This design comes from an exercise in tuning for small area on the open sky130 flow, not from production work. In this exercise RTL edits were held to simulation tests only and were not proved equivalent to the original. Some runs may be left out. An edit can pass the tests and still lose a function that they never use. Power and IR drop assume default switching activity.

===== design/flow/config.mk =====
export PLATFORM = sky130hd
export DESIGN_NAME = xspi_sopi_controller
export DESIGN_NICKNAME = xspi_sopi_controller
export VERILOG_FILES = /design/flow/design.v
export SDC_FILE = /design/flow/constraint.sdc
export NUM_CORES = 4
export LEC_CHECK = 0
export CAP_MARGIN = 20
export CORE_MARGIN = 2
export CORE_UTILIZATION = 40
export PLACE_DENSITY = 0.6
export SLEW_MARGIN = 20

===== design/flow/constraint.sdc =====
create_clock -name core_clock -period 5.0 [get_ports {clk}]
set_input_delay 1.0000 -clock core_clock [delete_from_list [all_inputs] [get_ports {clk}]]
set_output_delay 1.0000 -clock core_clock [all_outputs]
set_load 0.01 [all_outputs]

===== design/flow/design.v =====
module xspi_sopi_controller (
    input  wire        clk,       
    input  wire        rst_n,     
    output reg         cs_n,      
    output reg         sck,       
    output reg [7:0]   io_out,    
    input  wire [7:0]  io_in,     
    output reg         io_oe,     
    input  wire        start,     
  input  wire [7:0]  command_in,   
  input  wire [47:0] address_in,   
  input  wire [63:0] wr_data_in,   
    output reg [63:0]  rd_data,   
    output reg         done,      
    output reg         crc_ca_match,
    output reg         crc_data_match,
    output reg         crc_ca_error,
    output reg         crc_data_error,
    input wire         crc_ca_error_slave,
    input wire         crc_data_error_slave
);
    reg [2:0] wait_cycles;
    reg [7:0] command;
    reg [47:0] address;
    reg [63:0] wr_data;
    reg [3:0] retransmit_cnt;   
    reg [3:0] state;          
    reg [3:0] next_state;     
    localparam Latency         = 3'd6;
    localparam STATE_IDLE      = 4'd0;  
    localparam STATE_CMD       = 4'd1;  
    localparam STATE_ADDR      = 4'd2;  
    localparam STATE_SEND_CRC_CA = 4'd3;  
    localparam STATE_WR_DATA   = 4'd4;  
    localparam STATE_SEND_CRC_DATA = 4'd5;  
    localparam STATE_RD_DATA   = 4'd6;  
    localparam STATE_RECV_CRC_DATA = 4'd7;  
    localparam STATE_RECV_CRC_CA = 4'd8;  
    localparam STATE_FINISH    = 4'd9;  
    reg [3:0] byte_cnt;       
    reg [63:0] rdata_buf;     
    reg crc_ca_clear, crc_ca_enable;
    wire [7:0] crc_ca_out;
    reg [7:0] crc_ca_recv;
    reg crc_data_clear, crc_data_enable;
    wire [7:0] crc_data_out;
    reg [7:0] crc_data_recv;
    reg [7:0] data_for_crc;
    crc8 crc_ca_inst (
        .clk(clk),
        .rst(!rst_n),
        .enable(crc_ca_enable),
        .clear(crc_ca_clear),
        .data_in(data_for_crc),
        .crc_out(crc_ca_out)
    );
    crc8 crc_data_inst (
        .clk(clk),
        .rst(!rst_n),
        .enable(crc_data_enable),
        .clear(crc_data_clear),
        .data_in(data_for_crc),
        .crc_out(crc_data_out)
    );
    always @(posedge clk or negedge rst_n) begin
        if (!rst_n)
            state <= STATE_IDLE;
        else
            state <= next_state;
    end
    always @(*) begin
        next_state = state;
        case (state)
            STATE_IDLE:
                if (start)
                    next_state = STATE_CMD;
            STATE_CMD:
                next_state = STATE_ADDR;
            STATE_ADDR:
                if (byte_cnt == 6)
                    next_state = STATE_SEND_CRC_CA;
            STATE_SEND_CRC_CA:
                next_state = (command == 8'hFF) ? STATE_RECV_CRC_CA : (command == 8'hA5) ? STATE_WR_DATA : STATE_FINISH;
            STATE_RECV_CRC_CA:
                next_state = (command == 8'hFF) ? STATE_RD_DATA : STATE_FINISH;
            STATE_WR_DATA:
                if (byte_cnt == 14)
                    next_state = STATE_SEND_CRC_DATA;
            STATE_SEND_CRC_DATA:
                next_state = STATE_FINISH;
            STATE_RD_DATA:
                if (byte_cnt == 15)
                    next_state = STATE_RECV_CRC_DATA;
            STATE_RECV_CRC_DATA:
                next_state = STATE_FINISH;
            STATE_FINISH:
                if ((crc_ca_error_slave == 1'b1 || crc_data_error_slave == 1'b1 || crc_data_error == 1'b1) && retransmit_cnt < 4'd3) begin
                    next_state = STATE_CMD;   
                end else begin
                    next_state = STATE_IDLE;
                end
            default:
                next_state = STATE_IDLE;
        endcase
    end
    always @(posedge clk or negedge rst_n) begin
        if (!rst_n) begin
            cs_n     <= 1'b1;
            sck      <= 1'b0;
            io_out   <= 8'h00;
            io_oe    <= 1'b0;
            done     <= 1'b0;
            rd_data  <= 64'h0;
            rdata_buf <= 64'h0;
            byte_cnt <= 4'd0;
            wait_cycles <= 3'd0;
            crc_ca_clear <= 1'b1;
            crc_ca_enable <= 1'b0;
            crc_data_clear <= 1'b1;
            crc_data_enable <= 1'b0;
            crc_ca_match <= 1'b0;
            crc_ca_error <= 1'b0;
            crc_data_match <= 1'b0;
            crc_data_error <= 1'b0;
            retransmit_cnt <= 0;
        end else begin
            crc_ca_enable <= 1'b0;
            crc_data_enable <= 1'b0;
            case (state)
                STATE_IDLE: begin
                    done     <= 1'b0;
                    cs_n     <= 1'b1;
                    sck      <= 1'b0;
                    io_oe    <= 1'b0;
                    byte_cnt <= 4'd0;
                    wait_cycles <= 0;
                    crc_ca_clear <= 1'b1;
                    crc_data_clear <= 1'b1;
                    crc_ca_match <= 1'b0;
                    crc_ca_error <= 1'b0;
                    crc_data_match <= 1'b0;
                    crc_data_error <= 1'b0;
                    command<=command_in;
                    address<=address_in;
                    wr_data<=wr_data_in;
                    retransmit_cnt <= 4'd0;   
                end
                STATE_CMD: begin
                    cs_n     <= 1'b0;
                    io_oe    <= 1'b1;
                    io_out   <= command;
                    byte_cnt <= 1;
                    crc_ca_clear <= 1'b0;
                    crc_ca_enable <= 1'b1;
                    data_for_crc <= command;
                end
                STATE_ADDR: begin
                    io_oe    <= 1'b1;
                    case (byte_cnt)
                        1: begin io_out <= address[47:40]; data_for_crc <= address[47:40]; end
                        2: begin io_out <= address[39:32]; data_for_crc <= address[39:32]; end
                        3: begin io_out <= address[31:24]; data_for_crc <= address[31:24]; end
                        4: begin io_out <= address[23:16]; data_for_crc <= address[23:16]; end
                        5: begin io_out <= address[15:8];  data_for_crc <= address[15:8];  end
                        6: begin io_out <= address[7:0];   data_for_crc <= address[7:0];   end
                    endcase
                  if (byte_cnt<=5)
                    crc_ca_enable <= 1'b1;
                  else crc_ca_enable <= 1'b0;
                    crc_ca_clear <= 1'b0;
                    byte_cnt <= byte_cnt + 1;
                end
                STATE_SEND_CRC_CA: begin
                    io_oe <= 1'b1;
                    io_out <= crc_ca_out;
                    crc_ca_enable <= 1'b0;
                end
                STATE_RECV_CRC_CA: begin
                    io_oe <= 1'b0;
                    crc_ca_recv <= io_in;
                    if (io_in == crc_ca_out) begin
                        crc_ca_match <= 1'b1;
                        crc_ca_error <= 1'b0;
                    end else begin
                        crc_ca_match <= 1'b0;
                        crc_ca_error <= 1'b1;
                    end
                end
                STATE_WR_DATA: begin
                    io_oe    <= 1'b1;
                    case (byte_cnt)
                        7: begin io_out <= wr_data[63:56]; data_for_crc <= wr_data[63:56]; end
                        8: begin io_out <= wr_data[55:48]; data_for_crc <= wr_data[55:48]; end
                        9: begin io_out <= wr_data[47:40]; data_for_crc <= wr_data[47:40]; end
                        10: begin io_out <= wr_data[39:32]; data_for_crc <= wr_data[39:32]; end
                        11: begin io_out <= wr_data[31:24]; data_for_crc <= wr_data[31:24]; end
                        12: begin io_out <= wr_data[23:16]; data_for_crc <= wr_data[23:16]; end
                        13: begin io_out <= wr_data[15:8];  data_for_crc <= wr_data[15:8];  end
                        14: begin io_out <= wr_data[7:0];   data_for_crc <= wr_data[7:0];   end
                    endcase
                  if (byte_cnt<=13)
                    crc_data_enable <= 1'b1;
                  else crc_data_enable <= 1'b0;
                    crc_data_clear <= 0;
                    byte_cnt <= byte_cnt + 1;
                end
                STATE_SEND_CRC_DATA: begin
                    crc_data_clear<=0;
                    io_oe <= 1'b1;
                    io_out <= crc_data_out;
                    crc_data_enable <= 1'b0;
                end
                STATE_RD_DATA: begin
                    crc_ca_match <= 1'b0;
                    io_oe <= 1'b0;
                        case (byte_cnt)
                            8: begin rdata_buf[63:56] <= io_in; data_for_crc <= io_in; end
                            9: begin rdata_buf[55:48] <= io_in; data_for_crc <= io_in; end
                            10: begin rdata_buf[47:40] <= io_in; data_for_crc <= io_in; end
                            11: begin rdata_buf[39:32] <= io_in; data_for_crc <= io_in; end
                            12: begin rdata_buf[31:24] <= io_in; data_for_crc <= io_in; end
                            13: begin rdata_buf[23:16] <= io_in; data_for_crc <= io_in; end
                            14: begin rdata_buf[15:8]  <= io_in; data_for_crc <= io_in; end
                            15: begin rdata_buf[7:0]   <= io_in; data_for_crc <= io_in; end
                        endcase
                  if (byte_cnt>=8 && byte_cnt<=14)
                        crc_data_enable <= 1'b1;
                  else crc_data_enable <= 1'b0;
                      crc_data_clear <= 0;
                  if (Latency-1 > wait_cycles) begin
                        wait_cycles <= wait_cycles +1;
                    end else begin
                        byte_cnt <= byte_cnt + 1;
                    end
                end
                STATE_RECV_CRC_DATA: begin
                    io_oe <= 1'b0;
                    crc_data_recv <= io_in;
                    if (io_in == crc_data_out) begin
                        crc_data_match <= 1'b1;
                        crc_data_error <= 1'b0;
                    end else begin
                        crc_data_match <= 1'b0;
                        crc_data_error <= 1'b1;
                    end
                end
                STATE_FINISH: begin
                    if (crc_ca_error_slave == 1'b1 || crc_data_error_slave == 1'b1 || crc_data_error == 1'b1) begin
                        cs_n    <= 1'b1;   
                        io_oe   <= 1'b0;
                        done    <= 1'b0;
                                    byte_cnt <= 4'd0;
                        wait_cycles <= 3'd0;
                        retransmit_cnt <= retransmit_cnt + 1;   
            crc_ca_clear <= 1'b1;
            crc_data_clear <= 1'b1;
            crc_ca_match <= 1'b0;
            crc_ca_error <= 1'b0;
            crc_data_match <= 1'b0;
            crc_data_error <= 1'b0;
                    end else begin
                        crc_data_match <= 1'b0;
                        cs_n    <= 1'b1;
                        io_oe   <= 1'b0;
                        done    <= 1'b1;
                        rd_data <= rdata_buf;
                    end
                end
            endcase
        end
    end
endmodule
module crc8 (
    input  wire       clk,       
    input  wire       rst,       
    input  wire       enable,    
    input  wire       clear,     
    input  wire [7:0] data_in,   
    output reg  [7:0] crc_out    
);
    parameter POLY = 8'h07;  
    wire [7:0] crc_in = crc_out ^ data_in;
    wire [7:0] stage0 = (crc_in[7]) ? (crc_in << 1) ^ POLY : (crc_in << 1);
    wire [7:0] stage1 = (stage0[7]) ? (stage0 << 1) ^ POLY : (stage0 << 1);
    wire [7:0] stage2 = (stage1[7]) ? (stage1 << 1) ^ POLY : (stage1 << 1);
    wire [7:0] stage3 = (stage2[7]) ? (stage2 << 1) ^ POLY : (stage2 << 1);
    wire [7:0] stage4 = (stage3[7]) ? (stage3 << 1) ^ POLY : (stage3 << 1);
    wire [7:0] stage5 = (stage4[7]) ? (stage4 << 1) ^ POLY : (stage4 << 1);
    wire [7:0] stage6 = (stage5[7]) ? (stage5 << 1) ^ POLY : (stage5 << 1);
    wire [7:0] crc_next = (stage6[7]) ? (stage6 << 1) ^ POLY : (stage6 << 1);
    always @(posedge clk or posedge rst) begin
        if (rst)
            crc_out <= 8'h00;
        else if (clear)
            crc_out <= 8'h00;
        else if (enable)
            crc_out <= crc_next;
    end
endmodule 

===== design/flow/run.sh =====
#!/bin/bash
# synth_recipe.tcl (not shown) runs the flow's synth.tcl, then flattens the netlist and writes it again
# the make line also repeats each setting of config.mk as NAME=value (left out here)
make -C /OpenROAD-flow-scripts/flow DESIGN_CONFIG=/design/flow/config.mk WORK_HOME=/design/flow/orfs CLKGATE_MAP_FILE= SYNTH_SCRIPT=/design/flow/synth_recipe.tcl finish

Run 1, wires at chosen ports, followed through buffers:
The bar under the picture is 50 um long.
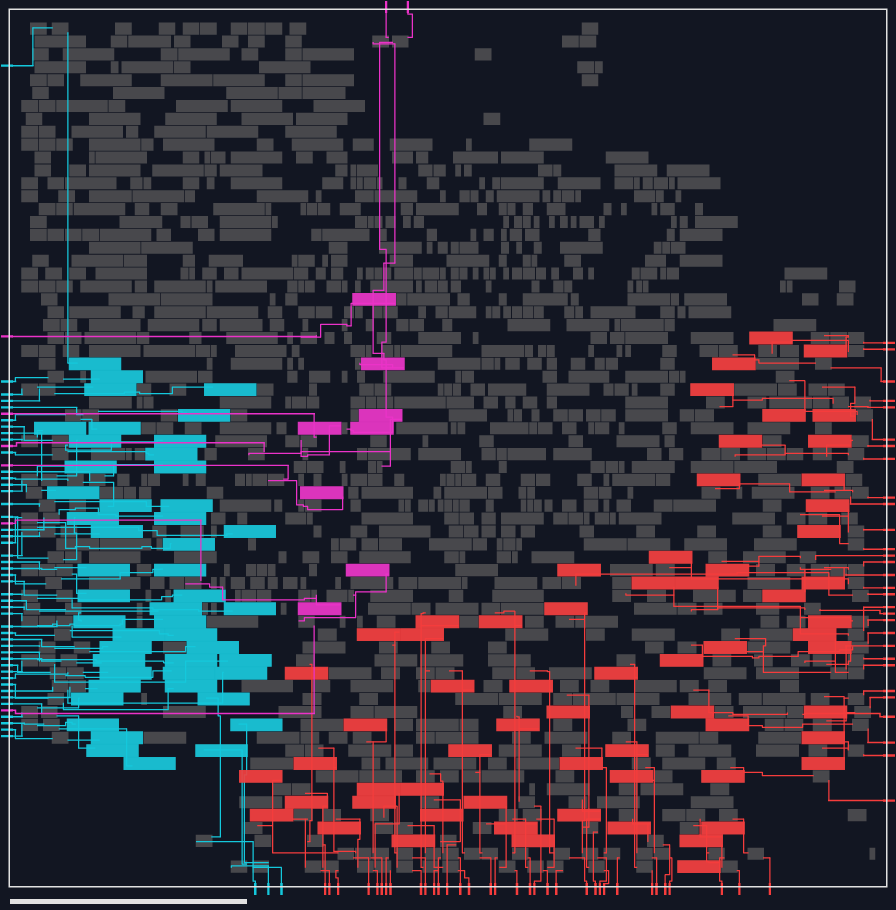
[io_out] magenta | bits: 8 | direction: output | edge: 6 left, 2 top | end cells: 8 | buffers: 8 | wire: 775 um
[address_in] cyan | bits: 48 | direction: input | edge: 45 left, 3 bottom | end cells: 48 | buffers: 48 | wire: 1430 um
[rd_data] red | bits: 64 | direction: output | edge: 34 bottom, 30 right | end cells: 64 | buffers: 64 | wire: 2070 um

Run 1, wires after detailed routing:
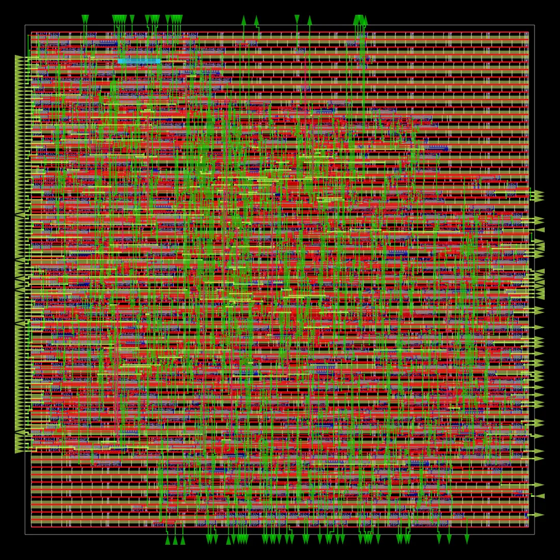
top routing layer used: met5
detailed-routed wire length on met2: 14800 um
routed wire length per instance: 20.3 um
routed length on met1: 15100 um

==> reports/metrics.cfg, run 1 <==
[routing]
dr.pass1.iters=5
num_vias=8498
ant_nets=0

[cts]
clock-sinks=306
clk_pin_slew_ps=60
cts_buffer_depth=3
clk_latency_ps=560
postCtsResizedCells=0

[floorplan]
ios=213
die_w_um=185
row_count=66
start_util_pct=40.4
dieArea_um2=34200

[layout]
mostFrequentLayoutCell=clkdlybuf4s50_1
seqCellArea_um2=8300

[synth]
synth_compound_area_share_pct=9.72
syn-num-nets=1096
synth_cell_types=69
synth-xor-area-share_pct=5.05
async_flop_share_pct=58.2
post_synth.cell_area_avg_um2=13.7
synth-adder-area-share_pct=0.670
yosysWarnings=2
ys_seq_area_share_pct=63.5
synthesis.area_um2=13100

[global_routing]
grt_pass1_wl_um=49900

[place]
post_dp_cell_area_um2=15600
portBuffers=211
dpl.hpwl_um=23100

[critical_path]
startpoint=byte_cnt[1]
worst-path-buf-inv=1
cp_top_family=compound AO/OA/AOI/OAI gates
critPathCaptureType=flip-flop
worstPathMaxFanout=23

[sta]
grt_setup_unrepaired=no
period_needed_ps=3240
fin_crit_sh_pct=64.7
setup_tns_ps=0
clock.fmax_ghz=0.309

[pwr]
p_sw_mw=2.57
switching_share_pct=30.7
cellInternalPower_mw=5.81
pwr_density_cell_nw_per_um2=504
peakVddDrop_v=0.000302
p_total_mw=8.38

[run_status]
status=complete, no violations

Run 1, sequential cells grouped by signal name:
Other sequential cells in the stronger grey, the rest of the logic in the fainter grey.
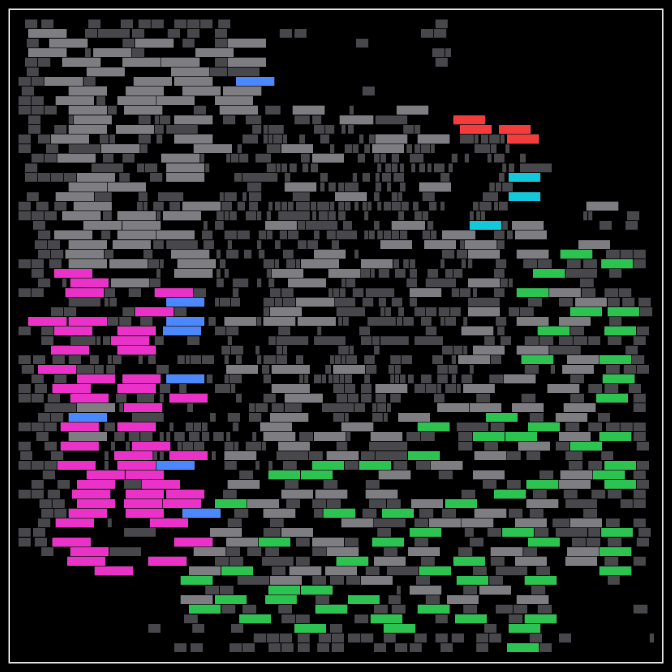
[retransmit_cnt] red | placed flops: 4 | where: upper right
[wait_cycles] cyan | placed flops: 3
[address] magenta | placed flops: 48
[command] blue | placed flops: 8 | where: middle left
[rd_data] green | placed flops: 64

==> run 1: final cells by class <==
class                   instances  area share, %
flip-flops and latches        306           49.9
multi-input cells             576           26.9
repair buffers                223           13.4
clock buffers                  52           5.86
well taps                     442           3.33
clock inverters                 5          0.331
inverters                      10          0.226
==> run 1: power groups by stage <==
stage,Clock (mW),Combinational (mW),Sequential [mW]
after floorplan,0,1.50,3.60
after global placement,0,2.45,3.65
after detailed placement,0,2.49,3.66
after CTS,2.35,2.49,3.61
after global routing,2.44,2.71,3.67
final,2.30,2.48,3.60
==> run 1: final timing paths <==
path	cells past startpoint	end	slack (ps)
setup reg to reg	8	data_for_crc[1]	1760
hold / removal	1	rdata_buf[30]	380
min in group core_clock	2	cs_n	470
setup / recovery	8	data_for_crc[1]	1760
hold reg to reg	2	cs_n	470
max in group asynchronous	3	rd_data[32]	2600
==> run 1: through the flow <==
step | setup slack [ps] | cells
3_5_place_dp | 1740 | 1557
3_3_place_gp | 1890 | 1557
4_1_cts | 1750 | 1614
2_1_floorplan | 399 | 956
6_report | 1760 | 1614
5_1_grt | 1430 | 1614
==> run 1: synth_stat cells, types with 16 or more instances <==
master	count	area [um2]
a21oi_1	34	170
nor2_1	58	218
xnor2_1	29	254
dfrtp_1	175	4380
xor2_1	29	254
mux2_2	129	1450
clkbuf_1	34	128
edfxtp_1	128	3840
buf_2	16	80.1
o21ai_0	34	170
a22oi_1	16	120
nand2_1	64	240
==> run 1: state kept, by name (all words and copies together) (netlist names), 8 cells and up <==
signal,flops
crc_ca_inst.crc_out,8
io_out,8
address,48
rdata_buf,64
crc_data_inst.crc_out,8
data_for_crc,8
wr_data,64
command,8
rd_data,64
==> run 1: worst register-to-register path: stages (launching register included) <==
cell and delay [ps]:
dfrtp_1 450, inv_1 140, ha_1 830, o21ai_0 250, a31oi_2 590, nand4_1 170, o21ai_0 160, o21ai_0 120
a221o_1 270
==> run 1: per-layer routing <==
metal | vias to the layer above | GRT usage (%) | wire length, um
met3 | 44 | 3.64 | 2200
met2 | 312 | 30.0 | 14800
li1 | 3909 | - | -
met5 | - | 0 | 13
met1 | 4231 | 27.9 | 15100
met4 | 2 | 4.22 | 563
## Run 2: what changed since run 1
==> design/flow/design.v (replaced) <==
module xspi_sopi_controller (
    input  wire        clk,
    input  wire        rst_n,
    output wire        cs_n,
    output wire        sck,
    output wire [7:0]  io_out,
    input  wire [7:0]  io_in,
    output wire        io_oe,
    input  wire        start,
    input  wire [7:0]  command_in,
    input  wire [47:0] address_in,
    input  wire [63:0] wr_data_in,
    output wire [63:0] rd_data,
    output reg         done,
    output wire        crc_ca_match,
    output wire        crc_data_match,
    output wire        crc_ca_error,
    output wire        crc_data_error,
    input  wire        crc_ca_error_slave,
    input  wire        crc_data_error_slave
);
    reg [4:0]  cnt;       
    reg [1:0]  rc;        
    reg [55:0] ca;        
    reg [63:0] dat;       
    reg [7:0]  crc;
    reg        ca_err;
    wire idle = (cnt == 5'd0);
    wire [7:0] cmd = ca[55:48];
    wire rd = (cmd == 8'hFF);
    wire wr = (cmd == 8'hA5);
    wire c9  = (cnt == 5'd9);
    wire c10 = (cnt == 5'd10);
    wire c25 = (cnt == 5'd25);
    wire sh_ca = (cnt >= 5'd2) && (cnt <= 5'd8);
    wire d_tx  = !rd && (cnt >= 5'd10) && (cnt <= 5'd17);
    wire d_rx  = rd && (cnt >= 5'd16) && (cnt <= 5'd23);
    wire rx    = rd && (c9 || cnt >= 5'd16);
    wire d_sh  = d_tx || d_rx;
    wire ca_hd = !idle && !sh_ca;
    wire d_hd  = !idle && !d_sh;
    wire crc_zero = (crc == 8'h00);
    assign io_out = sh_ca ? ca[55:48] : d_tx ? dat[63:56] : crc;
    wire [7:0] x = rx ? io_in : io_out;
    wire crc_hold = (cnt == 5'd8) || (cnt == 5'd17 && !rd) || (cnt == 5'd23);
    wire [7:0] s0 = crc ^ x;
    wire [7:0] s1 = s0[7] ? ((s0 << 1) ^ 8'h07) : (s0 << 1);
    wire [7:0] s2 = s1[7] ? ((s1 << 1) ^ 8'h07) : (s1 << 1);
    wire [7:0] s3 = s2[7] ? ((s2 << 1) ^ 8'h07) : (s2 << 1);
    wire [7:0] s4 = s3[7] ? ((s3 << 1) ^ 8'h07) : (s3 << 1);
    wire [7:0] s5 = s4[7] ? ((s4 << 1) ^ 8'h07) : (s4 << 1);
    wire [7:0] s6 = s5[7] ? ((s5 << 1) ^ 8'h07) : (s5 << 1);
    wire [7:0] s7 = s6[7] ? ((s6 << 1) ^ 8'h07) : (s6 << 1);
    wire [7:0] s8 = s7[7] ? ((s7 << 1) ^ 8'h07) : (s7 << 1);
    wire fin = c25 || (cnt == 5'd18 && !rd) || (c9 && !rd && !wr);
    assign crc_data_match = c25 && crc_zero;
    assign crc_data_error = c25 && !crc_zero;
    assign crc_ca_match   = rd && c10 && crc_zero;
    assign crc_ca_error   = rd && (c10 ? !crc_zero : (ca_err && (cnt > 5'd10 || done)));
    wire err = crc_ca_error_slave || crc_data_error_slave || crc_data_error;
    wire again = err && (rc != 2'd3);
    assign cs_n  = (cnt <= 5'd1);
    assign io_oe = (cnt >= 5'd2) && (cnt <= 5'd9 || !rd);
    assign sck   = 1'b0;
    assign rd_data = dat;
    always @(posedge clk or negedge rst_n) begin
        if (!rst_n) begin
            cnt  <= 5'd0;
            done <= 1'b0;
            crc  <= 8'h00;
        end else begin
            if (!crc_hold)
                crc <= s8;
            done <= fin && !err;
            if (idle)
                cnt <= start ? 5'd1 : 5'd0;
            else if (fin)
                cnt <= again ? 5'd1 : 5'd0;
            else
                cnt <= cnt + 5'd1;
        end
    end
    always @(posedge clk) begin
        if (idle)
            rc <= 2'd0;
        else if (fin && err)
            rc <= rc + 2'd1;
        ca  <= ({56{idle}} & {command_in, address_in}) |
               ({56{sh_ca}} & {ca[47:0], ca[55:48]}) |
               ({56{ca_hd}} & ca);
        dat <= ({64{idle}} & wr_data_in) |
               ({64{d_sh}} & {dat[55:0], x}) |
               ({64{d_hd}} & dat);
        if (c10)
            ca_err <= !crc_zero;
    end
endmodule
--- a/design/flow/config.mk
+++ b/design/flow/config.mk
@@ -8,5 +8,6 @@
 export CAP_MARGIN = 20
 export CORE_MARGIN = 2
 export CORE_UTILIZATION = 40
+export CTS_BUF_LIST = sky130_fd_sc_hd__clkbuf_4 sky130_fd_sc_hd__clkbuf_8
 export PLACE_DENSITY = 0.6
 export SLEW_MARGIN = 20
Run 2, metal 3:
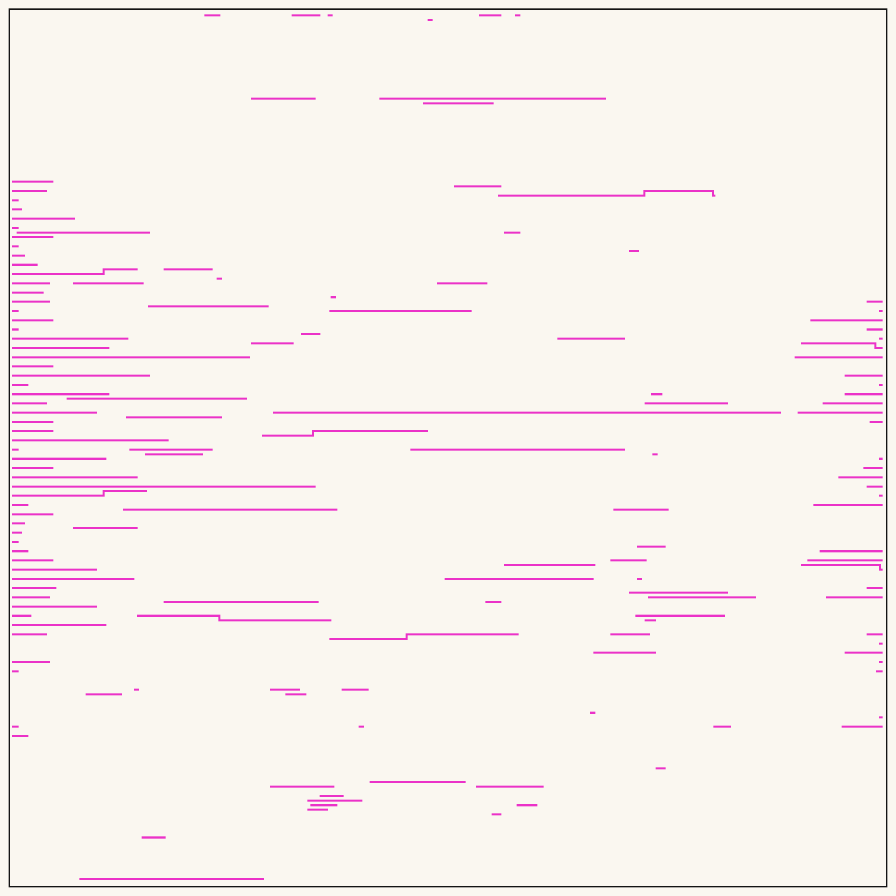
share of all routed wire: 6.7%
main direction: horizontal

Run 2, sequential cells grouped by signal name:
Other sequential cells in the stronger grey, the rest of the logic in the fainter grey.
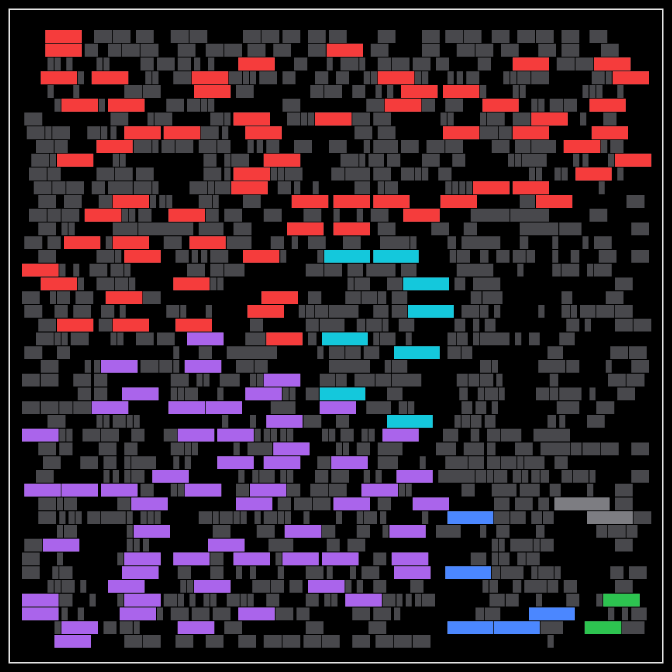
final core utilization: 58.4%
fraction of area in registers: 31.7%
Seq. pwr: 2.26 mW
Sequential Area: 2820 um2

==> run 2 against run 1 <==
Net effect:
- largest power group is now combinational logic
- highest routed layer is now met4
- synthesized cell count is 23% lower
- clock skew is 11 ps higher
- non-clock buffer count down 7
- first-iteration DRC count down 13%
- worst hold slack gained 65 ps
- core utilization increased by 7.0 points
- sequential share of layout area down 18 points
==> reports/metrics.cfg, run 2 <==
[cts]
clk_pin_slew_ps=90  ; was 60 ps
cts_buffer_depth=2  ; was 3
clk_latency_ps=450  ; was 560 ps
clock-sinks=137  ; was 306
postCtsResizedCells=0  ; unchanged
post_cts_buffers=0  ; unchanged

[critical_path]
cp_top_family=flip-flops  ; was compound AO/OA/AOI/OAI gates
worstPathMaxFanout=14  ; was 23
critPathCaptureType=primary output  ; was flip-flop
worst-path-buf-inv=2  ; was 1
crit_arrival_ps=3350  ; was 3550 ps
max_stage_delay_ps=690  ; was 830 ps

[sta]
clock.fmax_ghz=0.230  ; was 0.309 GHz
worst_clock_skew_ps=20.8  ; was 9.88 ps
period_needed_ps=4350  ; was 3240 ps
finalHoldViolCount=0  ; unchanged
setup_tns_ps=0  ; unchanged
grt_setup_unrepaired=no  ; unchanged
worst_slack_ps=651  ; was 1760 ps
fin_crit_sh_pct=87.0  ; was 64.7%
holdWs_ps=446  ; was 381 ps
tightestPinTransition_ps=859  ; was 1000 ps

[layout]
biggestRegsByFlops=dat: 64 flops, ca: 56 flops, crc: 8 flops  ; was rd_data: 64 flops, rdata_buf: 64 flops, wr_data: 64 flops
mostFrequentLayoutCell=nand2_1  ; was clkdlybuf4s50_1
top_register=dat
final_cell_mix=247 x nand2_1, 211 x clkdlybuf4s50_1, 122 x dfxtp_1  ; was 210 x clkdlybuf4s50_1, 175 x dfrtp_1, 129 x mux2_2
largest_register_ff_count=64

[floorplan]
dieArea_um2=16600  ; was 34200 um2
die_w_um=129  ; was 185 um
start_util_pct=41.0  ; was 40.4%
row_count=45  ; was 66

[place]
preCtsSetupSlack_ps=1190  ; was 1740 ps
post_dp_cell_area_um2=8510  ; was 15600 um2
dpl.hpwl_um=14500  ; was 23100 um

[run_status]
status=complete, no violations  ; unchanged

[synth]
async_flop_share_pct=10.2  ; was 58.2%
synth_cell_types=69  ; unchanged
synthesis.area_um2=6250  ; was 13100 um2
synth_area_leaders=dfxtp_1 39%, nand2_1 15%, a22oi_1 14%, dfrtp_1 5.6%, clkbuf_1 2.5%  ; was dfrtp_1 33%, edfxtp_1 29%, mux2_2 11%, xnor2_1 1.9%, xor2_1 1.9%
synth_top_area_cell=dfxtp_1  ; was dfrtp_1
post_synth.cell_area_avg_um2=8.54  ; was 13.7 um2
ys_seq_area_share_pct=45.2  ; was 63.5%
yosysWarnings=1  ; was 2
synth.most_common_cell=nand2_1  ; was dfrtp_1
syn-num-nets=870  ; was 1096
synth_top_cell_area_share_pct=39.1  ; was 33.5%
yosys-top-cells-count=247 x nand2_1, 122 x dfxtp_1, 117 x a22oi_1, 41 x clkbuf_1, 26 x nor2_1  ; was 175 x dfrtp_1, 129 x mux2_2, 128 x edfxtp_1, 64 x nand2_1, 58 x nor2_1

[routing]
num_vias=6030  ; was 8498
dr.pass1.iters=5  ; unchanged
ant_nets=0  ; unchanged
post_drt_wl_per_cell_um=17.4  ; was 20.3 um

[global_routing]
grt_pass1_wl_um=31200  ; was 49900 um

[pwr]
peakVddDrop_v=0.000417  ; was 0.000302 V
p_total_mw=7.81  ; was 8.38 mW
pwr_density_cell_nw_per_um2=877  ; was 504 nW/um2

Run 2, wires at chosen ports, followed through buffers:
The bar under the picture is 50 um long.
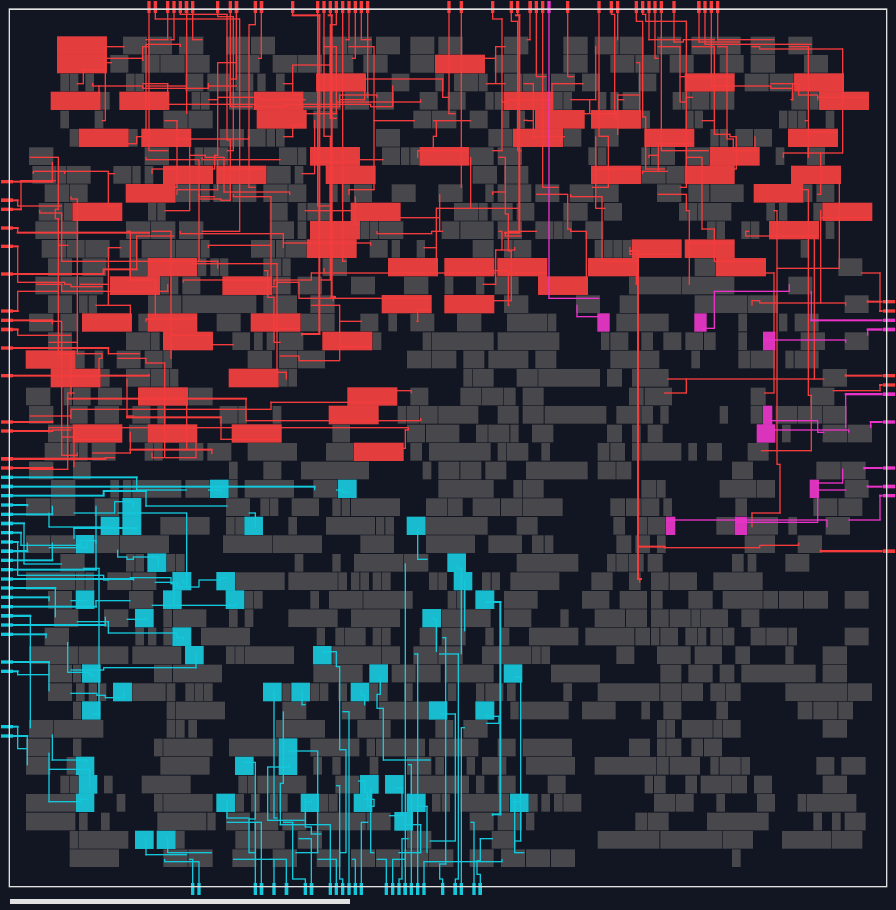
IO buf count: 211
I/O pin count: 213

[run 2: area by class of cell]
cell class | instances | area share (%)
clock inverter | 14 | 1.73
inverter | 8 | 0.337
timing repair buffer | 216 | 24.4
multi-input combinational | 539 | 36.2
tap | 211 | 2.96
clock buffer | 18 | 2.78
sequential | 137 | 31.7
[run 2: path summary, 6_finish.rpt]
kind | start | to | slack, ps | cells after the start
worst max-delay path | cnt[4] | io_out[6] | 650 | 7
max in group asynchronous | rst_n | cnt[2] | 3550 | 1
worst min register to register | ca[24] | ca[24] | 450 | 2
worst min-delay path | ca[24] | ca[24] | 450 | 2
min in group asynchronous | rst_n | crc[2] | 980 | 1
worst max register to register | cnt[1] | crc[4] | 1630 | 11
[run 2: per-stage QoR]
stage          std cells  util [%]
2_1_floorplan        732         -
6_report            1143      58.4
3_3_place_gp        1110      55.6
4_1_cts             1143      58.4
3_5_place_dp        1111      55.8
5_1_grt             1143      58.4
[run 2: per-layer routing]
| metal | part of all wire, % | vias to the layer above | GRT usage [%] |
|---|---|---|---|
| met5 | 0 | - | 0 |
| met4 | 2.3 | 0 | 8.18 |
| li1 | - | 2951 | - |
| met3 | 6.7 | 28 | 5.57 |
| met2 | 46 | 212 | 37.8 |
| met1 | 45 | 2839 | 32.5 |
[run 2: logic make-up (layout without fill, tap and decap cells)]
family / after synthesis / count (layout) / synth area share (%)
and+or+nand+nor: 329 / 329 / 22.9
AOI/OAI and AO/OA: 173 / 173 / 22.0
DFF: 137 / 137 / 45.2
buffers and inverters: 56 / 256 / 3.72
xor gates and xnor gates: 28 / 28 / 4.63
adders and majority gates: 5 / 5 / 1.00
muxes: 3 / 3 / 0.501
other: 1 / 1 / 0.0600
[run 2: tightest hold or removal path: cells and delay by family (launching register included)]
family,cells,cell delay [ps]
flops,1,320
simple gates,2,90
[run 2: report_power, final]
group | switching [mW] | internal (mW) | total (mW)
Clock | 0.490 | 0.428 | 0.918
Combinational | 2.51 | 2.13 | 4.64
Sequential | 0.545 | 1.71 | 2.26
## Run 3: what changed since run 2
==> design/flow/flow/run.sh (new file) <==
#!/bin/bash
# Standard layout, with every port buffered by the smallest buffer cell
# instead of the cell buffer_ports picks by default.
set -euo pipefail
export BUFFER_PORTS_ARGS="-buffer_cell sky130_fd_sc_hd__buf_1"
bash standard.sh finish > standard_flow.log 2>&1
==> design/flow/standard.sh (new file) <==
#!/bin/bash
# synth_recipe.tcl (not shown) runs the flow's synth.tcl, then flattens the netlist and writes it again
# the make line also repeats each setting of config.mk as NAME=value (left out here)
make -C /OpenROAD-flow-scripts/flow DESIGN_CONFIG=/design/flow/config.mk WORK_HOME=/design/flow/orfs CLKGATE_MAP_FILE= SYNTH_SCRIPT=/design/flow/synth_recipe.tcl "${@:-finish}"
--- a/design/flow/config.mk
+++ b/design/flow/config.mk
@@ -8,6 +8,5 @@
 export CAP_MARGIN = 20
 export CORE_MARGIN = 2
 export CORE_UTILIZATION = 40
-export CTS_BUF_LIST = sky130_fd_sc_hd__clkbuf_4 sky130_fd_sc_hd__clkbuf_8
 export PLACE_DENSITY = 0.6
 export SLEW_MARGIN = 20
removed: design/flow/run.sh
Run 3, wires at chosen ports, followed through buffers:
The bar under the picture is 50 um long.
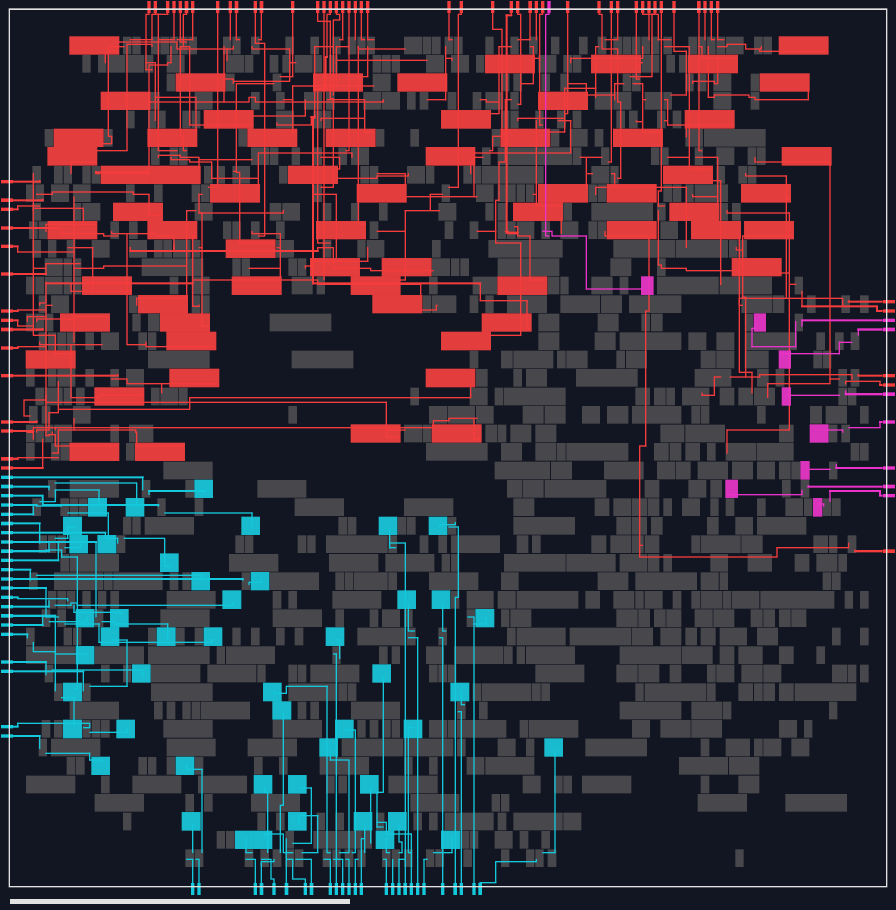
[rd_data] red | bits: 64 | direction: output | edge: 44 top, 15 left, 5 right | end cells: 64 | buffers: 64 | wire: 2820 um
[address_in] cyan | bits: 48 | direction: input | edge: 26 bottom, 22 left | end cells: 48 | buffers: 48 | wire: 1180 um
[io_out] magenta | bits: 8 | direction: output | edge: 7 right, 1 top | end cells: 8 | buffers: 8 | wire: 166 um

Run 3, metal 3:
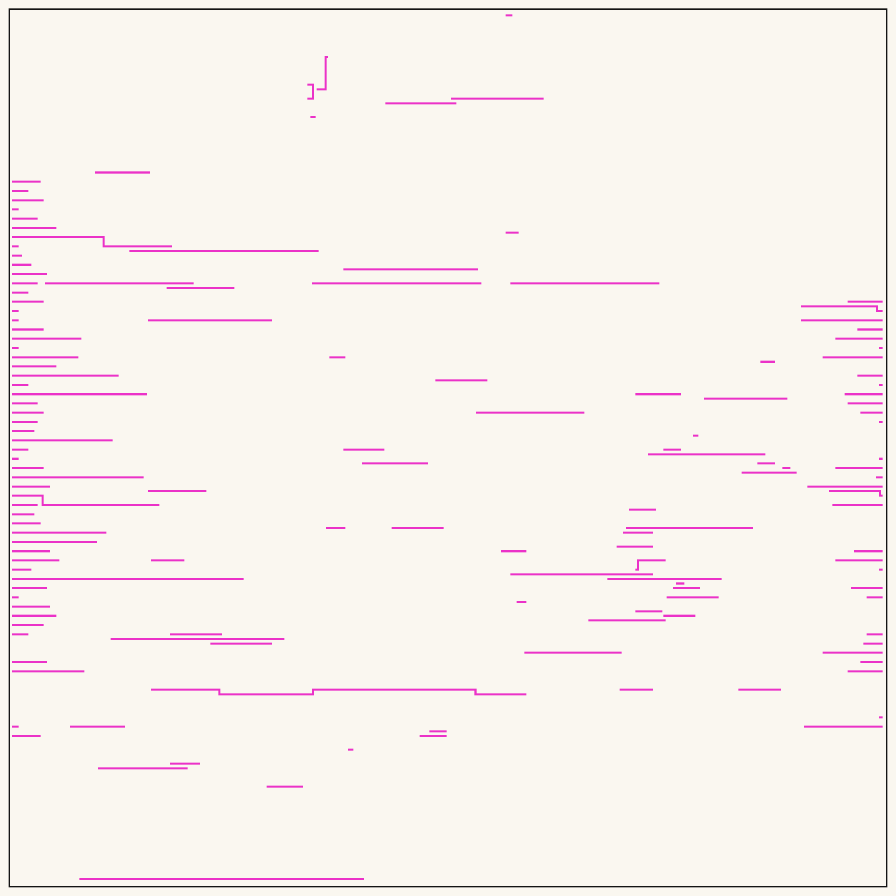
longest straight run: 41.6 um
nets with wire on the layer: 125
main direction: horizontal
share of all routed wire: 5.9%

==> run 3 against run 2 <==
Net effect:
- global-route usage down 1.2 points
- clock skew down 11 ps
- sequential cell count unchanged
- clock-buffer cell count up 2
- combinational power down 12%
- core utilization down 7.6 points
- sequential share of layout area up 4.7 points
- synthesized area unchanged
- sequential power about the same
- non-clock buffer count unchanged
- largest cell class unchanged
- highest routed layer unchanged
==> reports/metrics.cfg, run 3 <==
[pwr]
p_sw_mw=3.50  ; was 3.55 mW
seq_power_share_pct=30.0  ; was 28.9%
peakVddDrop_v=0.000470  ; was 0.000417 V
comb_power_share_pct=53.7  ; was 59.3%
switching_share_pct=46.1  ; was 45.4%
clkPwrFrac_pct=16.3  ; was 11.8%
cellInternalPower_mw=4.08  ; was 4.27 mW

[floorplan]
start_util_pct=41.0  ; unchanged
ios=213  ; unchanged
core_area_um2=15300  ; unchanged
die_w_um=129  ; unchanged
row_count=45  ; unchanged
dieArea_um2=16600  ; unchanged

[synth]
ys_seq_area_share_pct=45.2  ; unchanged
synth_top_cell_area_share_pct=39.1  ; unchanged
synth_cell_types=69  ; unchanged
post_synth.cell_area_avg_um2=8.54  ; unchanged
synth_top_area_cell=dfxtp_1  ; unchanged
syn-num-nets=870  ; unchanged
synth.most_common_cell=nand2_1  ; unchanged
synthesis.area_um2=6250  ; unchanged
yosys-top-cells-count=247 x nand2_1, 122 x dfxtp_1, 117 x a22oi_1, 41 x clkbuf_1, 26 x nor2_1  ; unchanged
synth_area_leaders=dfxtp_1 39%, nand2_1 15%, a22oi_1 14%, dfrtp_1 5.6%, clkbuf_1 2.5%  ; unchanged

[critical_path]
reg2reg_to=crc[2]  ; was crc[4]
worstPathMaxFanout=14  ; unchanged
r2r_start=cnt[1]  ; unchanged
critPathCaptureType=primary output  ; unchanged
reg2reg_depth=12  ; was 11
crit_arrival_ps=2940  ; was 3350 ps

[sta]
holdWs_ps=438  ; was 446 ps
period_needed_ps=3940  ; was 4350 ps
clock.fmax_ghz=0.253  ; was 0.230 GHz
worst_slack_ps=1060  ; was 651 ps
fin_crit_sh_pct=78.9  ; was 87.0%
grt_setup_unrepaired=no  ; unchanged
finalHoldViolCount=0  ; unchanged

[layout]
biggestRegsByFlops=dat: 64 flops, ca: 56 flops, crc: 8 flops  ; unchanged
mostFrequentLayoutCell=nand2_1  ; unchanged
final_cell_mix=247 x nand2_1, 211 x buf_1, 122 x dfxtp_1  ; was 247 x nand2_1, 211 x clkdlybuf4s50_1, 122 x dfxtp_1
fin_util_pct=50.8  ; was 58.4%

[routing]
num_vias=6004  ; was 6030
ant_nets=0  ; unchanged
routed_wirelength_um=18800  ; was 19900 um

[place]
portBuffers=211  ; unchanged
post_dp_cell_area_um2=7170  ; was 8510 um2
dpl.hpwl_um=13300  ; was 14500 um
preCtsSetupSlack_ps=1540  ; was 1190 ps
dp_cells=1111  ; unchanged

[worst_hold_path]
hold_start=ca[43]  ; was ca[24]
holdPathStages=2  ; unchanged

[cts]
clock-sinks=137  ; unchanged
post_cts_buffers=0  ; unchanged
postCtsResizedCells=0  ; unchanged
cts_buffer_depth=2  ; unchanged
cts-root-buf=clkbuf_16  ; was clkbuf_8
clk_latency_ps=420  ; was 450 ps

[run_status]
status=complete, no violations  ; unchanged

[global_routing]
grt_pass1_wl_um=29500  ; was 31200 um
gr-total-overflow=0  ; unchanged

Run 3, sequential cells grouped by signal name:
Other sequential cells in the stronger grey, the rest of the logic in the fainter grey.
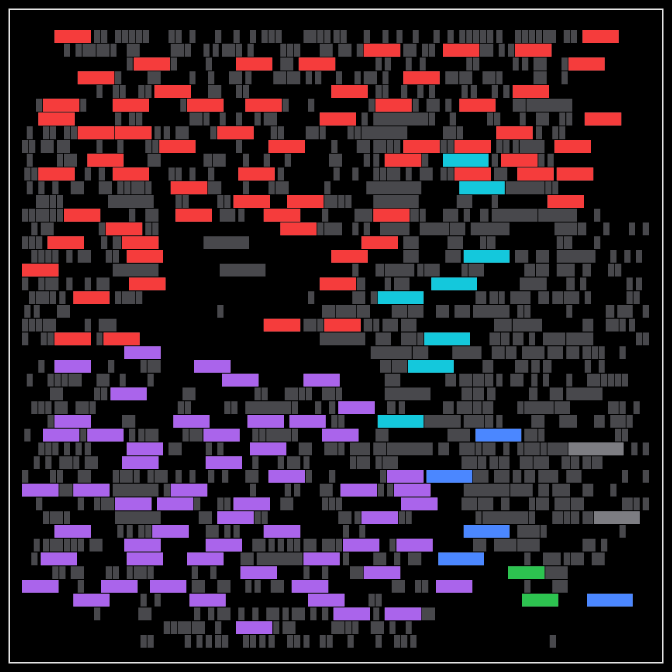
[dat] red | placed flops: 64
[ca] purple | placed flops: 56
[crc] cyan | placed flops: 8
[rc] green | placed flops: 2
[cnt] blue | placed flops: 5 | where: lower right
not coloured: 2

==> run 3: changes by cell type in the layout (fill, tap and decap cells not counted), sizes merged <==
| cell | before | now |
|---|---|---|
| buf | 5 | 216 |
| clkdlybuf4s50 | 211 | 0 |
| inv | 15 | 9 |
| clkbuf | 18 | 20 |
| clkinv | 4 | 6 |
| bufinv | 1 | 2 |
| clkinvlp | 2 | 1 |
| diode | 0 | 1 |
==> run 3: kinds of logic after synthesis <==
family                   Yosys count  synth area share (%)
adder cells (fa/ha/maj)            5                  1.00
multiplexers                       3                 0.501
other                              1                0.0600
AO/OA/AOI/OAI                    173                  22.0
AND/OR/NAND/NOR                  329                  22.9
flip-flops                       137                  45.2
XOR/XNOR                          28                  4.63
buffers and inverters             56                  3.72
==> run 3: worst max-delay path: stages (launching register included) <==
cell,delay [ps]
dfrtp_1,680
or3b_4,480
o22a_2,350
nor2_2,180
mux2_2,390
mux2i_1,250
inv_1,70
buf_1,130
==> run 3: layout make-up <==
class,count,area (um2),area share [%]
Multi-Input combinational cell,539,3220,41.6
Inverter,8,30.0,0.388
Sequential cell,137,2820,36.4
Antenna cell,1,2.50,0.0323
Clock inverter,10,121,1.57
Clock buffer,20,457,5.89
Timing Repair Buffer,216,830,10.7
Tap cell,211,264,3.41
==> run 3: power groups by stage <==
stage               combinational (mW)  sequential (mW)  clock, mW
global placement                  4.01             2.27          0
detailed placement                4.05             2.28          0
finish                            4.07             2.27       1.24
CTS                               4.08             2.27       1.27
floorplan                         3.12             2.19          0
global route                      4.60             2.34       1.32
==> run 3: how the worst max path moves through the flow <==
stage / start / endpoint / slack, ps / depth (start not counted)
after floorplan: cnt[1] / io_out[6] / 1980 / 8
after global placement: cnt[4] / io_out[6] / 1590 / 7
after detailed placement: cnt[4] / io_out[6] / 1540 / 7
after CTS: cnt[4] / io_out[6] / 1090 / 7
after global routing: cnt[4] / io_out[6] / 970 / 7
final: cnt[4] / io_out[6] / 1060 / 7
==> run 3: routing by layer <==
metal / routed length, um / up-vias / GRT usage, %
li1: - / 2959 / -
met1: 8810 / 2823 / 32.9
met2: 8680 / 204 / 33.9
met3: 1100 / 18 / 5.82
met4: 212 / 0 / 6.39
met5: 0 / - / 0
## Run 4: what changed since run 3
--- a/design/flow/config.mk
+++ b/design/flow/config.mk
@@ -8,5 +8,7 @@
 export CAP_MARGIN = 20
 export CORE_MARGIN = 2
 export CORE_UTILIZATION = 40
+export CTS_BUF_LIST = sky130_fd_sc_hd__clkbuf_8
+export CTS_CLUSTER_SIZE = 40
 export PLACE_DENSITY = 0.6
 export SLEW_MARGIN = 20
Run 4, routed metal per tile:
The bar under the picture is 50 um long. 26 x 26 tiles, from black (low) to pale yellow (high), scaled to the fullest tile. Values are wire area over tile area, all layers added.
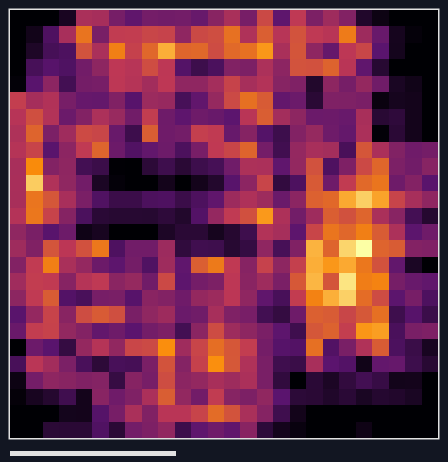
nearly empty tiles: 8.4%
mean over tiles: 0.18
fullest tile: 0.52
tiles over half the peak: 24%
densest ninth of the die: middle right

Run 4, sequential cells grouped by signal name:
Other sequential cells in the stronger grey, the rest of the logic in the fainter grey.
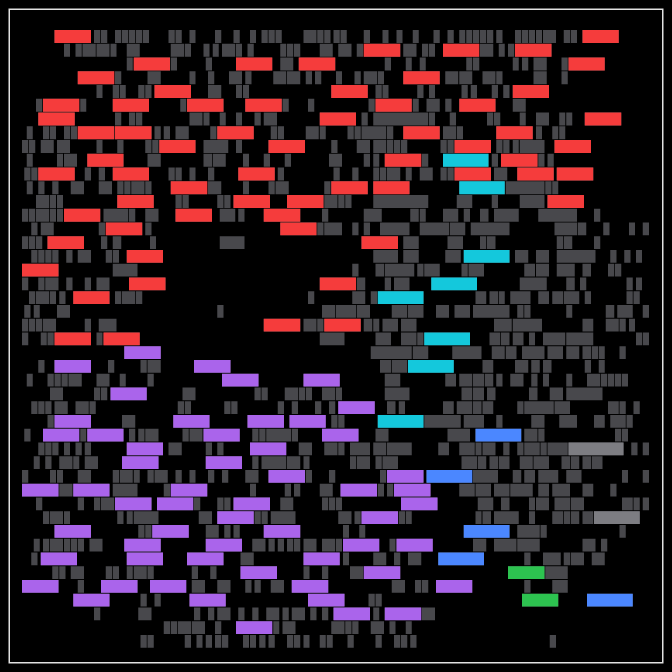
[crc] cyan | placed flops: 8
[rc] green | placed flops: 2
[dat] red | placed flops: 64
[ca] purple | placed flops: 56
[cnt] blue | placed flops: 5 | where: lower right
not coloured: 2

==> run 4 against run 3 <==
Net effect:
- cell area down 2.5%
- register-to-register slack better by 30 ps
- critical endpoint unchanged
- wire length down 0.61%
==> reports/metrics.cfg, run 4 <==
[global_routing]
gr-total-overflow=0  ; unchanged
grt_pass1_wl_um=29300  ; was 29500 um

[synth]
synth.most_common_cell=nand2_1  ; unchanged
synth_top_cell_area_share_pct=39.1  ; unchanged
synth_cell_types=69  ; unchanged
ys_seq_area_share_pct=45.2  ; unchanged
yosysWarnings=1  ; unchanged
synth_area_leaders=dfxtp_1 39%, nand2_1 15%, a22oi_1 14%, dfrtp_1 5.6%, clkbuf_1 2.5%  ; unchanged
yosys-top-cells-count=247 x nand2_1, 122 x dfxtp_1, 117 x a22oi_1, 41 x clkbuf_1, 26 x nor2_1  ; unchanged
synthesis.area_um2=6250  ; unchanged
synth_top_area_cell=dfxtp_1  ; unchanged

[run_status]
status=complete, no violations  ; unchanged

[cts]
cts_buffer_depth=2  ; unchanged
post_cts_buffers=0  ; unchanged
postCtsResizedCells=0  ; unchanged

[sta]
finalHoldViolCount=0  ; unchanged
clock.fmax_ghz=0.253  ; about the same
holdWs_ps=443  ; was 438 ps
worst_slack_ps=1050  ; was 1060 ps

[place]
dp_cells=1111  ; unchanged
portBuffers=211  ; unchanged

[layout]
biggestRegsByFlops=dat: 64 flops, ca: 56 flops, crc: 8 flops  ; unchanged
largest_register_ff_count=64  ; unchanged
stdcell_count=1142  ; unchanged
top_register=dat  ; unchanged

[routing]
dr.pass1.iters=5  ; unchanged

[floorplan]
start_util_pct=41.0  ; unchanged
core_area_um2=15300  ; unchanged

[critical_path]
worstPathMaxFanout=14  ; unchanged
reg2reg_to=crc[2]  ; unchanged

Run 4, metal 3:
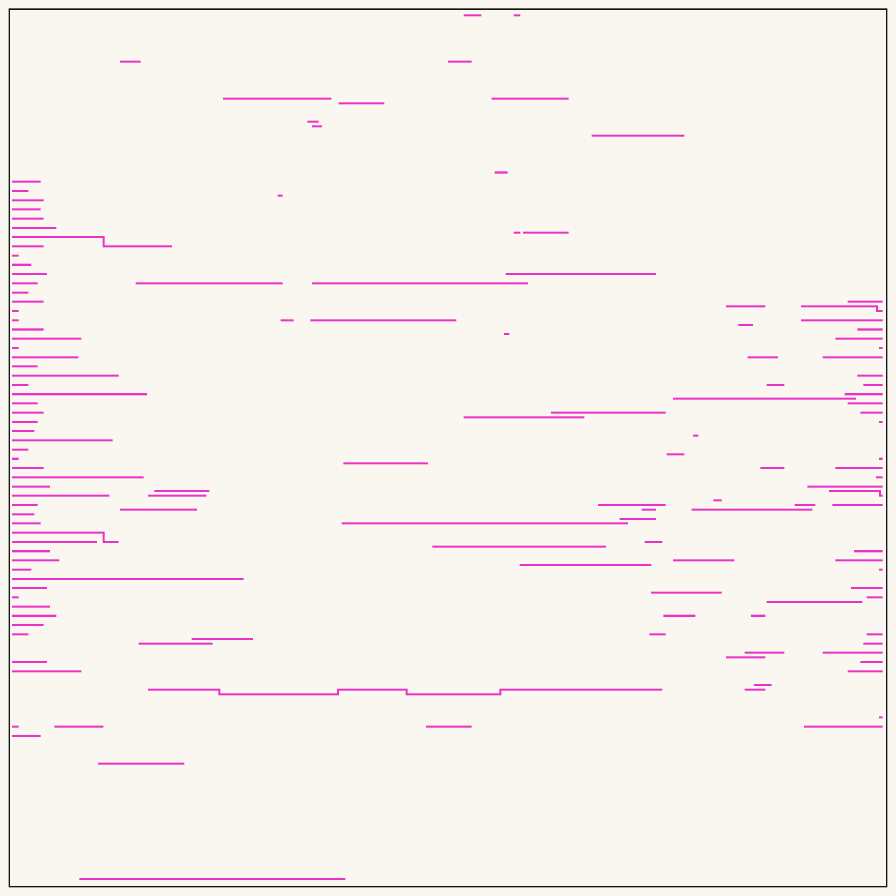
longest straight run: 41.9 um
nets with wire on the layer: 125
wire length on this layer: 1120 um

==> run 4: cell counts after synthesis <==
No cell type changed its count.
==> run 4: power breakdown <==
part           switching (mW)  internal, mW  total [mW]
Clock                   0.441         0.465       0.905
Combinational            2.45          1.61        4.06
Sequential              0.551          1.71        2.27
==> run 4: how the worst min path moves through the flow <==
stage	from	end	slack [ps]	depth (start not counted)
3_5_place_dp	ca[17]	ca[17]	430	2
4_1_cts	ca[43]	ca[43]	450	2
3_3_place_gp	ca[17]	ca[17]	430	2
6_report	ca[43]	ca[43]	440	2
2_1_floorplan	ca[0]	ca[0]	420	2
5_1_grt	ca[17]	ca[17]	460	2
==> run 4: final cells by class <==
class,count,area [um2]
diodes,1,2.50
clock buffers,19,262
clock inverters,11,125
fillers,1573,7700
inverters,8,30.0
multi-input cells,539,3220
flip-flops and latches,137,2820
well taps,211,264
repair buffers,216,830
==> run 4: per-layer routing <==
layer | wire [um] | vias up
li1 | - | 2956
met1 | 8770 | 2821
met2 | 8590 | 199
met3 | 1120 | 17
met4 | 203 | 0
met5 | 0 | -
==> run 4: cells by family (layout without fill, tap and decap cells) <==
kind of cell               after synthesis  count (layout)  synth area share (%)
AOI/OAI and AO/OA                      173             173                  22.0
xor gates and xnor gates                28              28                  4.63
adders and majority gates                5               5                  1.00
buffers and inverters                   56             254                  3.72
DFF                                    137             137                  45.2
muxes                                    3               3                 0.501
other                                    1               2                0.0600
and+or+nand+nor                        329             329                  22.9
==> run 4: critical path, cell delays in order (launching register included) <==
cell	delay [ps]
dfrtp_1	680
or3b_4	480
o22a_2	350
nor2_2	170
mux2_2	390
mux2i_1	230
inv_1	70
buf_1	130
==> run 4: stage by stage <==
step | utilization [%] | total power [mW]
2_1_floorplan | - | 5.31
3_3_place_gp | 47.0 | 6.28
3_5_place_dp | 47.0 | 6.33
4_1_cts | 49.5 | 7.26
5_1_grt | 49.5 | 7.91
6_report | 49.5 | 7.23
## Run 5: what changed since run 4
--- a/design/flow/config.mk
+++ b/design/flow/config.mk
@@ -7,8 +7,7 @@
 export LEC_CHECK = 0
 export CAP_MARGIN = 20
 export CORE_MARGIN = 2
-export CORE_UTILIZATION = 40
-export CTS_BUF_LIST = sky130_fd_sc_hd__clkbuf_8
-export CTS_CLUSTER_SIZE = 40
-export PLACE_DENSITY = 0.6
+export CORE_UTILIZATION = 65
+export CTS_BUF_LIST = sky130_fd_sc_hd__clkbuf_4 sky130_fd_sc_hd__clkbuf_8
+export PLACE_DENSITY = 0.8
 export SLEW_MARGIN = 20
Run 5, sequential cells grouped by signal name:
Other sequential cells in the stronger grey, the rest of the logic in the fainter grey.
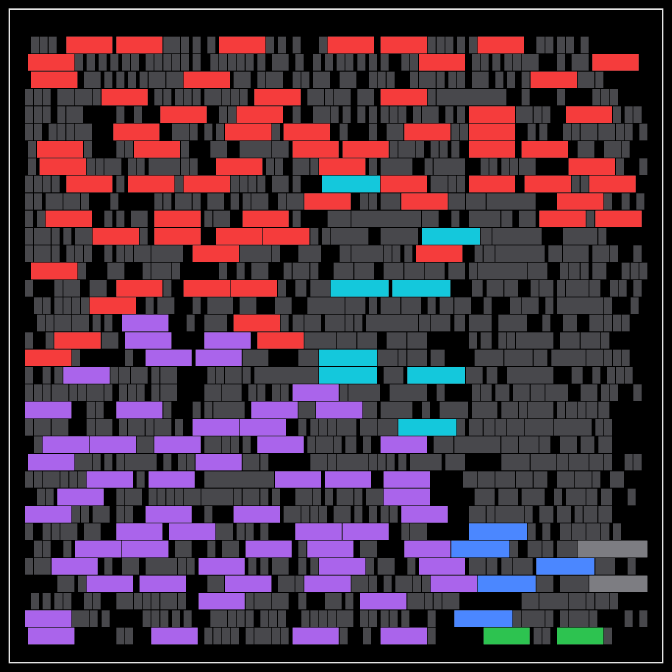
[ca] purple | placed flops: 56
[rc] green | placed flops: 2
[dat] red | placed flops: 64
[crc] cyan | placed flops: 8 | where: centre
[cnt] blue | placed flops: 5 | where: lower right

Run 5, wires after detailed routing:
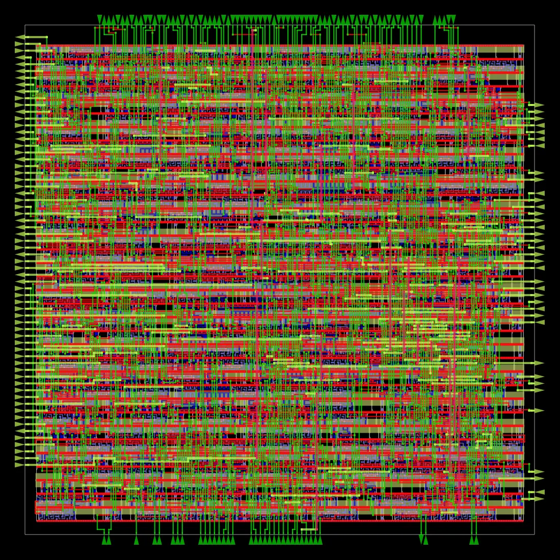
detailed-routed wire length on met2: 8620 um
routed wl met3: 1530 um
Routed WL: 17800 um
routed wire length per instance: 16.8 um

==> run 5 against run 4 <==
Net effect:
- combinational power up 3%
- total power up 2.3%
- die area down 37%
- synthesized cell count unchanged
- critical path depth up 1
- first-iteration DRC count up 1.1%
- synthesized area unchanged
- largest cell class unchanged
==> reports/metrics.cfg, run 5 <==
[synth]
synth_top_cell_area_share_pct=39.1  ; unchanged
synthMuxAreaShare_pct=0.501  ; unchanged
async_flop_share_pct=10.2  ; unchanged
synth_area_leaders=dfxtp_1 39%, nand2_1 15%, a22oi_1 14%, dfrtp_1 5.6%, clkbuf_1 2.5%  ; unchanged
synth.most_common_cell=nand2_1  ; unchanged
ys_seq_area_share_pct=45.2  ; unchanged
synth_cell_types=69  ; unchanged
syn-num-nets=870  ; unchanged

[cts]
cts-root-buf=clkbuf_8  ; unchanged
clk_latency_ps=430  ; was 450 ps
post_cts_buffers=0  ; unchanged
cts_buffer_depth=2  ; unchanged
clk_pin_slew_ps=90  ; was 80 ps
clock-sinks=137  ; unchanged

[layout]
largest_register_ff_count=64  ; unchanged
mostFrequentLayoutCell=nand2_1  ; unchanged
fillers=647  ; was 1573
final_cell_mix=247 x nand2_1, 211 x buf_1, 122 x dfxtp_1  ; unchanged

[sta]
setup_tns_ps=0  ; unchanged
finalHoldViolCount=0  ; unchanged
grt_setup_unrepaired=no  ; unchanged
fin_crit_sh_pct=81.5  ; was 79.1%
holdWs_ps=444  ; was 443 ps
clock.fmax_ghz=0.245  ; was 0.253 GHz

[floorplan]
ios=213  ; unchanged
row_count=35  ; was 45
start_util_pct=67.3  ; was 41.0%

[critical_path]
crit_path_cell_trace=inv_1, ha_1, nand3b_1, a21oi_4, buf_4, nor2_1, nor2_1, buf_1  ; was or3b_4, o22a_2, nor2_2, mux2_2, mux2i_1, inv_1, buf_1
critPathCaptureType=primary output  ; unchanged
crit_path_frequent_cell=nor2_1
max_stage_delay_ps=600  ; was 680 ps
cp_top_family=buffers and inverters  ; was flip-flops
crit_arrival_ps=3080  ; was 2950 ps
critPathSlowestCell=buf_4  ; was dfrtp_1

[pwr]
peakVddDrop_v=0.000449  ; was 0.000467 V
cellInternalPower_mw=3.86  ; was 3.79 mW
seq_power_share_pct=30.6  ; was 31.3%
p_sw_mw=3.53  ; was 3.44 mW

[place]
portBuffers=211  ; unchanged

[routing]
dr.pass1.iters=6  ; was 5
num_vias=6269  ; was 5993

[run_status]
status=complete, no violations  ; unchanged

Run 5, routed metal per tile:
The bar under the picture is 20 um long. 20 x 20 tiles, from black (low) to pale yellow (high), scaled to the fullest tile. Values are wire area over tile area, all layers added.
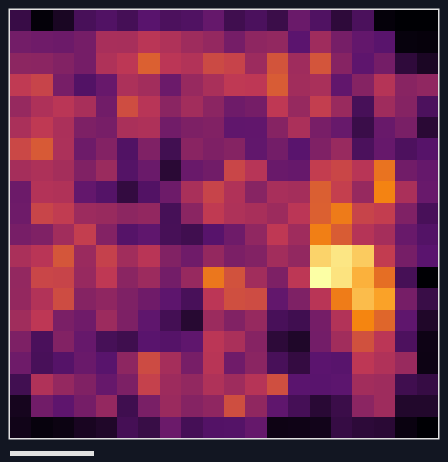
mean over tiles: 0.28
fullest tile: 0.79
tiles over half the peak: 16%

[run 5: through the flow]
step	cell area (um2)	utilization (%)	power [mW]	setup slack, ps	cells
after floorplan	6250	-	5.31	1980	732
after global placement	7060	76.0	6.10	1570	1028
after detailed placement	7060	76.0	6.31	1430	1028
after CTS	7470	80.5	7.28	956	1059
after global routing	7500	80.8	7.95	797	1060
final	7500	80.8	7.39	923	1060
[run 5: layout make-up]
type | count | area (um2) | area share, %
clock inverter | 13 | 170 | 2.27
multi-input combinational | 539 | 3220 | 43.0
timing repair buffer | 216 | 850 | 11.3
tap | 129 | 161 | 2.15
sequential | 137 | 2820 | 37.7
inverter | 8 | 30.0 | 0.401
clock buffer | 18 | 241 | 3.22
[run 5: cell families after synthesis]
| group | Yosys count |
|---|---|
| simple gates | 329 |
| fa+ha+maj | 5 |
| other cells | 1 |
| buf+inv | 56 |
| compound gates | 173 |
| mux | 3 |
| xor+xnor | 28 |
| flops | 137 |
[run 5: path summary, 6_finish.rpt]
| path | from | end | slack [ps] | cells past startpoint |
|---|---|---|---|---|
| max reg2reg | cnt[1] | crc[6] | 1570 | 11 |
| max in group asynchronous | rst_n | crc[0] | 3860 | 1 |
| min | ca[17] | ca[17] | 440 | 2 |
| min in group asynchronous | rst_n | done | 630 | 1 |
| min reg2reg | ca[17] | ca[17] | 440 | 2 |
| max | cnt[1] | io_out[0] | 920 | 8 |
[run 5: tightest hold or removal path, stage by stage, from the launching register on]
cell and delay [ps]:
dfxtp_1 320, nand2_1 50, nand2_1 40
[run 5: power groups by stage]
stage	clock network [mW]	registers [mW]	logic, mW
floorplan	0	2.19	3.12
global route	0.992	2.32	4.64
CTS	0.944	2.24	4.10
global placement	0	2.23	3.87
finish	0.938	2.26	4.19
detailed placement	0	2.26	4.05
[run 5: routing by layer]
metal,wire length (um),share of wire (%),vias up,global-route usage [%]
li1,-,-,2952,-
met1,7320,41,2957,44.7
met2,8620,48,321,54.9
met3,1530,8.6,39,8.48
met4,359,2.0,0,10.3
met5,0,0,-,0
## Run 6: what changed since run 5
--- a/design/flow/design.v
+++ b/design/flow/design.v
@@ -36,9 +36,6 @@
     wire d_tx  = !rd && (cnt >= 5'd10) && (cnt <= 5'd17);
     wire d_rx  = rd && (cnt >= 5'd16) && (cnt <= 5'd23);
     wire rx    = rd && (c9 || cnt >= 5'd16);
-    wire d_sh  = d_tx || d_rx;
-    wire ca_hd = !idle && !sh_ca;
-    wire d_hd  = !idle && !d_sh;
     wire crc_zero = (crc == 8'h00);
     assign io_out = sh_ca ? ca[55:48] : d_tx ? dat[63:56] : crc;
     wire [7:0] x = rx ? io_in : io_out;
@@ -85,12 +82,14 @@
             rc <= 2'd0;
         else if (fin && err)
             rc <= rc + 2'd1;
-        ca  <= ({56{idle}} & {command_in, address_in}) |
-               ({56{sh_ca}} & {ca[47:0], ca[55:48]}) |
-               ({56{ca_hd}} & ca);
-        dat <= ({64{idle}} & wr_data_in) |
-               ({64{d_sh}} & {dat[55:0], x}) |
-               ({64{d_hd}} & dat);
+        if (idle)
+            ca <= {command_in, address_in};
+        else if (sh_ca)
+            ca <= {ca[47:0], ca[55:48]};
+        if (idle)
+            dat <= wr_data_in;
+        else if (d_tx || d_rx)
+            dat <= {dat[55:0], x};
         if (c10)
             ca_err <= !crc_zero;
     end
==> design/flow/run.sh (new file) <==
#!/bin/bash
# synth_recipe.tcl (not shown) runs the flow's synth.tcl, then flattens the netlist and writes it again
# the make line also repeats each setting of config.mk as NAME=value (left out here)
make -C /OpenROAD-flow-scripts/flow DESIGN_CONFIG=/design/flow/config.mk WORK_HOME=/design/flow/orfs CLKGATE_MAP_FILE= SYNTH_SCRIPT=/design/flow/synth_recipe.tcl finish
--- a/design/flow/config.mk
+++ b/design/flow/config.mk
@@ -7,7 +7,6 @@
 export LEC_CHECK = 0
 export CAP_MARGIN = 20
 export CORE_MARGIN = 2
-export CORE_UTILIZATION = 65
-export CTS_BUF_LIST = sky130_fd_sc_hd__clkbuf_4 sky130_fd_sc_hd__clkbuf_8
-export PLACE_DENSITY = 0.8
+export CORE_UTILIZATION = 40
+export PLACE_DENSITY = 0.6
 export SLEW_MARGIN = 20
removed: design/flow/flow/run.sh
removed: design/flow/standard.sh
Run 6, sequential cells grouped by signal name:
Other sequential cells in the stronger grey, the rest of the logic in the fainter grey.
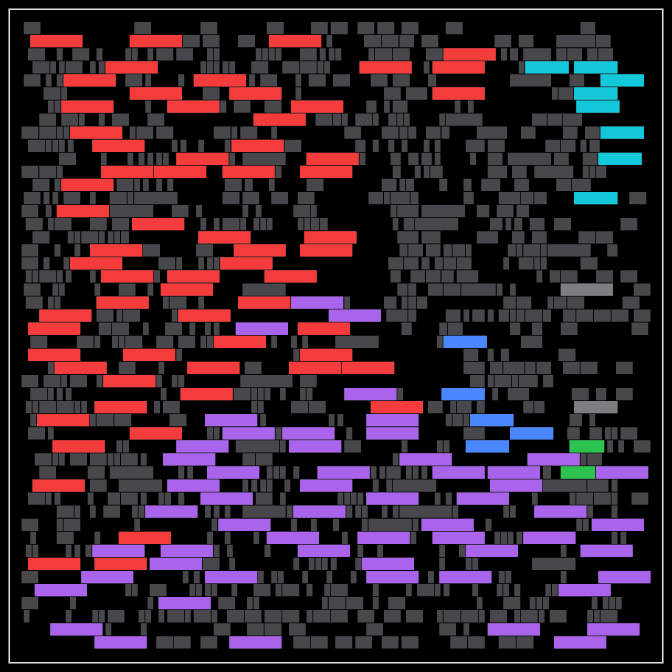
final core utilization: 57.2%
Sequential Area: 4020 um2
Seq. pwr: 2.80 mW

Run 6, metal 3:
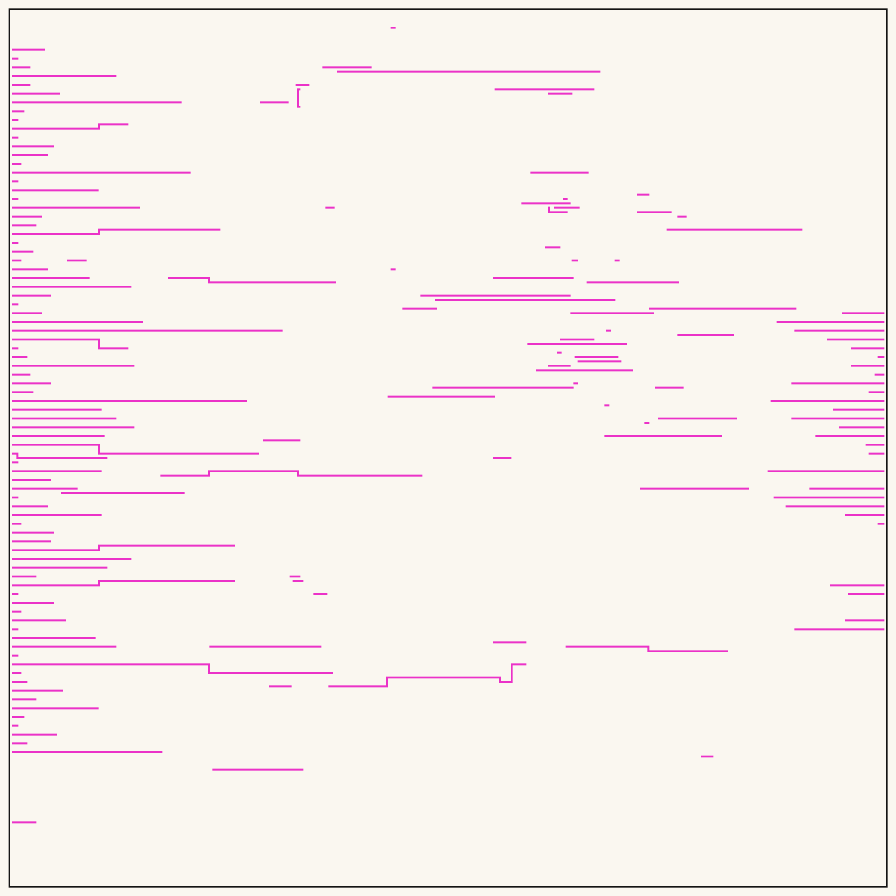
longest straight run: 41.6 um
main direction: horizontal
share of all routed wire: 8.0%

==> run 6 against run 5 <==
Net effect:
- still clean
- die area is 77% higher
- sequential power increased by 24%
- wire length grew 17%
- worst hold slack better by 69 ps
- cell count is 9.1% higher
- global-route usage decreased by 10 points
- setup slack worse by 6.4 ps
- synthesized cell count decreased by 0.96%
- clock skew down 3.9 ps
- synthesized area up 11%
- via count down 6.8%
- total power is 7.1% higher
- largest power group unchanged
==> reports/metrics.cfg, run 6 <==
[critical_path]
cp_top_family=compound AO/OA/AOI/OAI gates  ; was buffers and inverters
worst-path-buf-inv=2  ; was 3
crit_arrival_ps=3080  ; about the same
critPathSlowestCell=a21oi_2  ; was buf_4
worstPathMaxFanout=18  ; was 58
max_stage_delay_ps=600  ; about the same

[sta]
clock.fmax_ghz=0.245  ; about the same
period_needed_ps=4080  ; about the same
tightestPinTransition_ps=995  ; was 808 ps
worst_clock_skew_ps=10.5  ; was 14.4 ps
grt_setup_unrepaired=no  ; unchanged
holdWs_ps=514  ; was 444 ps
finalHoldViolCount=0  ; unchanged
fin_crit_sh_pct=81.7  ; was 81.5%

[synth]
synth_top_area_cell=edfxtp_1  ; was dfxtp_1
synth_area_leaders=edfxtp_1 52%, nand2_1 19%, dfrtp_1 5.0%, nor2_1 2.1%, xor2_1 1.9%  ; was dfxtp_1 39%, nand2_1 15%, a22oi_1 14%, dfrtp_1 5.6%, clkbuf_1 2.5%
ys_seq_area_share_pct=58.0  ; was 45.2%
yosys-top-cells-count=355 x nand2_1, 121 x edfxtp_1, 39 x nor2_1, 30 x clkbuf_1, 15 x xor2_1  ; was 247 x nand2_1, 122 x dfxtp_1, 117 x a22oi_1, 41 x clkbuf_1, 26 x nor2_1
synth_top_cell_area_share_pct=52.4  ; was 39.1%
syn-num-nets=863  ; was 870
post_synth.cell_area_avg_um2=9.57  ; was 8.54 um2
yosysWarnings=1  ; unchanged
synth_cell_types=68  ; was 69
synthesis.area_um2=6940  ; was 6250 um2
async_flop_share_pct=10.2  ; unchanged

[floorplan]
row_count=48  ; was 35
dieArea_um2=18400  ; was 10400 um2
ios=213  ; unchanged
die_w_um=136  ; was 102 um
start_util_pct=40.5  ; was 67.3%

[layout]
largest_register_ff_count=64  ; unchanged
diodes=0  ; unchanged
biggestRegsByFlops=dat: 64 flops, ca: 56 flops, crc: 8 flops  ; unchanged
final_cell_mix=353 x nand2_1, 211 x clkdlybuf4s50_1, 121 x edfxtp_1  ; was 247 x nand2_1, 211 x buf_1, 122 x dfxtp_1

[global_routing]
gr-total-overflow=0  ; unchanged
grt_pass1_wl_um=32500  ; was 27500 um

[cts]
clock-sinks=137  ; unchanged
cts-root-buf=clkbuf_16  ; was clkbuf_8
clk_latency_ps=420  ; was 430 ps
postCtsResizedCells=0  ; unchanged

[routing]
dr.pass1.iters=5  ; was 6

[place]
dpl.hpwl_um=14900  ; was 12700 um

[run_status]
status=complete, no violations  ; unchanged

[pwr]
peakVddDrop_v=0.000472  ; was 0.000449 V

Run 6, routed metal per tile:
The bar under the picture is 50 um long. 27 x 27 tiles, from black (low) to pale yellow (high), scaled to the fullest tile. Values are wire area over tile area, all layers added.
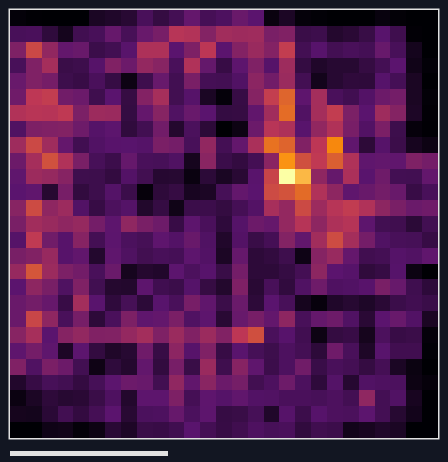
via count: 5844
routed wire length per instance: 18.1 um
Routed WL: 20900 um
Total Routing Usage GR: 23.4%

-- run 6: area by class of cell --
| class | instances | area [um2] |
|---|---|---|
| Multi-Input combinational cell | 543 | 2760 |
| Fill cell | 1552 | 7330 |
| Tap cell | 225 | 282 |
| Inverter | 4 | 15.0 |
| Timing Repair Buffer | 215 | 2140 |
| Sequential cell | 137 | 4020 |
| Clock buffer | 20 | 437 |
| Clock inverter | 12 | 125 |
-- run 6: worst register-to-register path: stages, from the launching register on --
cell      delay, ps
dfrtp_1         490
inv_1           110
ha_1            260
and4bb_2        270
a21oi_2         600
nand2_1         200
o21ai_1         440
xor2_1          150
xnor2_1         270
xor2_1          180
nor2_1           60
xor2_1          140
-- run 6: path summary, 6_finish.rpt --
check | slack (ps) | cells past startpoint | end | from
min in group asynchronous | 1000 | 1 | cnt[1] | rst_n
min reg2reg | 510 | 2 | rc[1] | rc[1]
max | 920 | 7 | io_out[0] | cnt[0]
min | 510 | 2 | rc[1] | rc[1]
max reg2reg | 1700 | 11 | crc[4] | cnt[0]
max in group asynchronous | 3560 | 1 | cnt[0] | rst_n
-- run 6: per-stage QoR --
step,setup WS (ps),util [%],power (mW),cells,cell area [um2]
floorplan,1410,-,5.18,725,6940
global placement,1420,53.9,6.70,1124,9220
detailed placement,1380,53.9,6.75,1124,9220
CTS,933,57.2,8.01,1156,9780
global route,720,57.2,8.52,1156,9780
finish,916,57.2,7.92,1156,9780
-- run 6: logic make-up after synthesis --
family	count (synthesis)	synth area share, %
xor+xnor	32	4.76
flops	137	58.0
simple gates	436	25.4
compound gates	63	7.36
fa+ha+maj	5	0.902
mux	6	0.920
other cells	1	0.0541
buf+inv	45	2.58
-- run 6: report_power, final --
part           leakage [nW]  internal, mW  switching, mW
combinational          2.39          1.76           2.14
sequential             1.35          2.32          0.478
clock                 0.273         0.731          0.492
total                  4.02          4.81           3.11
-- run 6: per-layer routing --
layer / track usage, % / vias to the layer above / routed length (um)
met3: 7.59 / 29 / 1680
met1: 31.3 / 2764 / 9110
met5: 0 / - / 0
met2: 36.8 / 215 / 9800
li1: - / 2836 / -
met4: 6.42 / 0 / 342
--- run 7 (changed files replaced; the others as in run 6) ---
removed: design/flow/run.sh
==> design/flow/design.v <==
module xspi_sopi_controller (
    input  wire        clk,
    input  wire        rst_n,
    output wire        cs_n,
    output wire        sck,
    output wire [7:0]  io_out,
    input  wire [7:0]  io_in,
    output wire        io_oe,
    input  wire        start,
    input  wire [7:0]  command_in,
    input  wire [47:0] address_in,
    input  wire [63:0] wr_data_in,
    output wire [63:0] rd_data,
    output reg         done,
    output wire        crc_ca_match,
    output wire        crc_data_match,
    output wire        crc_ca_error,
    output wire        crc_data_error,
    input  wire        crc_ca_error_slave,
    input  wire        crc_data_error_slave
);
    reg [4:0]  cnt;       
    reg [1:0]  rc;        
    reg [55:0] ca;        
    reg [63:0] dat;       
    reg [7:0]  crc;
    reg        ca_err;
    reg        ph;        
    wire idle = (cnt == 5'd0);
    wire [7:0] ctop = ca[55:48];
    wire rd = ph ? (ctop == 8'h00) : (ctop == 8'hFF);
    wire wr = ph ? (ctop == 8'h5A) : (ctop == 8'hA5);
    wire c9  = (cnt == 5'd9);
    wire c10 = (cnt == 5'd10);
    wire c25 = (cnt == 5'd25);
    wire sh_ca = (cnt >= 5'd2) && (cnt <= 5'd8);
    wire d_tx  = !rd && (cnt >= 5'd10) && (cnt <= 5'd17);
    wire d_rx  = rd && (cnt >= 5'd16) && (cnt <= 5'd23);
    wire rx    = rd && (c9 || cnt >= 5'd16);
    wire d_sh  = d_tx || d_rx;
    wire ca_hd = !idle && !sh_ca;
    wire d_hd  = !idle && !d_sh;
    wire crc_zero = (crc == 8'h00);
    wire [7:0] top = sh_ca ? ctop : dat[63:56];
    assign io_out = (sh_ca || d_tx) ? (top ^ {8{ph}}) : crc;
    wire [7:0] x = rx ? io_in : io_out;
    wire [7:0] d_in = x ^ {8{cnt[0]}};
    wire crc_hold = (cnt == 5'd8) || (cnt == 5'd17 && !rd) || (cnt == 5'd23);
    wire [7:0] s0 = crc ^ x;
    wire [7:0] s1 = s0[7] ? ((s0 << 1) ^ 8'h07) : (s0 << 1);
    wire [7:0] s2 = s1[7] ? ((s1 << 1) ^ 8'h07) : (s1 << 1);
    wire [7:0] s3 = s2[7] ? ((s2 << 1) ^ 8'h07) : (s2 << 1);
    wire [7:0] s4 = s3[7] ? ((s3 << 1) ^ 8'h07) : (s3 << 1);
    wire [7:0] s5 = s4[7] ? ((s4 << 1) ^ 8'h07) : (s4 << 1);
    wire [7:0] s6 = s5[7] ? ((s5 << 1) ^ 8'h07) : (s5 << 1);
    wire [7:0] s7 = s6[7] ? ((s6 << 1) ^ 8'h07) : (s6 << 1);
    wire [7:0] s8 = s7[7] ? ((s7 << 1) ^ 8'h07) : (s7 << 1);
    wire fin = c25 || (cnt == 5'd18 && !rd) || (c9 && !rd && !wr);
    assign crc_data_match = c25 && crc_zero;
    assign crc_data_error = c25 && !crc_zero;
    assign crc_ca_match   = rd && c10 && crc_zero;
    assign crc_ca_error   = rd && (c10 ? !crc_zero : (ca_err && (cnt > 5'd10 || done)));
    wire err = crc_ca_error_slave || crc_data_error_slave || crc_data_error;
    wire again = err && (rc != 2'd3);
    assign cs_n  = (cnt <= 5'd1);
    assign io_oe = (cnt >= 5'd2) && (cnt <= 5'd9 || !rd);
    assign sck   = 1'b0;
    assign rd_data = dat;
    always @(posedge clk or negedge rst_n) begin
        if (!rst_n) begin
            cnt  <= 5'd0;
            done <= 1'b0;
            crc  <= 8'h00;
        end else begin
            if (!crc_hold)
                crc <= s8;
            done <= fin && !err;
            if (idle)
                cnt <= start ? 5'd1 : 5'd0;
            else if (fin)
                cnt <= again ? 5'd1 : 5'd0;
            else
                cnt <= cnt + 5'd1;
        end
    end
    always @(posedge clk) begin
        if (idle)
            rc <= 2'd0;
        else if (fin && err)
            rc <= rc + 2'd1;
        ph  <= idle || !ph;
        ca  <= ~(({56{idle}} & {command_in, address_in}) |
                 ({56{sh_ca}} & {ca[47:0], ca[55:48]}) |
                 ({56{ca_hd}} & ca));
        dat <= ~(({64{idle}} & wr_data_in) |
                 ({64{d_sh}} & {dat[55:0], d_in}) |
                 ({64{d_hd}} & dat));
        if (c10)
            ca_err <= !crc_zero;
    end
endmodule
==> design/flow/flow/run.sh <==
#!/bin/bash
# Layout flow: the standard synthesis, then its combinational logic mapped
# again for area (registers untouched, see remap.tcl), then the standard
# layout with every port buffered by the smallest buffer cell.
set -euo pipefail
here=$(pwd)
res=$here/orfs/results/$FLOW_PLATFORM/xspi_sopi_controller/base
export BUFFER_PORTS_ARGS="-buffer_cell sky130_fd_sc_hd__buf_1"
yosys_bin=$(command -v yosys || echo "$FLOW_HOME/../tools/install/yosys/bin/yosys")

bash standard.sh synth > log_standard_synth.txt 2>&1

cp "$res/1_2_yosys.v" "$res/1_2_yosys_standard.v"
dont_use=$(sed -n '/^export DONT_USE_CELLS/,/^$/p' "$FLOW_HOME/platforms/$FLOW_PLATFORM/config.mk" | tr -d '\\' | grep -o 'sky130_fd_sc_hd__[a-z0-9_]*' | tr '\n' ' ')
REMAP_IN="$res/1_2_yosys_standard.v" REMAP_OUT="$res/1_2_yosys.v" \
REMAP_LIB="$FLOW_HOME/platforms/$FLOW_PLATFORM/lib/sky130_fd_sc_hd__tt_025C_1v80.lib" \
REMAP_ABC="$here/flow/area.abc" REMAP_TOP="$FLOW_TOP" REMAP_DONT_USE="$dont_use" \
  "$yosys_bin" -c "$here/flow/remap.tcl" > log_remap.txt 2>&1
rm -f "$res/1_synth.odb"

bash standard.sh finish > log_layout.txt 2>&1
==> design/flow/flow/area.abc <==
strash
dch
amap
==> design/flow/flow/remap.tcl <==
# Re-map the combinational logic of the standard synthesis for area.
# Registers (and tie cells) are kept as they are: same instances, names and
# cell types. Only the gates between them are mapped again, with ABC's
# area-oriented mapper. Environment: REMAP_IN, REMAP_OUT, REMAP_LIB,
# REMAP_ABC (ABC script), REMAP_DONT_USE (cell names).
yosys -import
set lib $::env(REMAP_LIB)
read_liberty -ignore_miss_func -overwrite $lib
read_verilog -overwrite $::env(REMAP_IN)
hierarchy -check -top $::env(REMAP_TOP)
blackbox sky130_fd_sc_hd__df* sky130_fd_sc_hd__edf* sky130_fd_sc_hd__sdf* sky130_fd_sc_hd__sedf* sky130_fd_sc_hd__dl* sky130_fd_sc_hd__conb_1
flatten
opt_clean -purge
tee -o remap_before.txt stat -liberty $lib
set du {}
foreach c $::env(REMAP_DONT_USE) { lappend du -dont_use $c }
abc -liberty $lib {*}$du -script $::env(REMAP_ABC)
opt_clean -purge
# cell interfaces for the checks below
read_liberty -lib -overwrite -ignore_miss_func $lib
hilomap -singleton -hicell sky130_fd_sc_hd__conb_1 HI -locell sky130_fd_sc_hd__conb_1 LO
insbuf -buf sky130_fd_sc_hd__buf_4 A X
opt_clean -purge
# give every internal net a plain generated name (write_verilog names the
# hidden ones _N_); ports keep theirs
yosys rename -hide w:* i:* %d o:* %d
check -assert -mapped
tee -o remap_after.txt stat -liberty $lib
write_verilog -noattr -nohex -nodec $::env(REMAP_OUT)
==> design/flow/standard.sh <==
#!/bin/bash
# synth_recipe.tcl (not shown) runs the flow's synth.tcl, then flattens the netlist and writes it again
# the make line also repeats each setting of config.mk as NAME=value (left out here)
make -C /OpenROAD-flow-scripts/flow DESIGN_CONFIG=/design/flow/config.mk WORK_HOME=/design/flow/orfs CLKGATE_MAP_FILE= SYNTH_SCRIPT=/design/flow/synth_recipe.tcl "${@:-finish}"
==> design/flow/config.mk <==
export PLATFORM = sky130hd
export DESIGN_NAME = xspi_sopi_controller
export DESIGN_NICKNAME = xspi_sopi_controller
export VERILOG_FILES = /design/flow/design.v
export SDC_FILE = /design/flow/constraint.sdc
export NUM_CORES = 4
export LEC_CHECK = 0
export CAP_MARGIN = 20
export CORE_MARGIN = 2
export CORE_UTILIZATION = 40
export CTS_BUF_LIST = sky130_fd_sc_hd__clkbuf_8
export PLACE_DENSITY = 0.6
export SLEW_MARGIN = 20
Run 7, metal 3:
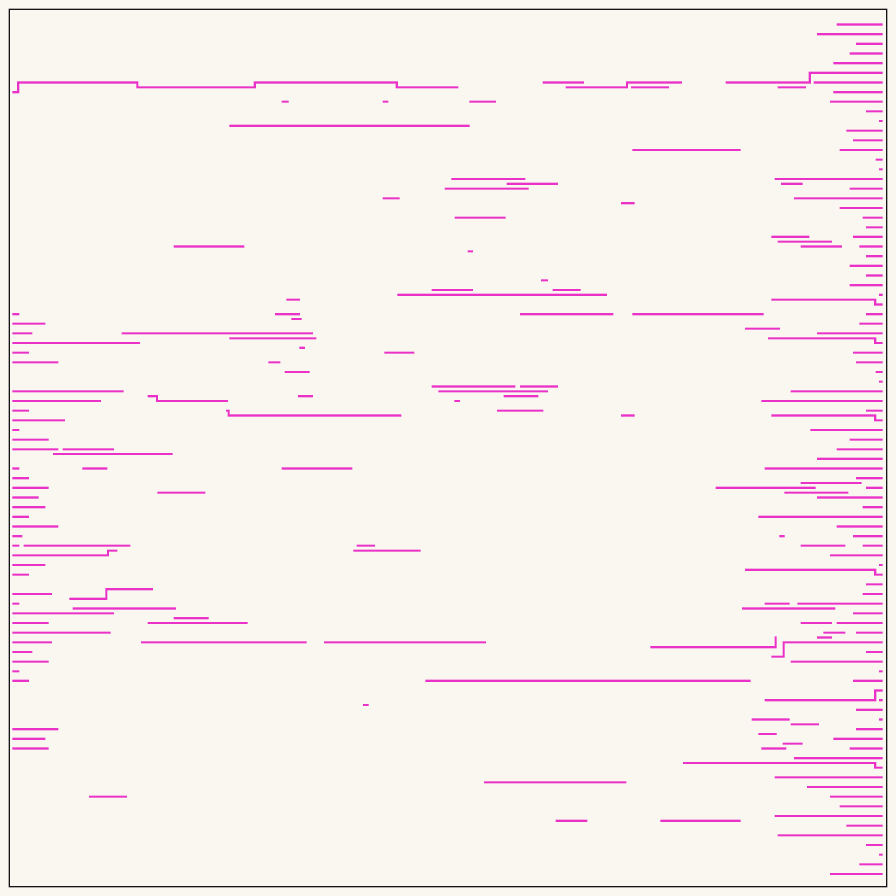
main direction: horizontal
share of all routed wire: 9.1%
longest straight run: 45.5 um

Run 7, routed metal per tile:
The bar under the picture is 20 um long. 25 x 25 tiles, from black (low) to pale yellow (high), scaled to the fullest tile. Values are wire area over tile area, all layers added.
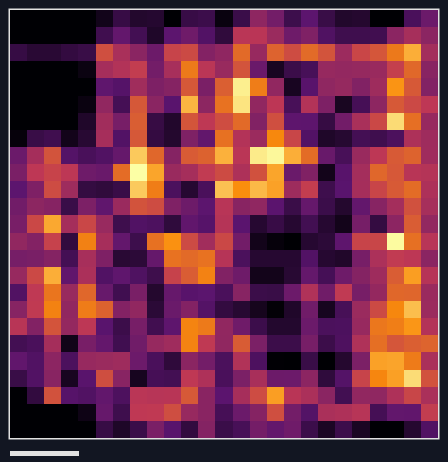
via count: 5606
Total Routing Usage GR: 22.0%
Routed WL: 17300 um
routed wire length per instance: 18.8 um

==> run 7 against run 6 <==
Net effect:
- clock-buffer cell count fell by 1
- still clean
- sequential power down 19%
- core utilization decreased by 8.4 points
- die area is 17% lower
- total power is 15% lower
- highest routed layer unchanged
- critical endpoint is now io_out[2]
==> reports/metrics.cfg, run 7 <==
[global_routing]
gr-total-overflow=0  ; unchanged

[critical_path]
endpoint=io_out[2]  ; was io_out[0]
crit_arrival_ps=3510  ; was 3080 ps
max_stage_delay_ps=410  ; was 600 ps
critPathSlowestCell=dfrtp_1  ; was a21oi_2
crit_path_frequent_cell=nor2_1
r2r_start=cnt[1]  ; was cnt[0]
crit_path_cell_trace=nor2_1, nand4_1, o21ai_4, buf_6, clkinvlp_4, o21ai_0, nor2_1, a21oi_1, nor2b_1, o21bai_1, buf_1  ; was inv_1, ha_1, and4bb_2, a21oi_2, nor2_1, a31oi_1, clkdlybuf4s50_1
startpoint=cnt[1]  ; was cnt[0]

[layout]
largest_register_ff_count=64  ; unchanged
biggestRegsByFlops=dat: 64 flops, ca: 56 flops, crc: 8 flops  ; unchanged
stdcell_count=921  ; was 1156
top_register=dat  ; unchanged
diodes=0  ; unchanged
final_cell_mix=211 x buf_1, 123 x dfxtp_1, 117 x a222oi_1  ; was 353 x nand2_1, 211 x clkdlybuf4s50_1, 121 x edfxtp_1
mostFrequentLayoutCell=buf_1  ; was nand2_1
fillers=1405  ; was 1552

[pwr]
peakVddDrop_v=0.000390  ; was 0.000472 V
pwr_density_cell_nw_per_um2=997  ; was 810 nW/um2

[floorplan]
row_count=43  ; was 48
die_w_um=123  ; was 136 um
ios=213  ; unchanged
core_area_um2=13900  ; was 17100 um2

[run_status]
status=complete, no violations  ; unchanged

[sta]
finalHoldViolCount=0  ; unchanged
holdWs_ps=448  ; was 514 ps
tightestPinTransition_ps=1100  ; was 995 ps

[cts]
post_cts_buffers=0  ; unchanged
cts-root-buf=clkbuf_8  ; was clkbuf_16

[synth]
synthesis.area_um2=5710  ; was 6940 um2

[place]
post_dp_cell_area_um2=6320  ; was 9220 um2
portBuffers=211  ; unchanged

[routing]
ant_nets=0  ; unchanged

Run 7, wires at chosen ports, followed through buffers:
The bar under the picture is 20 um long.
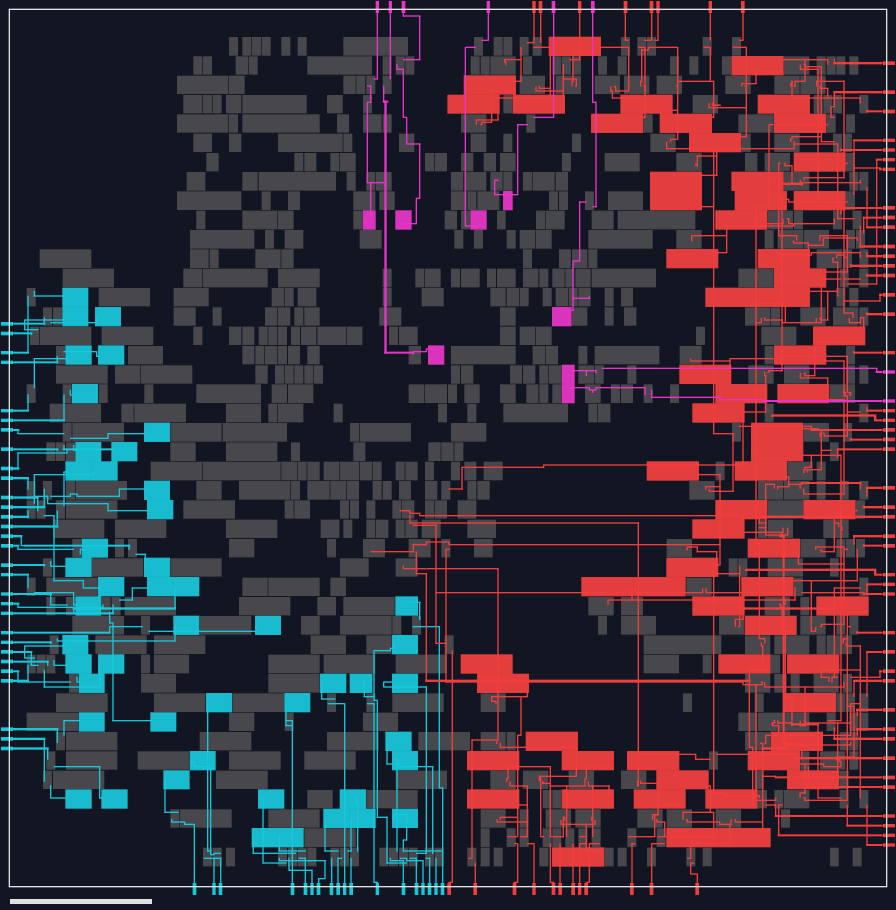
[io_out] magenta | bits: 8 | direction: output | edge: 6 top, 2 right | end cells: 8 | buffers: 8 | wire: 336 um
[address_in] cyan | bits: 48 | direction: input | edge: 30 left, 18 bottom | end cells: 48 | buffers: 48 | wire: 929 um
[rd_data] red | bits: 64 | direction: output | edge: 44 right, 12 bottom, 8 top | end cells: 64 | buffers: 64 | wire: 2600 um

## run 7: layout make-up
| class | instances | area, um2 | share of cell area (%) |
|---|---|---|---|
| Clock buffer | 19 | 262 | 3.86 |
| Clock inverter | 12 | 173 | 2.55 |
| Inverter | 43 | 166 | 2.46 |
| Multi-Input combinational cell | 311 | 2250 | 33.2 |
| Sequential cell | 138 | 2840 | 42.0 |
| Tap cell | 180 | 225 | 3.33 |
| Timing Repair Buffer | 218 | 848 | 12.5 |
## run 7: worst max-delay path, delay by kind of cell (launching register included)
kind	cells	cell delay (ps)
and+or+nand+nor	4	930
DFF	1	410
AOI/OAI and AO/OA	4	790
buffers and inverters	3	930
## run 7: through the flow
stage | util [%] | setup slack [ps]
6_report | 48.7 | 494
5_1_grt | 48.7 | 78.9
4_1_cts | 48.7 | 210
3_5_place_dp | 45.5 | 589
3_3_place_gp | 45.5 | 610
2_1_floorplan | - | 513
## run 7: worst min-delay path by stage
stage	endpoint	startpoint	cells after the start
after detailed placement	ca[4]	ca[4]	1
after global routing	ca[2]	ca[2]	1
after floorplan	ca[4]	ca[4]	1
after global placement	ca[17]	ca[17]	1
after CTS	ca[4]	ca[4]	1
final	ca[4]	ca[4]	1
## run 7: per-layer routing
metal | up-vias | global-route usage, % | routed length, um
li1 | 2626 | - | -
met5 | - | 0 | 0
met3 | 22 | 7.80 | 1580
met2 | 293 | 36.0 | 8250
met1 | 2665 | 27.0 | 7240
met4 | 0 | 7.03 | 240
## run 7: where the power goes
group / internal, mW / switching, mW
combinational: 1.39 / 2.10
sequential: 1.77 / 0.489
clock: 0.566 / 0.419
## Run 8: what changed since run 7
--- a/design/flow/flow/run.sh
+++ b/design/flow/flow/run.sh
@@ -6,6 +6,9 @@
 here=$(pwd)
 res=$here/orfs/results/$FLOW_PLATFORM/xspi_sopi_controller/base
 export BUFFER_PORTS_ARGS="-buffer_cell sky130_fd_sc_hd__buf_1"
+export PRE_FLOORPLAN_TCL="$here/flow/fanout.tcl"
+export POST_GLOBAL_PLACE_TCL="$here/flow/fanout_placed.tcl"
+export CTS_ARGS="-sink_clustering_enable -repair_clock_nets -dont_use_dummy_load -buf_list sky130_fd_sc_hd__clkbuf_4"
 yosys_bin=$(command -v yosys || echo "$FLOW_HOME/../tools/install/yosys/bin/yosys")
 
 bash standard.sh synth > log_standard_synth.txt 2>&1
==> design/flow/flow/fanout.tcl (new file) <==
# Split high-fanout signal nets: loads are grouped by position and each group
# of at most fanout_group loads is driven through its own buf_1. Runs before
# global placement (cells already have the rough positions of the first
# placement); global placement then places the new buffers.
set fanout_group 16
# before placement (floorplan) the groups follow netlist order
set placed [expr {[info exists ::env(FANOUT_PLACED)] && $::env(FANOUT_PLACED)}]
set block [ord::get_db_block]
set buf_master [[ord::get_db] findMaster sky130_fd_sc_hd__buf_1]
set nbuf 0
foreach net [$block getNets] {
  if {[$net getSigType] ne "SIGNAL"} { continue }
  if {[llength [$net getBTerms]] > 0} { continue }
  set loads {}
  set is_clock 0
  foreach it [$net getITerms] {
    if {[$it isInputSignal]} {
      if {[[$it getMTerm] getSigType] eq "CLOCK" || [[$it getMTerm] getName] eq "CLK"} { set is_clock 1 }
      lappend loads $it
    }
  }
  if {$is_clock || [llength $loads] <= $fanout_group} { continue }
  # order loads along a serpentine over rows of the die, then cut into groups
  set keyed {}
  foreach it $loads {
    set loc [[$it getInst] getLocation]
    lappend keyed [list [lindex $loc 0] [lindex $loc 1] $it]
  }
  set keyed [lsort -integer -index 0 $keyed]
  set ngroups [expr {int(ceil(double([llength $keyed]) / $fanout_group))}]
  set per [expr {int(ceil(double([llength $keyed]) / $ngroups))}]
  for {set g 0} {$g < $ngroups} {incr g} {
    set grp [lrange $keyed [expr {$g * $per}] [expr {($g + 1) * $per - 1}]]
    if {[llength $grp] == 0} { continue }
    set sx 0; set sy 0
    foreach k $grp { incr sx [lindex $k 0]; incr sy [lindex $k 1] }
    set name "fob_${nbuf}"
    set newnet [odb::dbNet_create $block "${name}_net"]
    set inst [odb::dbInst_create $block $buf_master $name]
    [$inst findITerm A] connect $net
    [$inst findITerm X] connect $newnet
    foreach k $grp {
      set it [lindex $k 2]
      $it disconnect
      $it connect $newnet
    }
    if {$placed} {
      $inst setLocation [expr {$sx / [llength $grp]}] [expr {$sy / [llength $grp]}]
      $inst setPlacementStatus PLACED
    }
    incr nbuf
  }
}
puts "fanout: inserted $nbuf buffers"
==> design/flow/flow/fanout_placed.tcl (new file) <==
set ::env(FANOUT_PLACED) 1
source [file join [file dirname [info script]] fanout.tcl]
Run 8, routed metal per tile:
The bar under the picture is 20 um long. 25 x 25 tiles, from black (low) to pale yellow (high), scaled to the fullest tile. Values are wire area over tile area, all layers added.
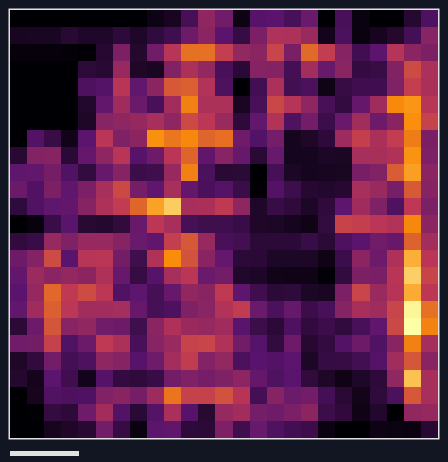
mean over tiles: 0.20
tiles over half the peak: 13%
nearly empty tiles: 7.4%

Run 8, wires after detailed routing:
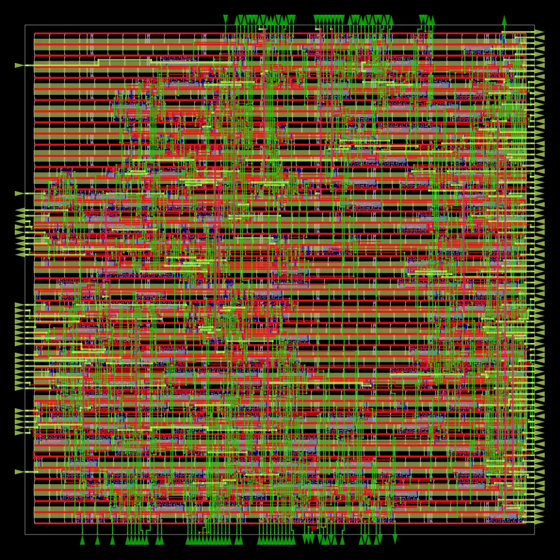
routed length on met1: 7650 um
Routed WL: 18600 um
via count: 5670

==> run 8 against run 7 <==
Net effect:
- still clean
- clock-buffer cell count decreased by 2
- total power is 5.9% lower
- fmax shrank 1.6%
- synthesized area increased by 1.7%
- via count increased by 1.1%
- sequential power grew 2%
- setup slack got worse by 72 ps
- worst hold slack worse by 1.3 ps
- critical path type unchanged
==> reports/metrics.cfg, run 8 <==
[layout]
fillers=1428  ; was 1405
top_register=dat  ; unchanged
multi_input_area_um2=2250  ; unchanged
largest_register_ff_count=64  ; unchanged
biggestRegsByFlops=dat: 64 flops, ca: 56 flops, crc: 8 flops  ; unchanged
seqCellArea_um2=2840  ; unchanged
diodes=0  ; unchanged
final_cell_mix=239 x buf_1, 123 x dfxtp_1, 117 x a222oi_1  ; was 211 x buf_1, 123 x dfxtp_1, 117 x a222oi_1

[sta]
grt_setup_unrepaired=no  ; unchanged
drv_slew=0  ; unchanged
tightestPinTransition_ps=952  ; was 1100 ps
worst_clock_skew_ps=38.3  ; was 15.5 ps
clock.fmax_ghz=0.218  ; was 0.222 GHz
period_needed_ps=4580  ; was 4510 ps
worst_slack_ps=421  ; was 494 ps
fin_crit_sh_pct=91.6  ; was 90.1%
finalHoldViolCount=0  ; unchanged
setup_tns_ps=0  ; unchanged

[floorplan]
core_area_um2=14400  ; was 13900 um2
start_util_pct=40.4  ; was 41.1%
dieArea_um2=15500  ; was 15200 um2
die_w_um=124  ; was 123 um
ios=213  ; unchanged

[run_status]
status=complete, no violations  ; unchanged

[critical_path]
cp_top_family=buffers and inverters  ; was simple AND/OR/NAND/NOR gates
crit_path_cell_trace=clkinv_1, nand4_1, o21ai_4, buf_4, buf_1, a22o_1, a21oi_1, clkinv_1, o22ai_1, buf_1  ; was nor2_1, nand4_1, o21ai_4, buf_6, clkinvlp_4, o21ai_0, nor2_1, a21oi_1, nor2b_1, o21bai_1, buf_1
crit_arrival_ps=3580  ; was 3510 ps
worstPathMaxFanout=16  ; was 59
max_stage_delay_ps=540  ; was 410 ps
critPathSlowestCell=dfrtp_1  ; unchanged

[place]
preCtsSetupSlack_ps=818  ; was 589 ps
portBuffers=211  ; unchanged

[global_routing]
track_usage_pct=23.7  ; was 22.0%
gr-total-overflow=0  ; unchanged
antenna_found_initial=0  ; unchanged

[synth]
post_synth.cell_area_avg_um2=9.97  ; was 10.3 um2
synthesis.area_um2=5800  ; was 5710 um2
yosysWarnings=1  ; unchanged
syn-num-nets=715  ; was 689

[routing]
dr.pass1.iters=6  ; was 10
ant_nets=0  ; unchanged
post_drt_wl_per_cell_um=19.9  ; was 18.8 um

[cts]
postCtsResizedCells=0  ; unchanged
cts-root-buf=clkbuf_4  ; was clkbuf_8
clock-sinks=138  ; unchanged
post_cts_buffers=0  ; unchanged
cts_buffer_depth=2  ; unchanged

[pwr]
peakVddDrop_v=0.000365  ; was 0.000390 V

Run 8, wires at chosen ports, followed through buffers:
The bar under the picture is 20 um long.
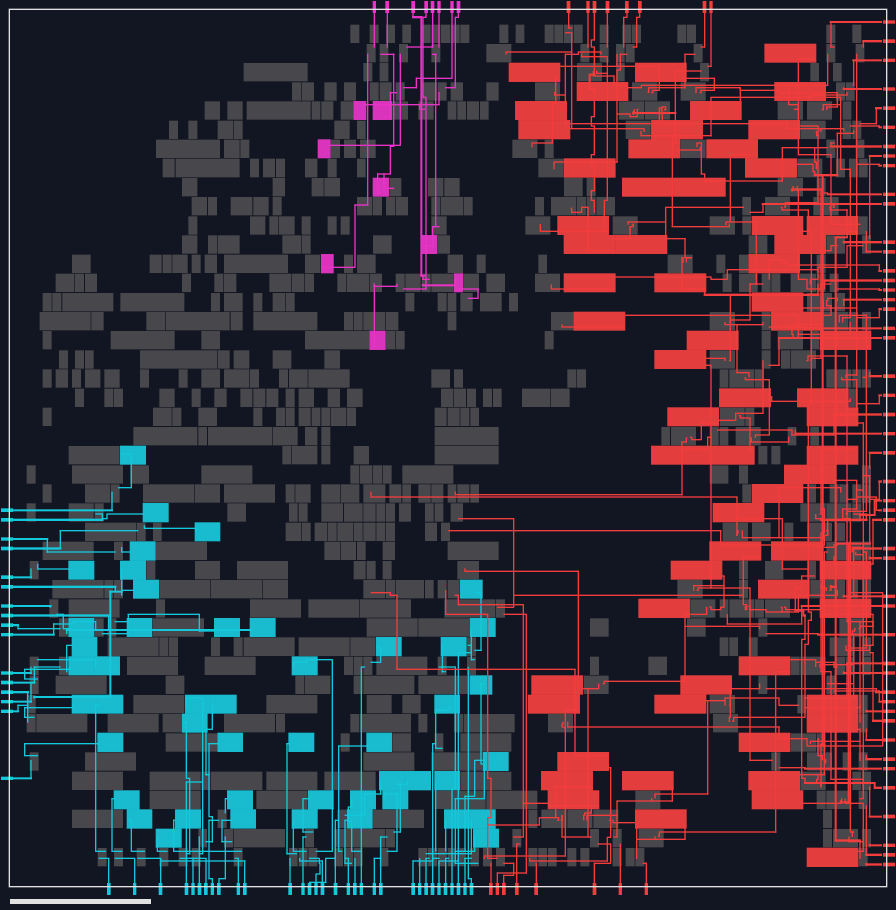
[io_out] magenta | bits: 8 | direction: output | edge: top | end cells: 8 | buffers: 8 | wire: 298 um
[rd_data] red | bits: 64 | direction: output | edge: 48 right, 8 top, 8 bottom | end cells: 64 | buffers: 64 | wire: 3290 um
[address_in] cyan | bits: 48 | direction: input | edge: 32 bottom, 16 left | end cells: 48 | buffers: 48 | wire: 1040 um

run 8: final timing paths:
check | endpoint | slack [ps] | startpoint | cells past startpoint
setup / recovery | io_out[0] | 420 | cnt[0] | 10
hold / removal | ca[50] | 450 | ca[42] | 1
setup reg to reg | crc[2] | 870 | cnt[0] | 16
hold reg to reg | ca[50] | 450 | ca[42] | 1
max in group asynchronous | crc[5] | 3920 | rst_n | 1
min in group asynchronous | crc[1] | 530 | rst_n | 1
run 8: where the power goes:
| group | internal (mW) | switching, mW | total [mW] | leakage (nW) |
|---|---|---|---|---|
| combinational | 1.42 | 2.14 | 3.56 | 0.924 |
| sequential | 1.77 | 0.527 | 2.30 | 1.21 |
| clock | 0.155 | 0.337 | 0.492 | 0.0782 |
run 8: final cells by class:
type | instances | share of cell area, %
clock buffers | 17 | 1.95
well taps | 184 | 3.52
flip-flops and latches | 138 | 43.4
repair buffers | 216 | 12.7
plain buffers | 28 | 1.60
multi-input cells | 311 | 34.4
inverters | 43 | 2.50
run 8: per-stage QoR:
step / std cells / hold WS (ps) / util [%] / instance area (um2) / total power, mW
finish: 937 / 447 / 45.6 / 6550 / 6.35
CTS: 937 / 448 / 45.6 / 6550 / 6.36
global route: 937 / 449 / 45.6 / 6550 / 6.90
floorplan: 582 / 423 / - / 5800 / 5.01
global placement: 892 / 438 / 43.9 / 6310 / 5.64
detailed placement: 920 / 449 / 44.7 / 6420 / 5.86
run 8: per-layer routing:
layer | global-route usage, % | part of all wire (%) | wire [um] | vias up
met5 | 0 | 0 | 0 | -
met4 | 10.9 | 3.2 | 592 | 0
met3 | 5.54 | 7.4 | 1370 | 31
met2 | 39.6 | 48 | 8990 | 285
met1 | 28.9 | 41 | 7650 | 2685
li1 | - | - | - | 2669

==> layout pictures side by side <==
Routed metal per tile.
Plate I
The bar under the picture is 50 um long. 26 x 26 tiles, from black (low) to pale yellow (high), scaled to the fullest tile. Values are wire area over tile area, all layers added.
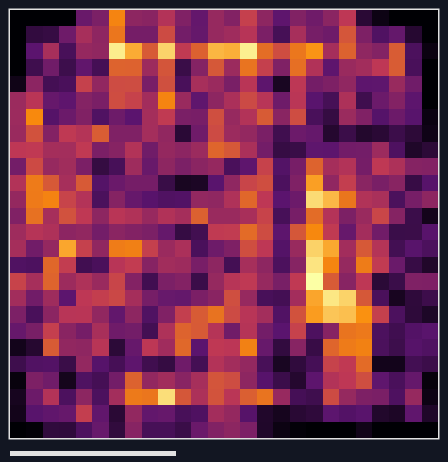
Plate II
The bar under the picture is 50 um long. 37 x 37 tiles, from black (low) to pale yellow (high), scaled to the fullest tile. Values are wire area over tile area, all layers added.
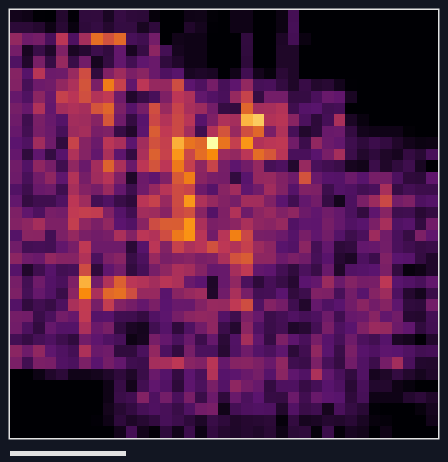
- run 1 = Plate II
- run 2 = Plate I

Key to Plate I:
nearly empty tiles: 3.6%
fullest tile: 0.53
tiles over half the peak: 23%
mean over tiles: 0.19


==> gallery <==
Wires after detailed routing.
(a)
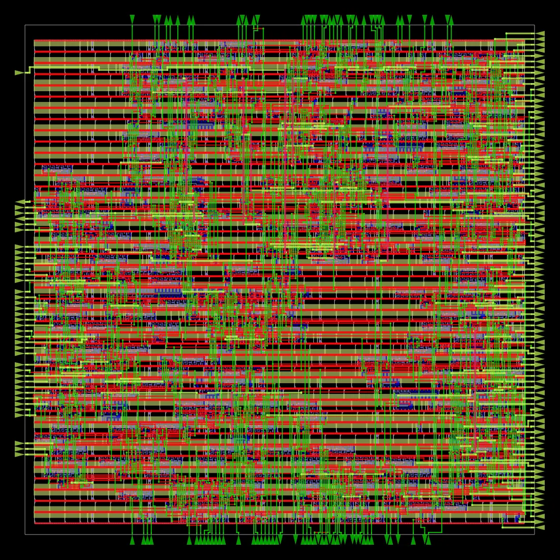
(b)
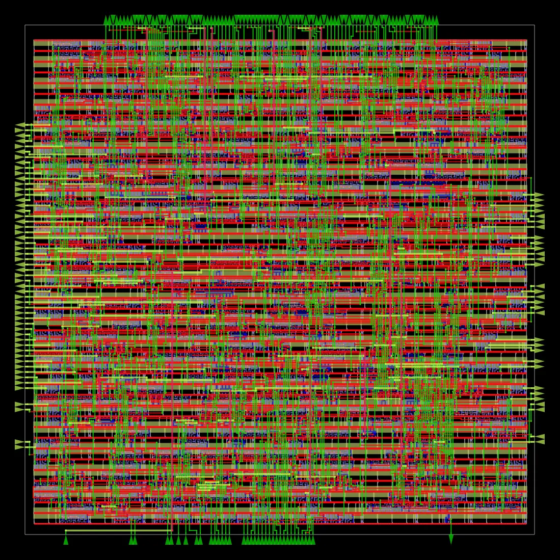
(c)
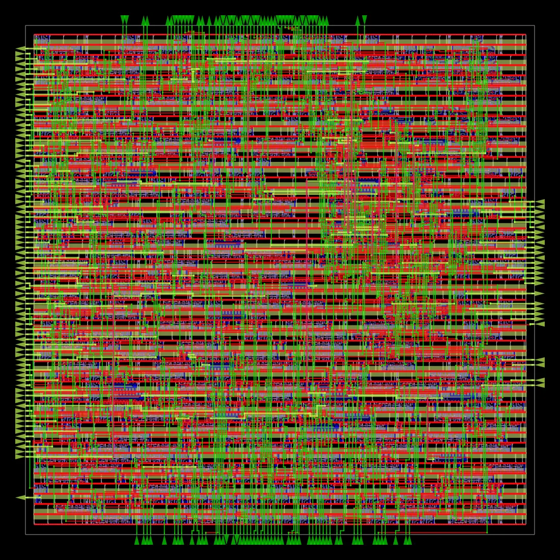
(a) -> run 7
(c) -> run 6
(b) -> run 2

## static timing again, ports no longer ideal
Ports are ideal in the flow. The routed layouts listed here were re-timed in OpenROAD. Step 1: set_driving_cell puts a clkbuf_16 on clk and a buf_2 on each other input, an assumption about the parent block. Step 2 also shifts input and output timing later by t, the mid clock arrival at the registers, as if the neighbouring blocks saw the same clock. Three values: ideal ports, drivers, drivers and shift; two values: the first two.
run	t, ns	slack for setup (ns)	latest minus earliest clock arrival (ns)
run 1	0.607	1.764 / 1.764 / 1.764	0.012 / 0.012
run 2	0.480	0.651 / 0.614 / 1.095	0.020 / 0.021
run 3	0.449	1.055 / 1.017 / 1.466	0.010 / 0.010
run 4	0.477	1.047 / 1.011 / 1.488	0.013 / 0.014
run 5	0.456	0.923 / 0.888 / 1.344	0.017 / 0.018
run 6	0.458	0.916 / 0.876 / 1.334	0.011 / 0.010
run 7	0.476	0.494 / 0.456 / 0.770	0.016 / 0.016
run 8	0.560	0.421 / 0.387 / 0.874	0.044 / 0.044
After both steps setup and hold are still met in every run listed.
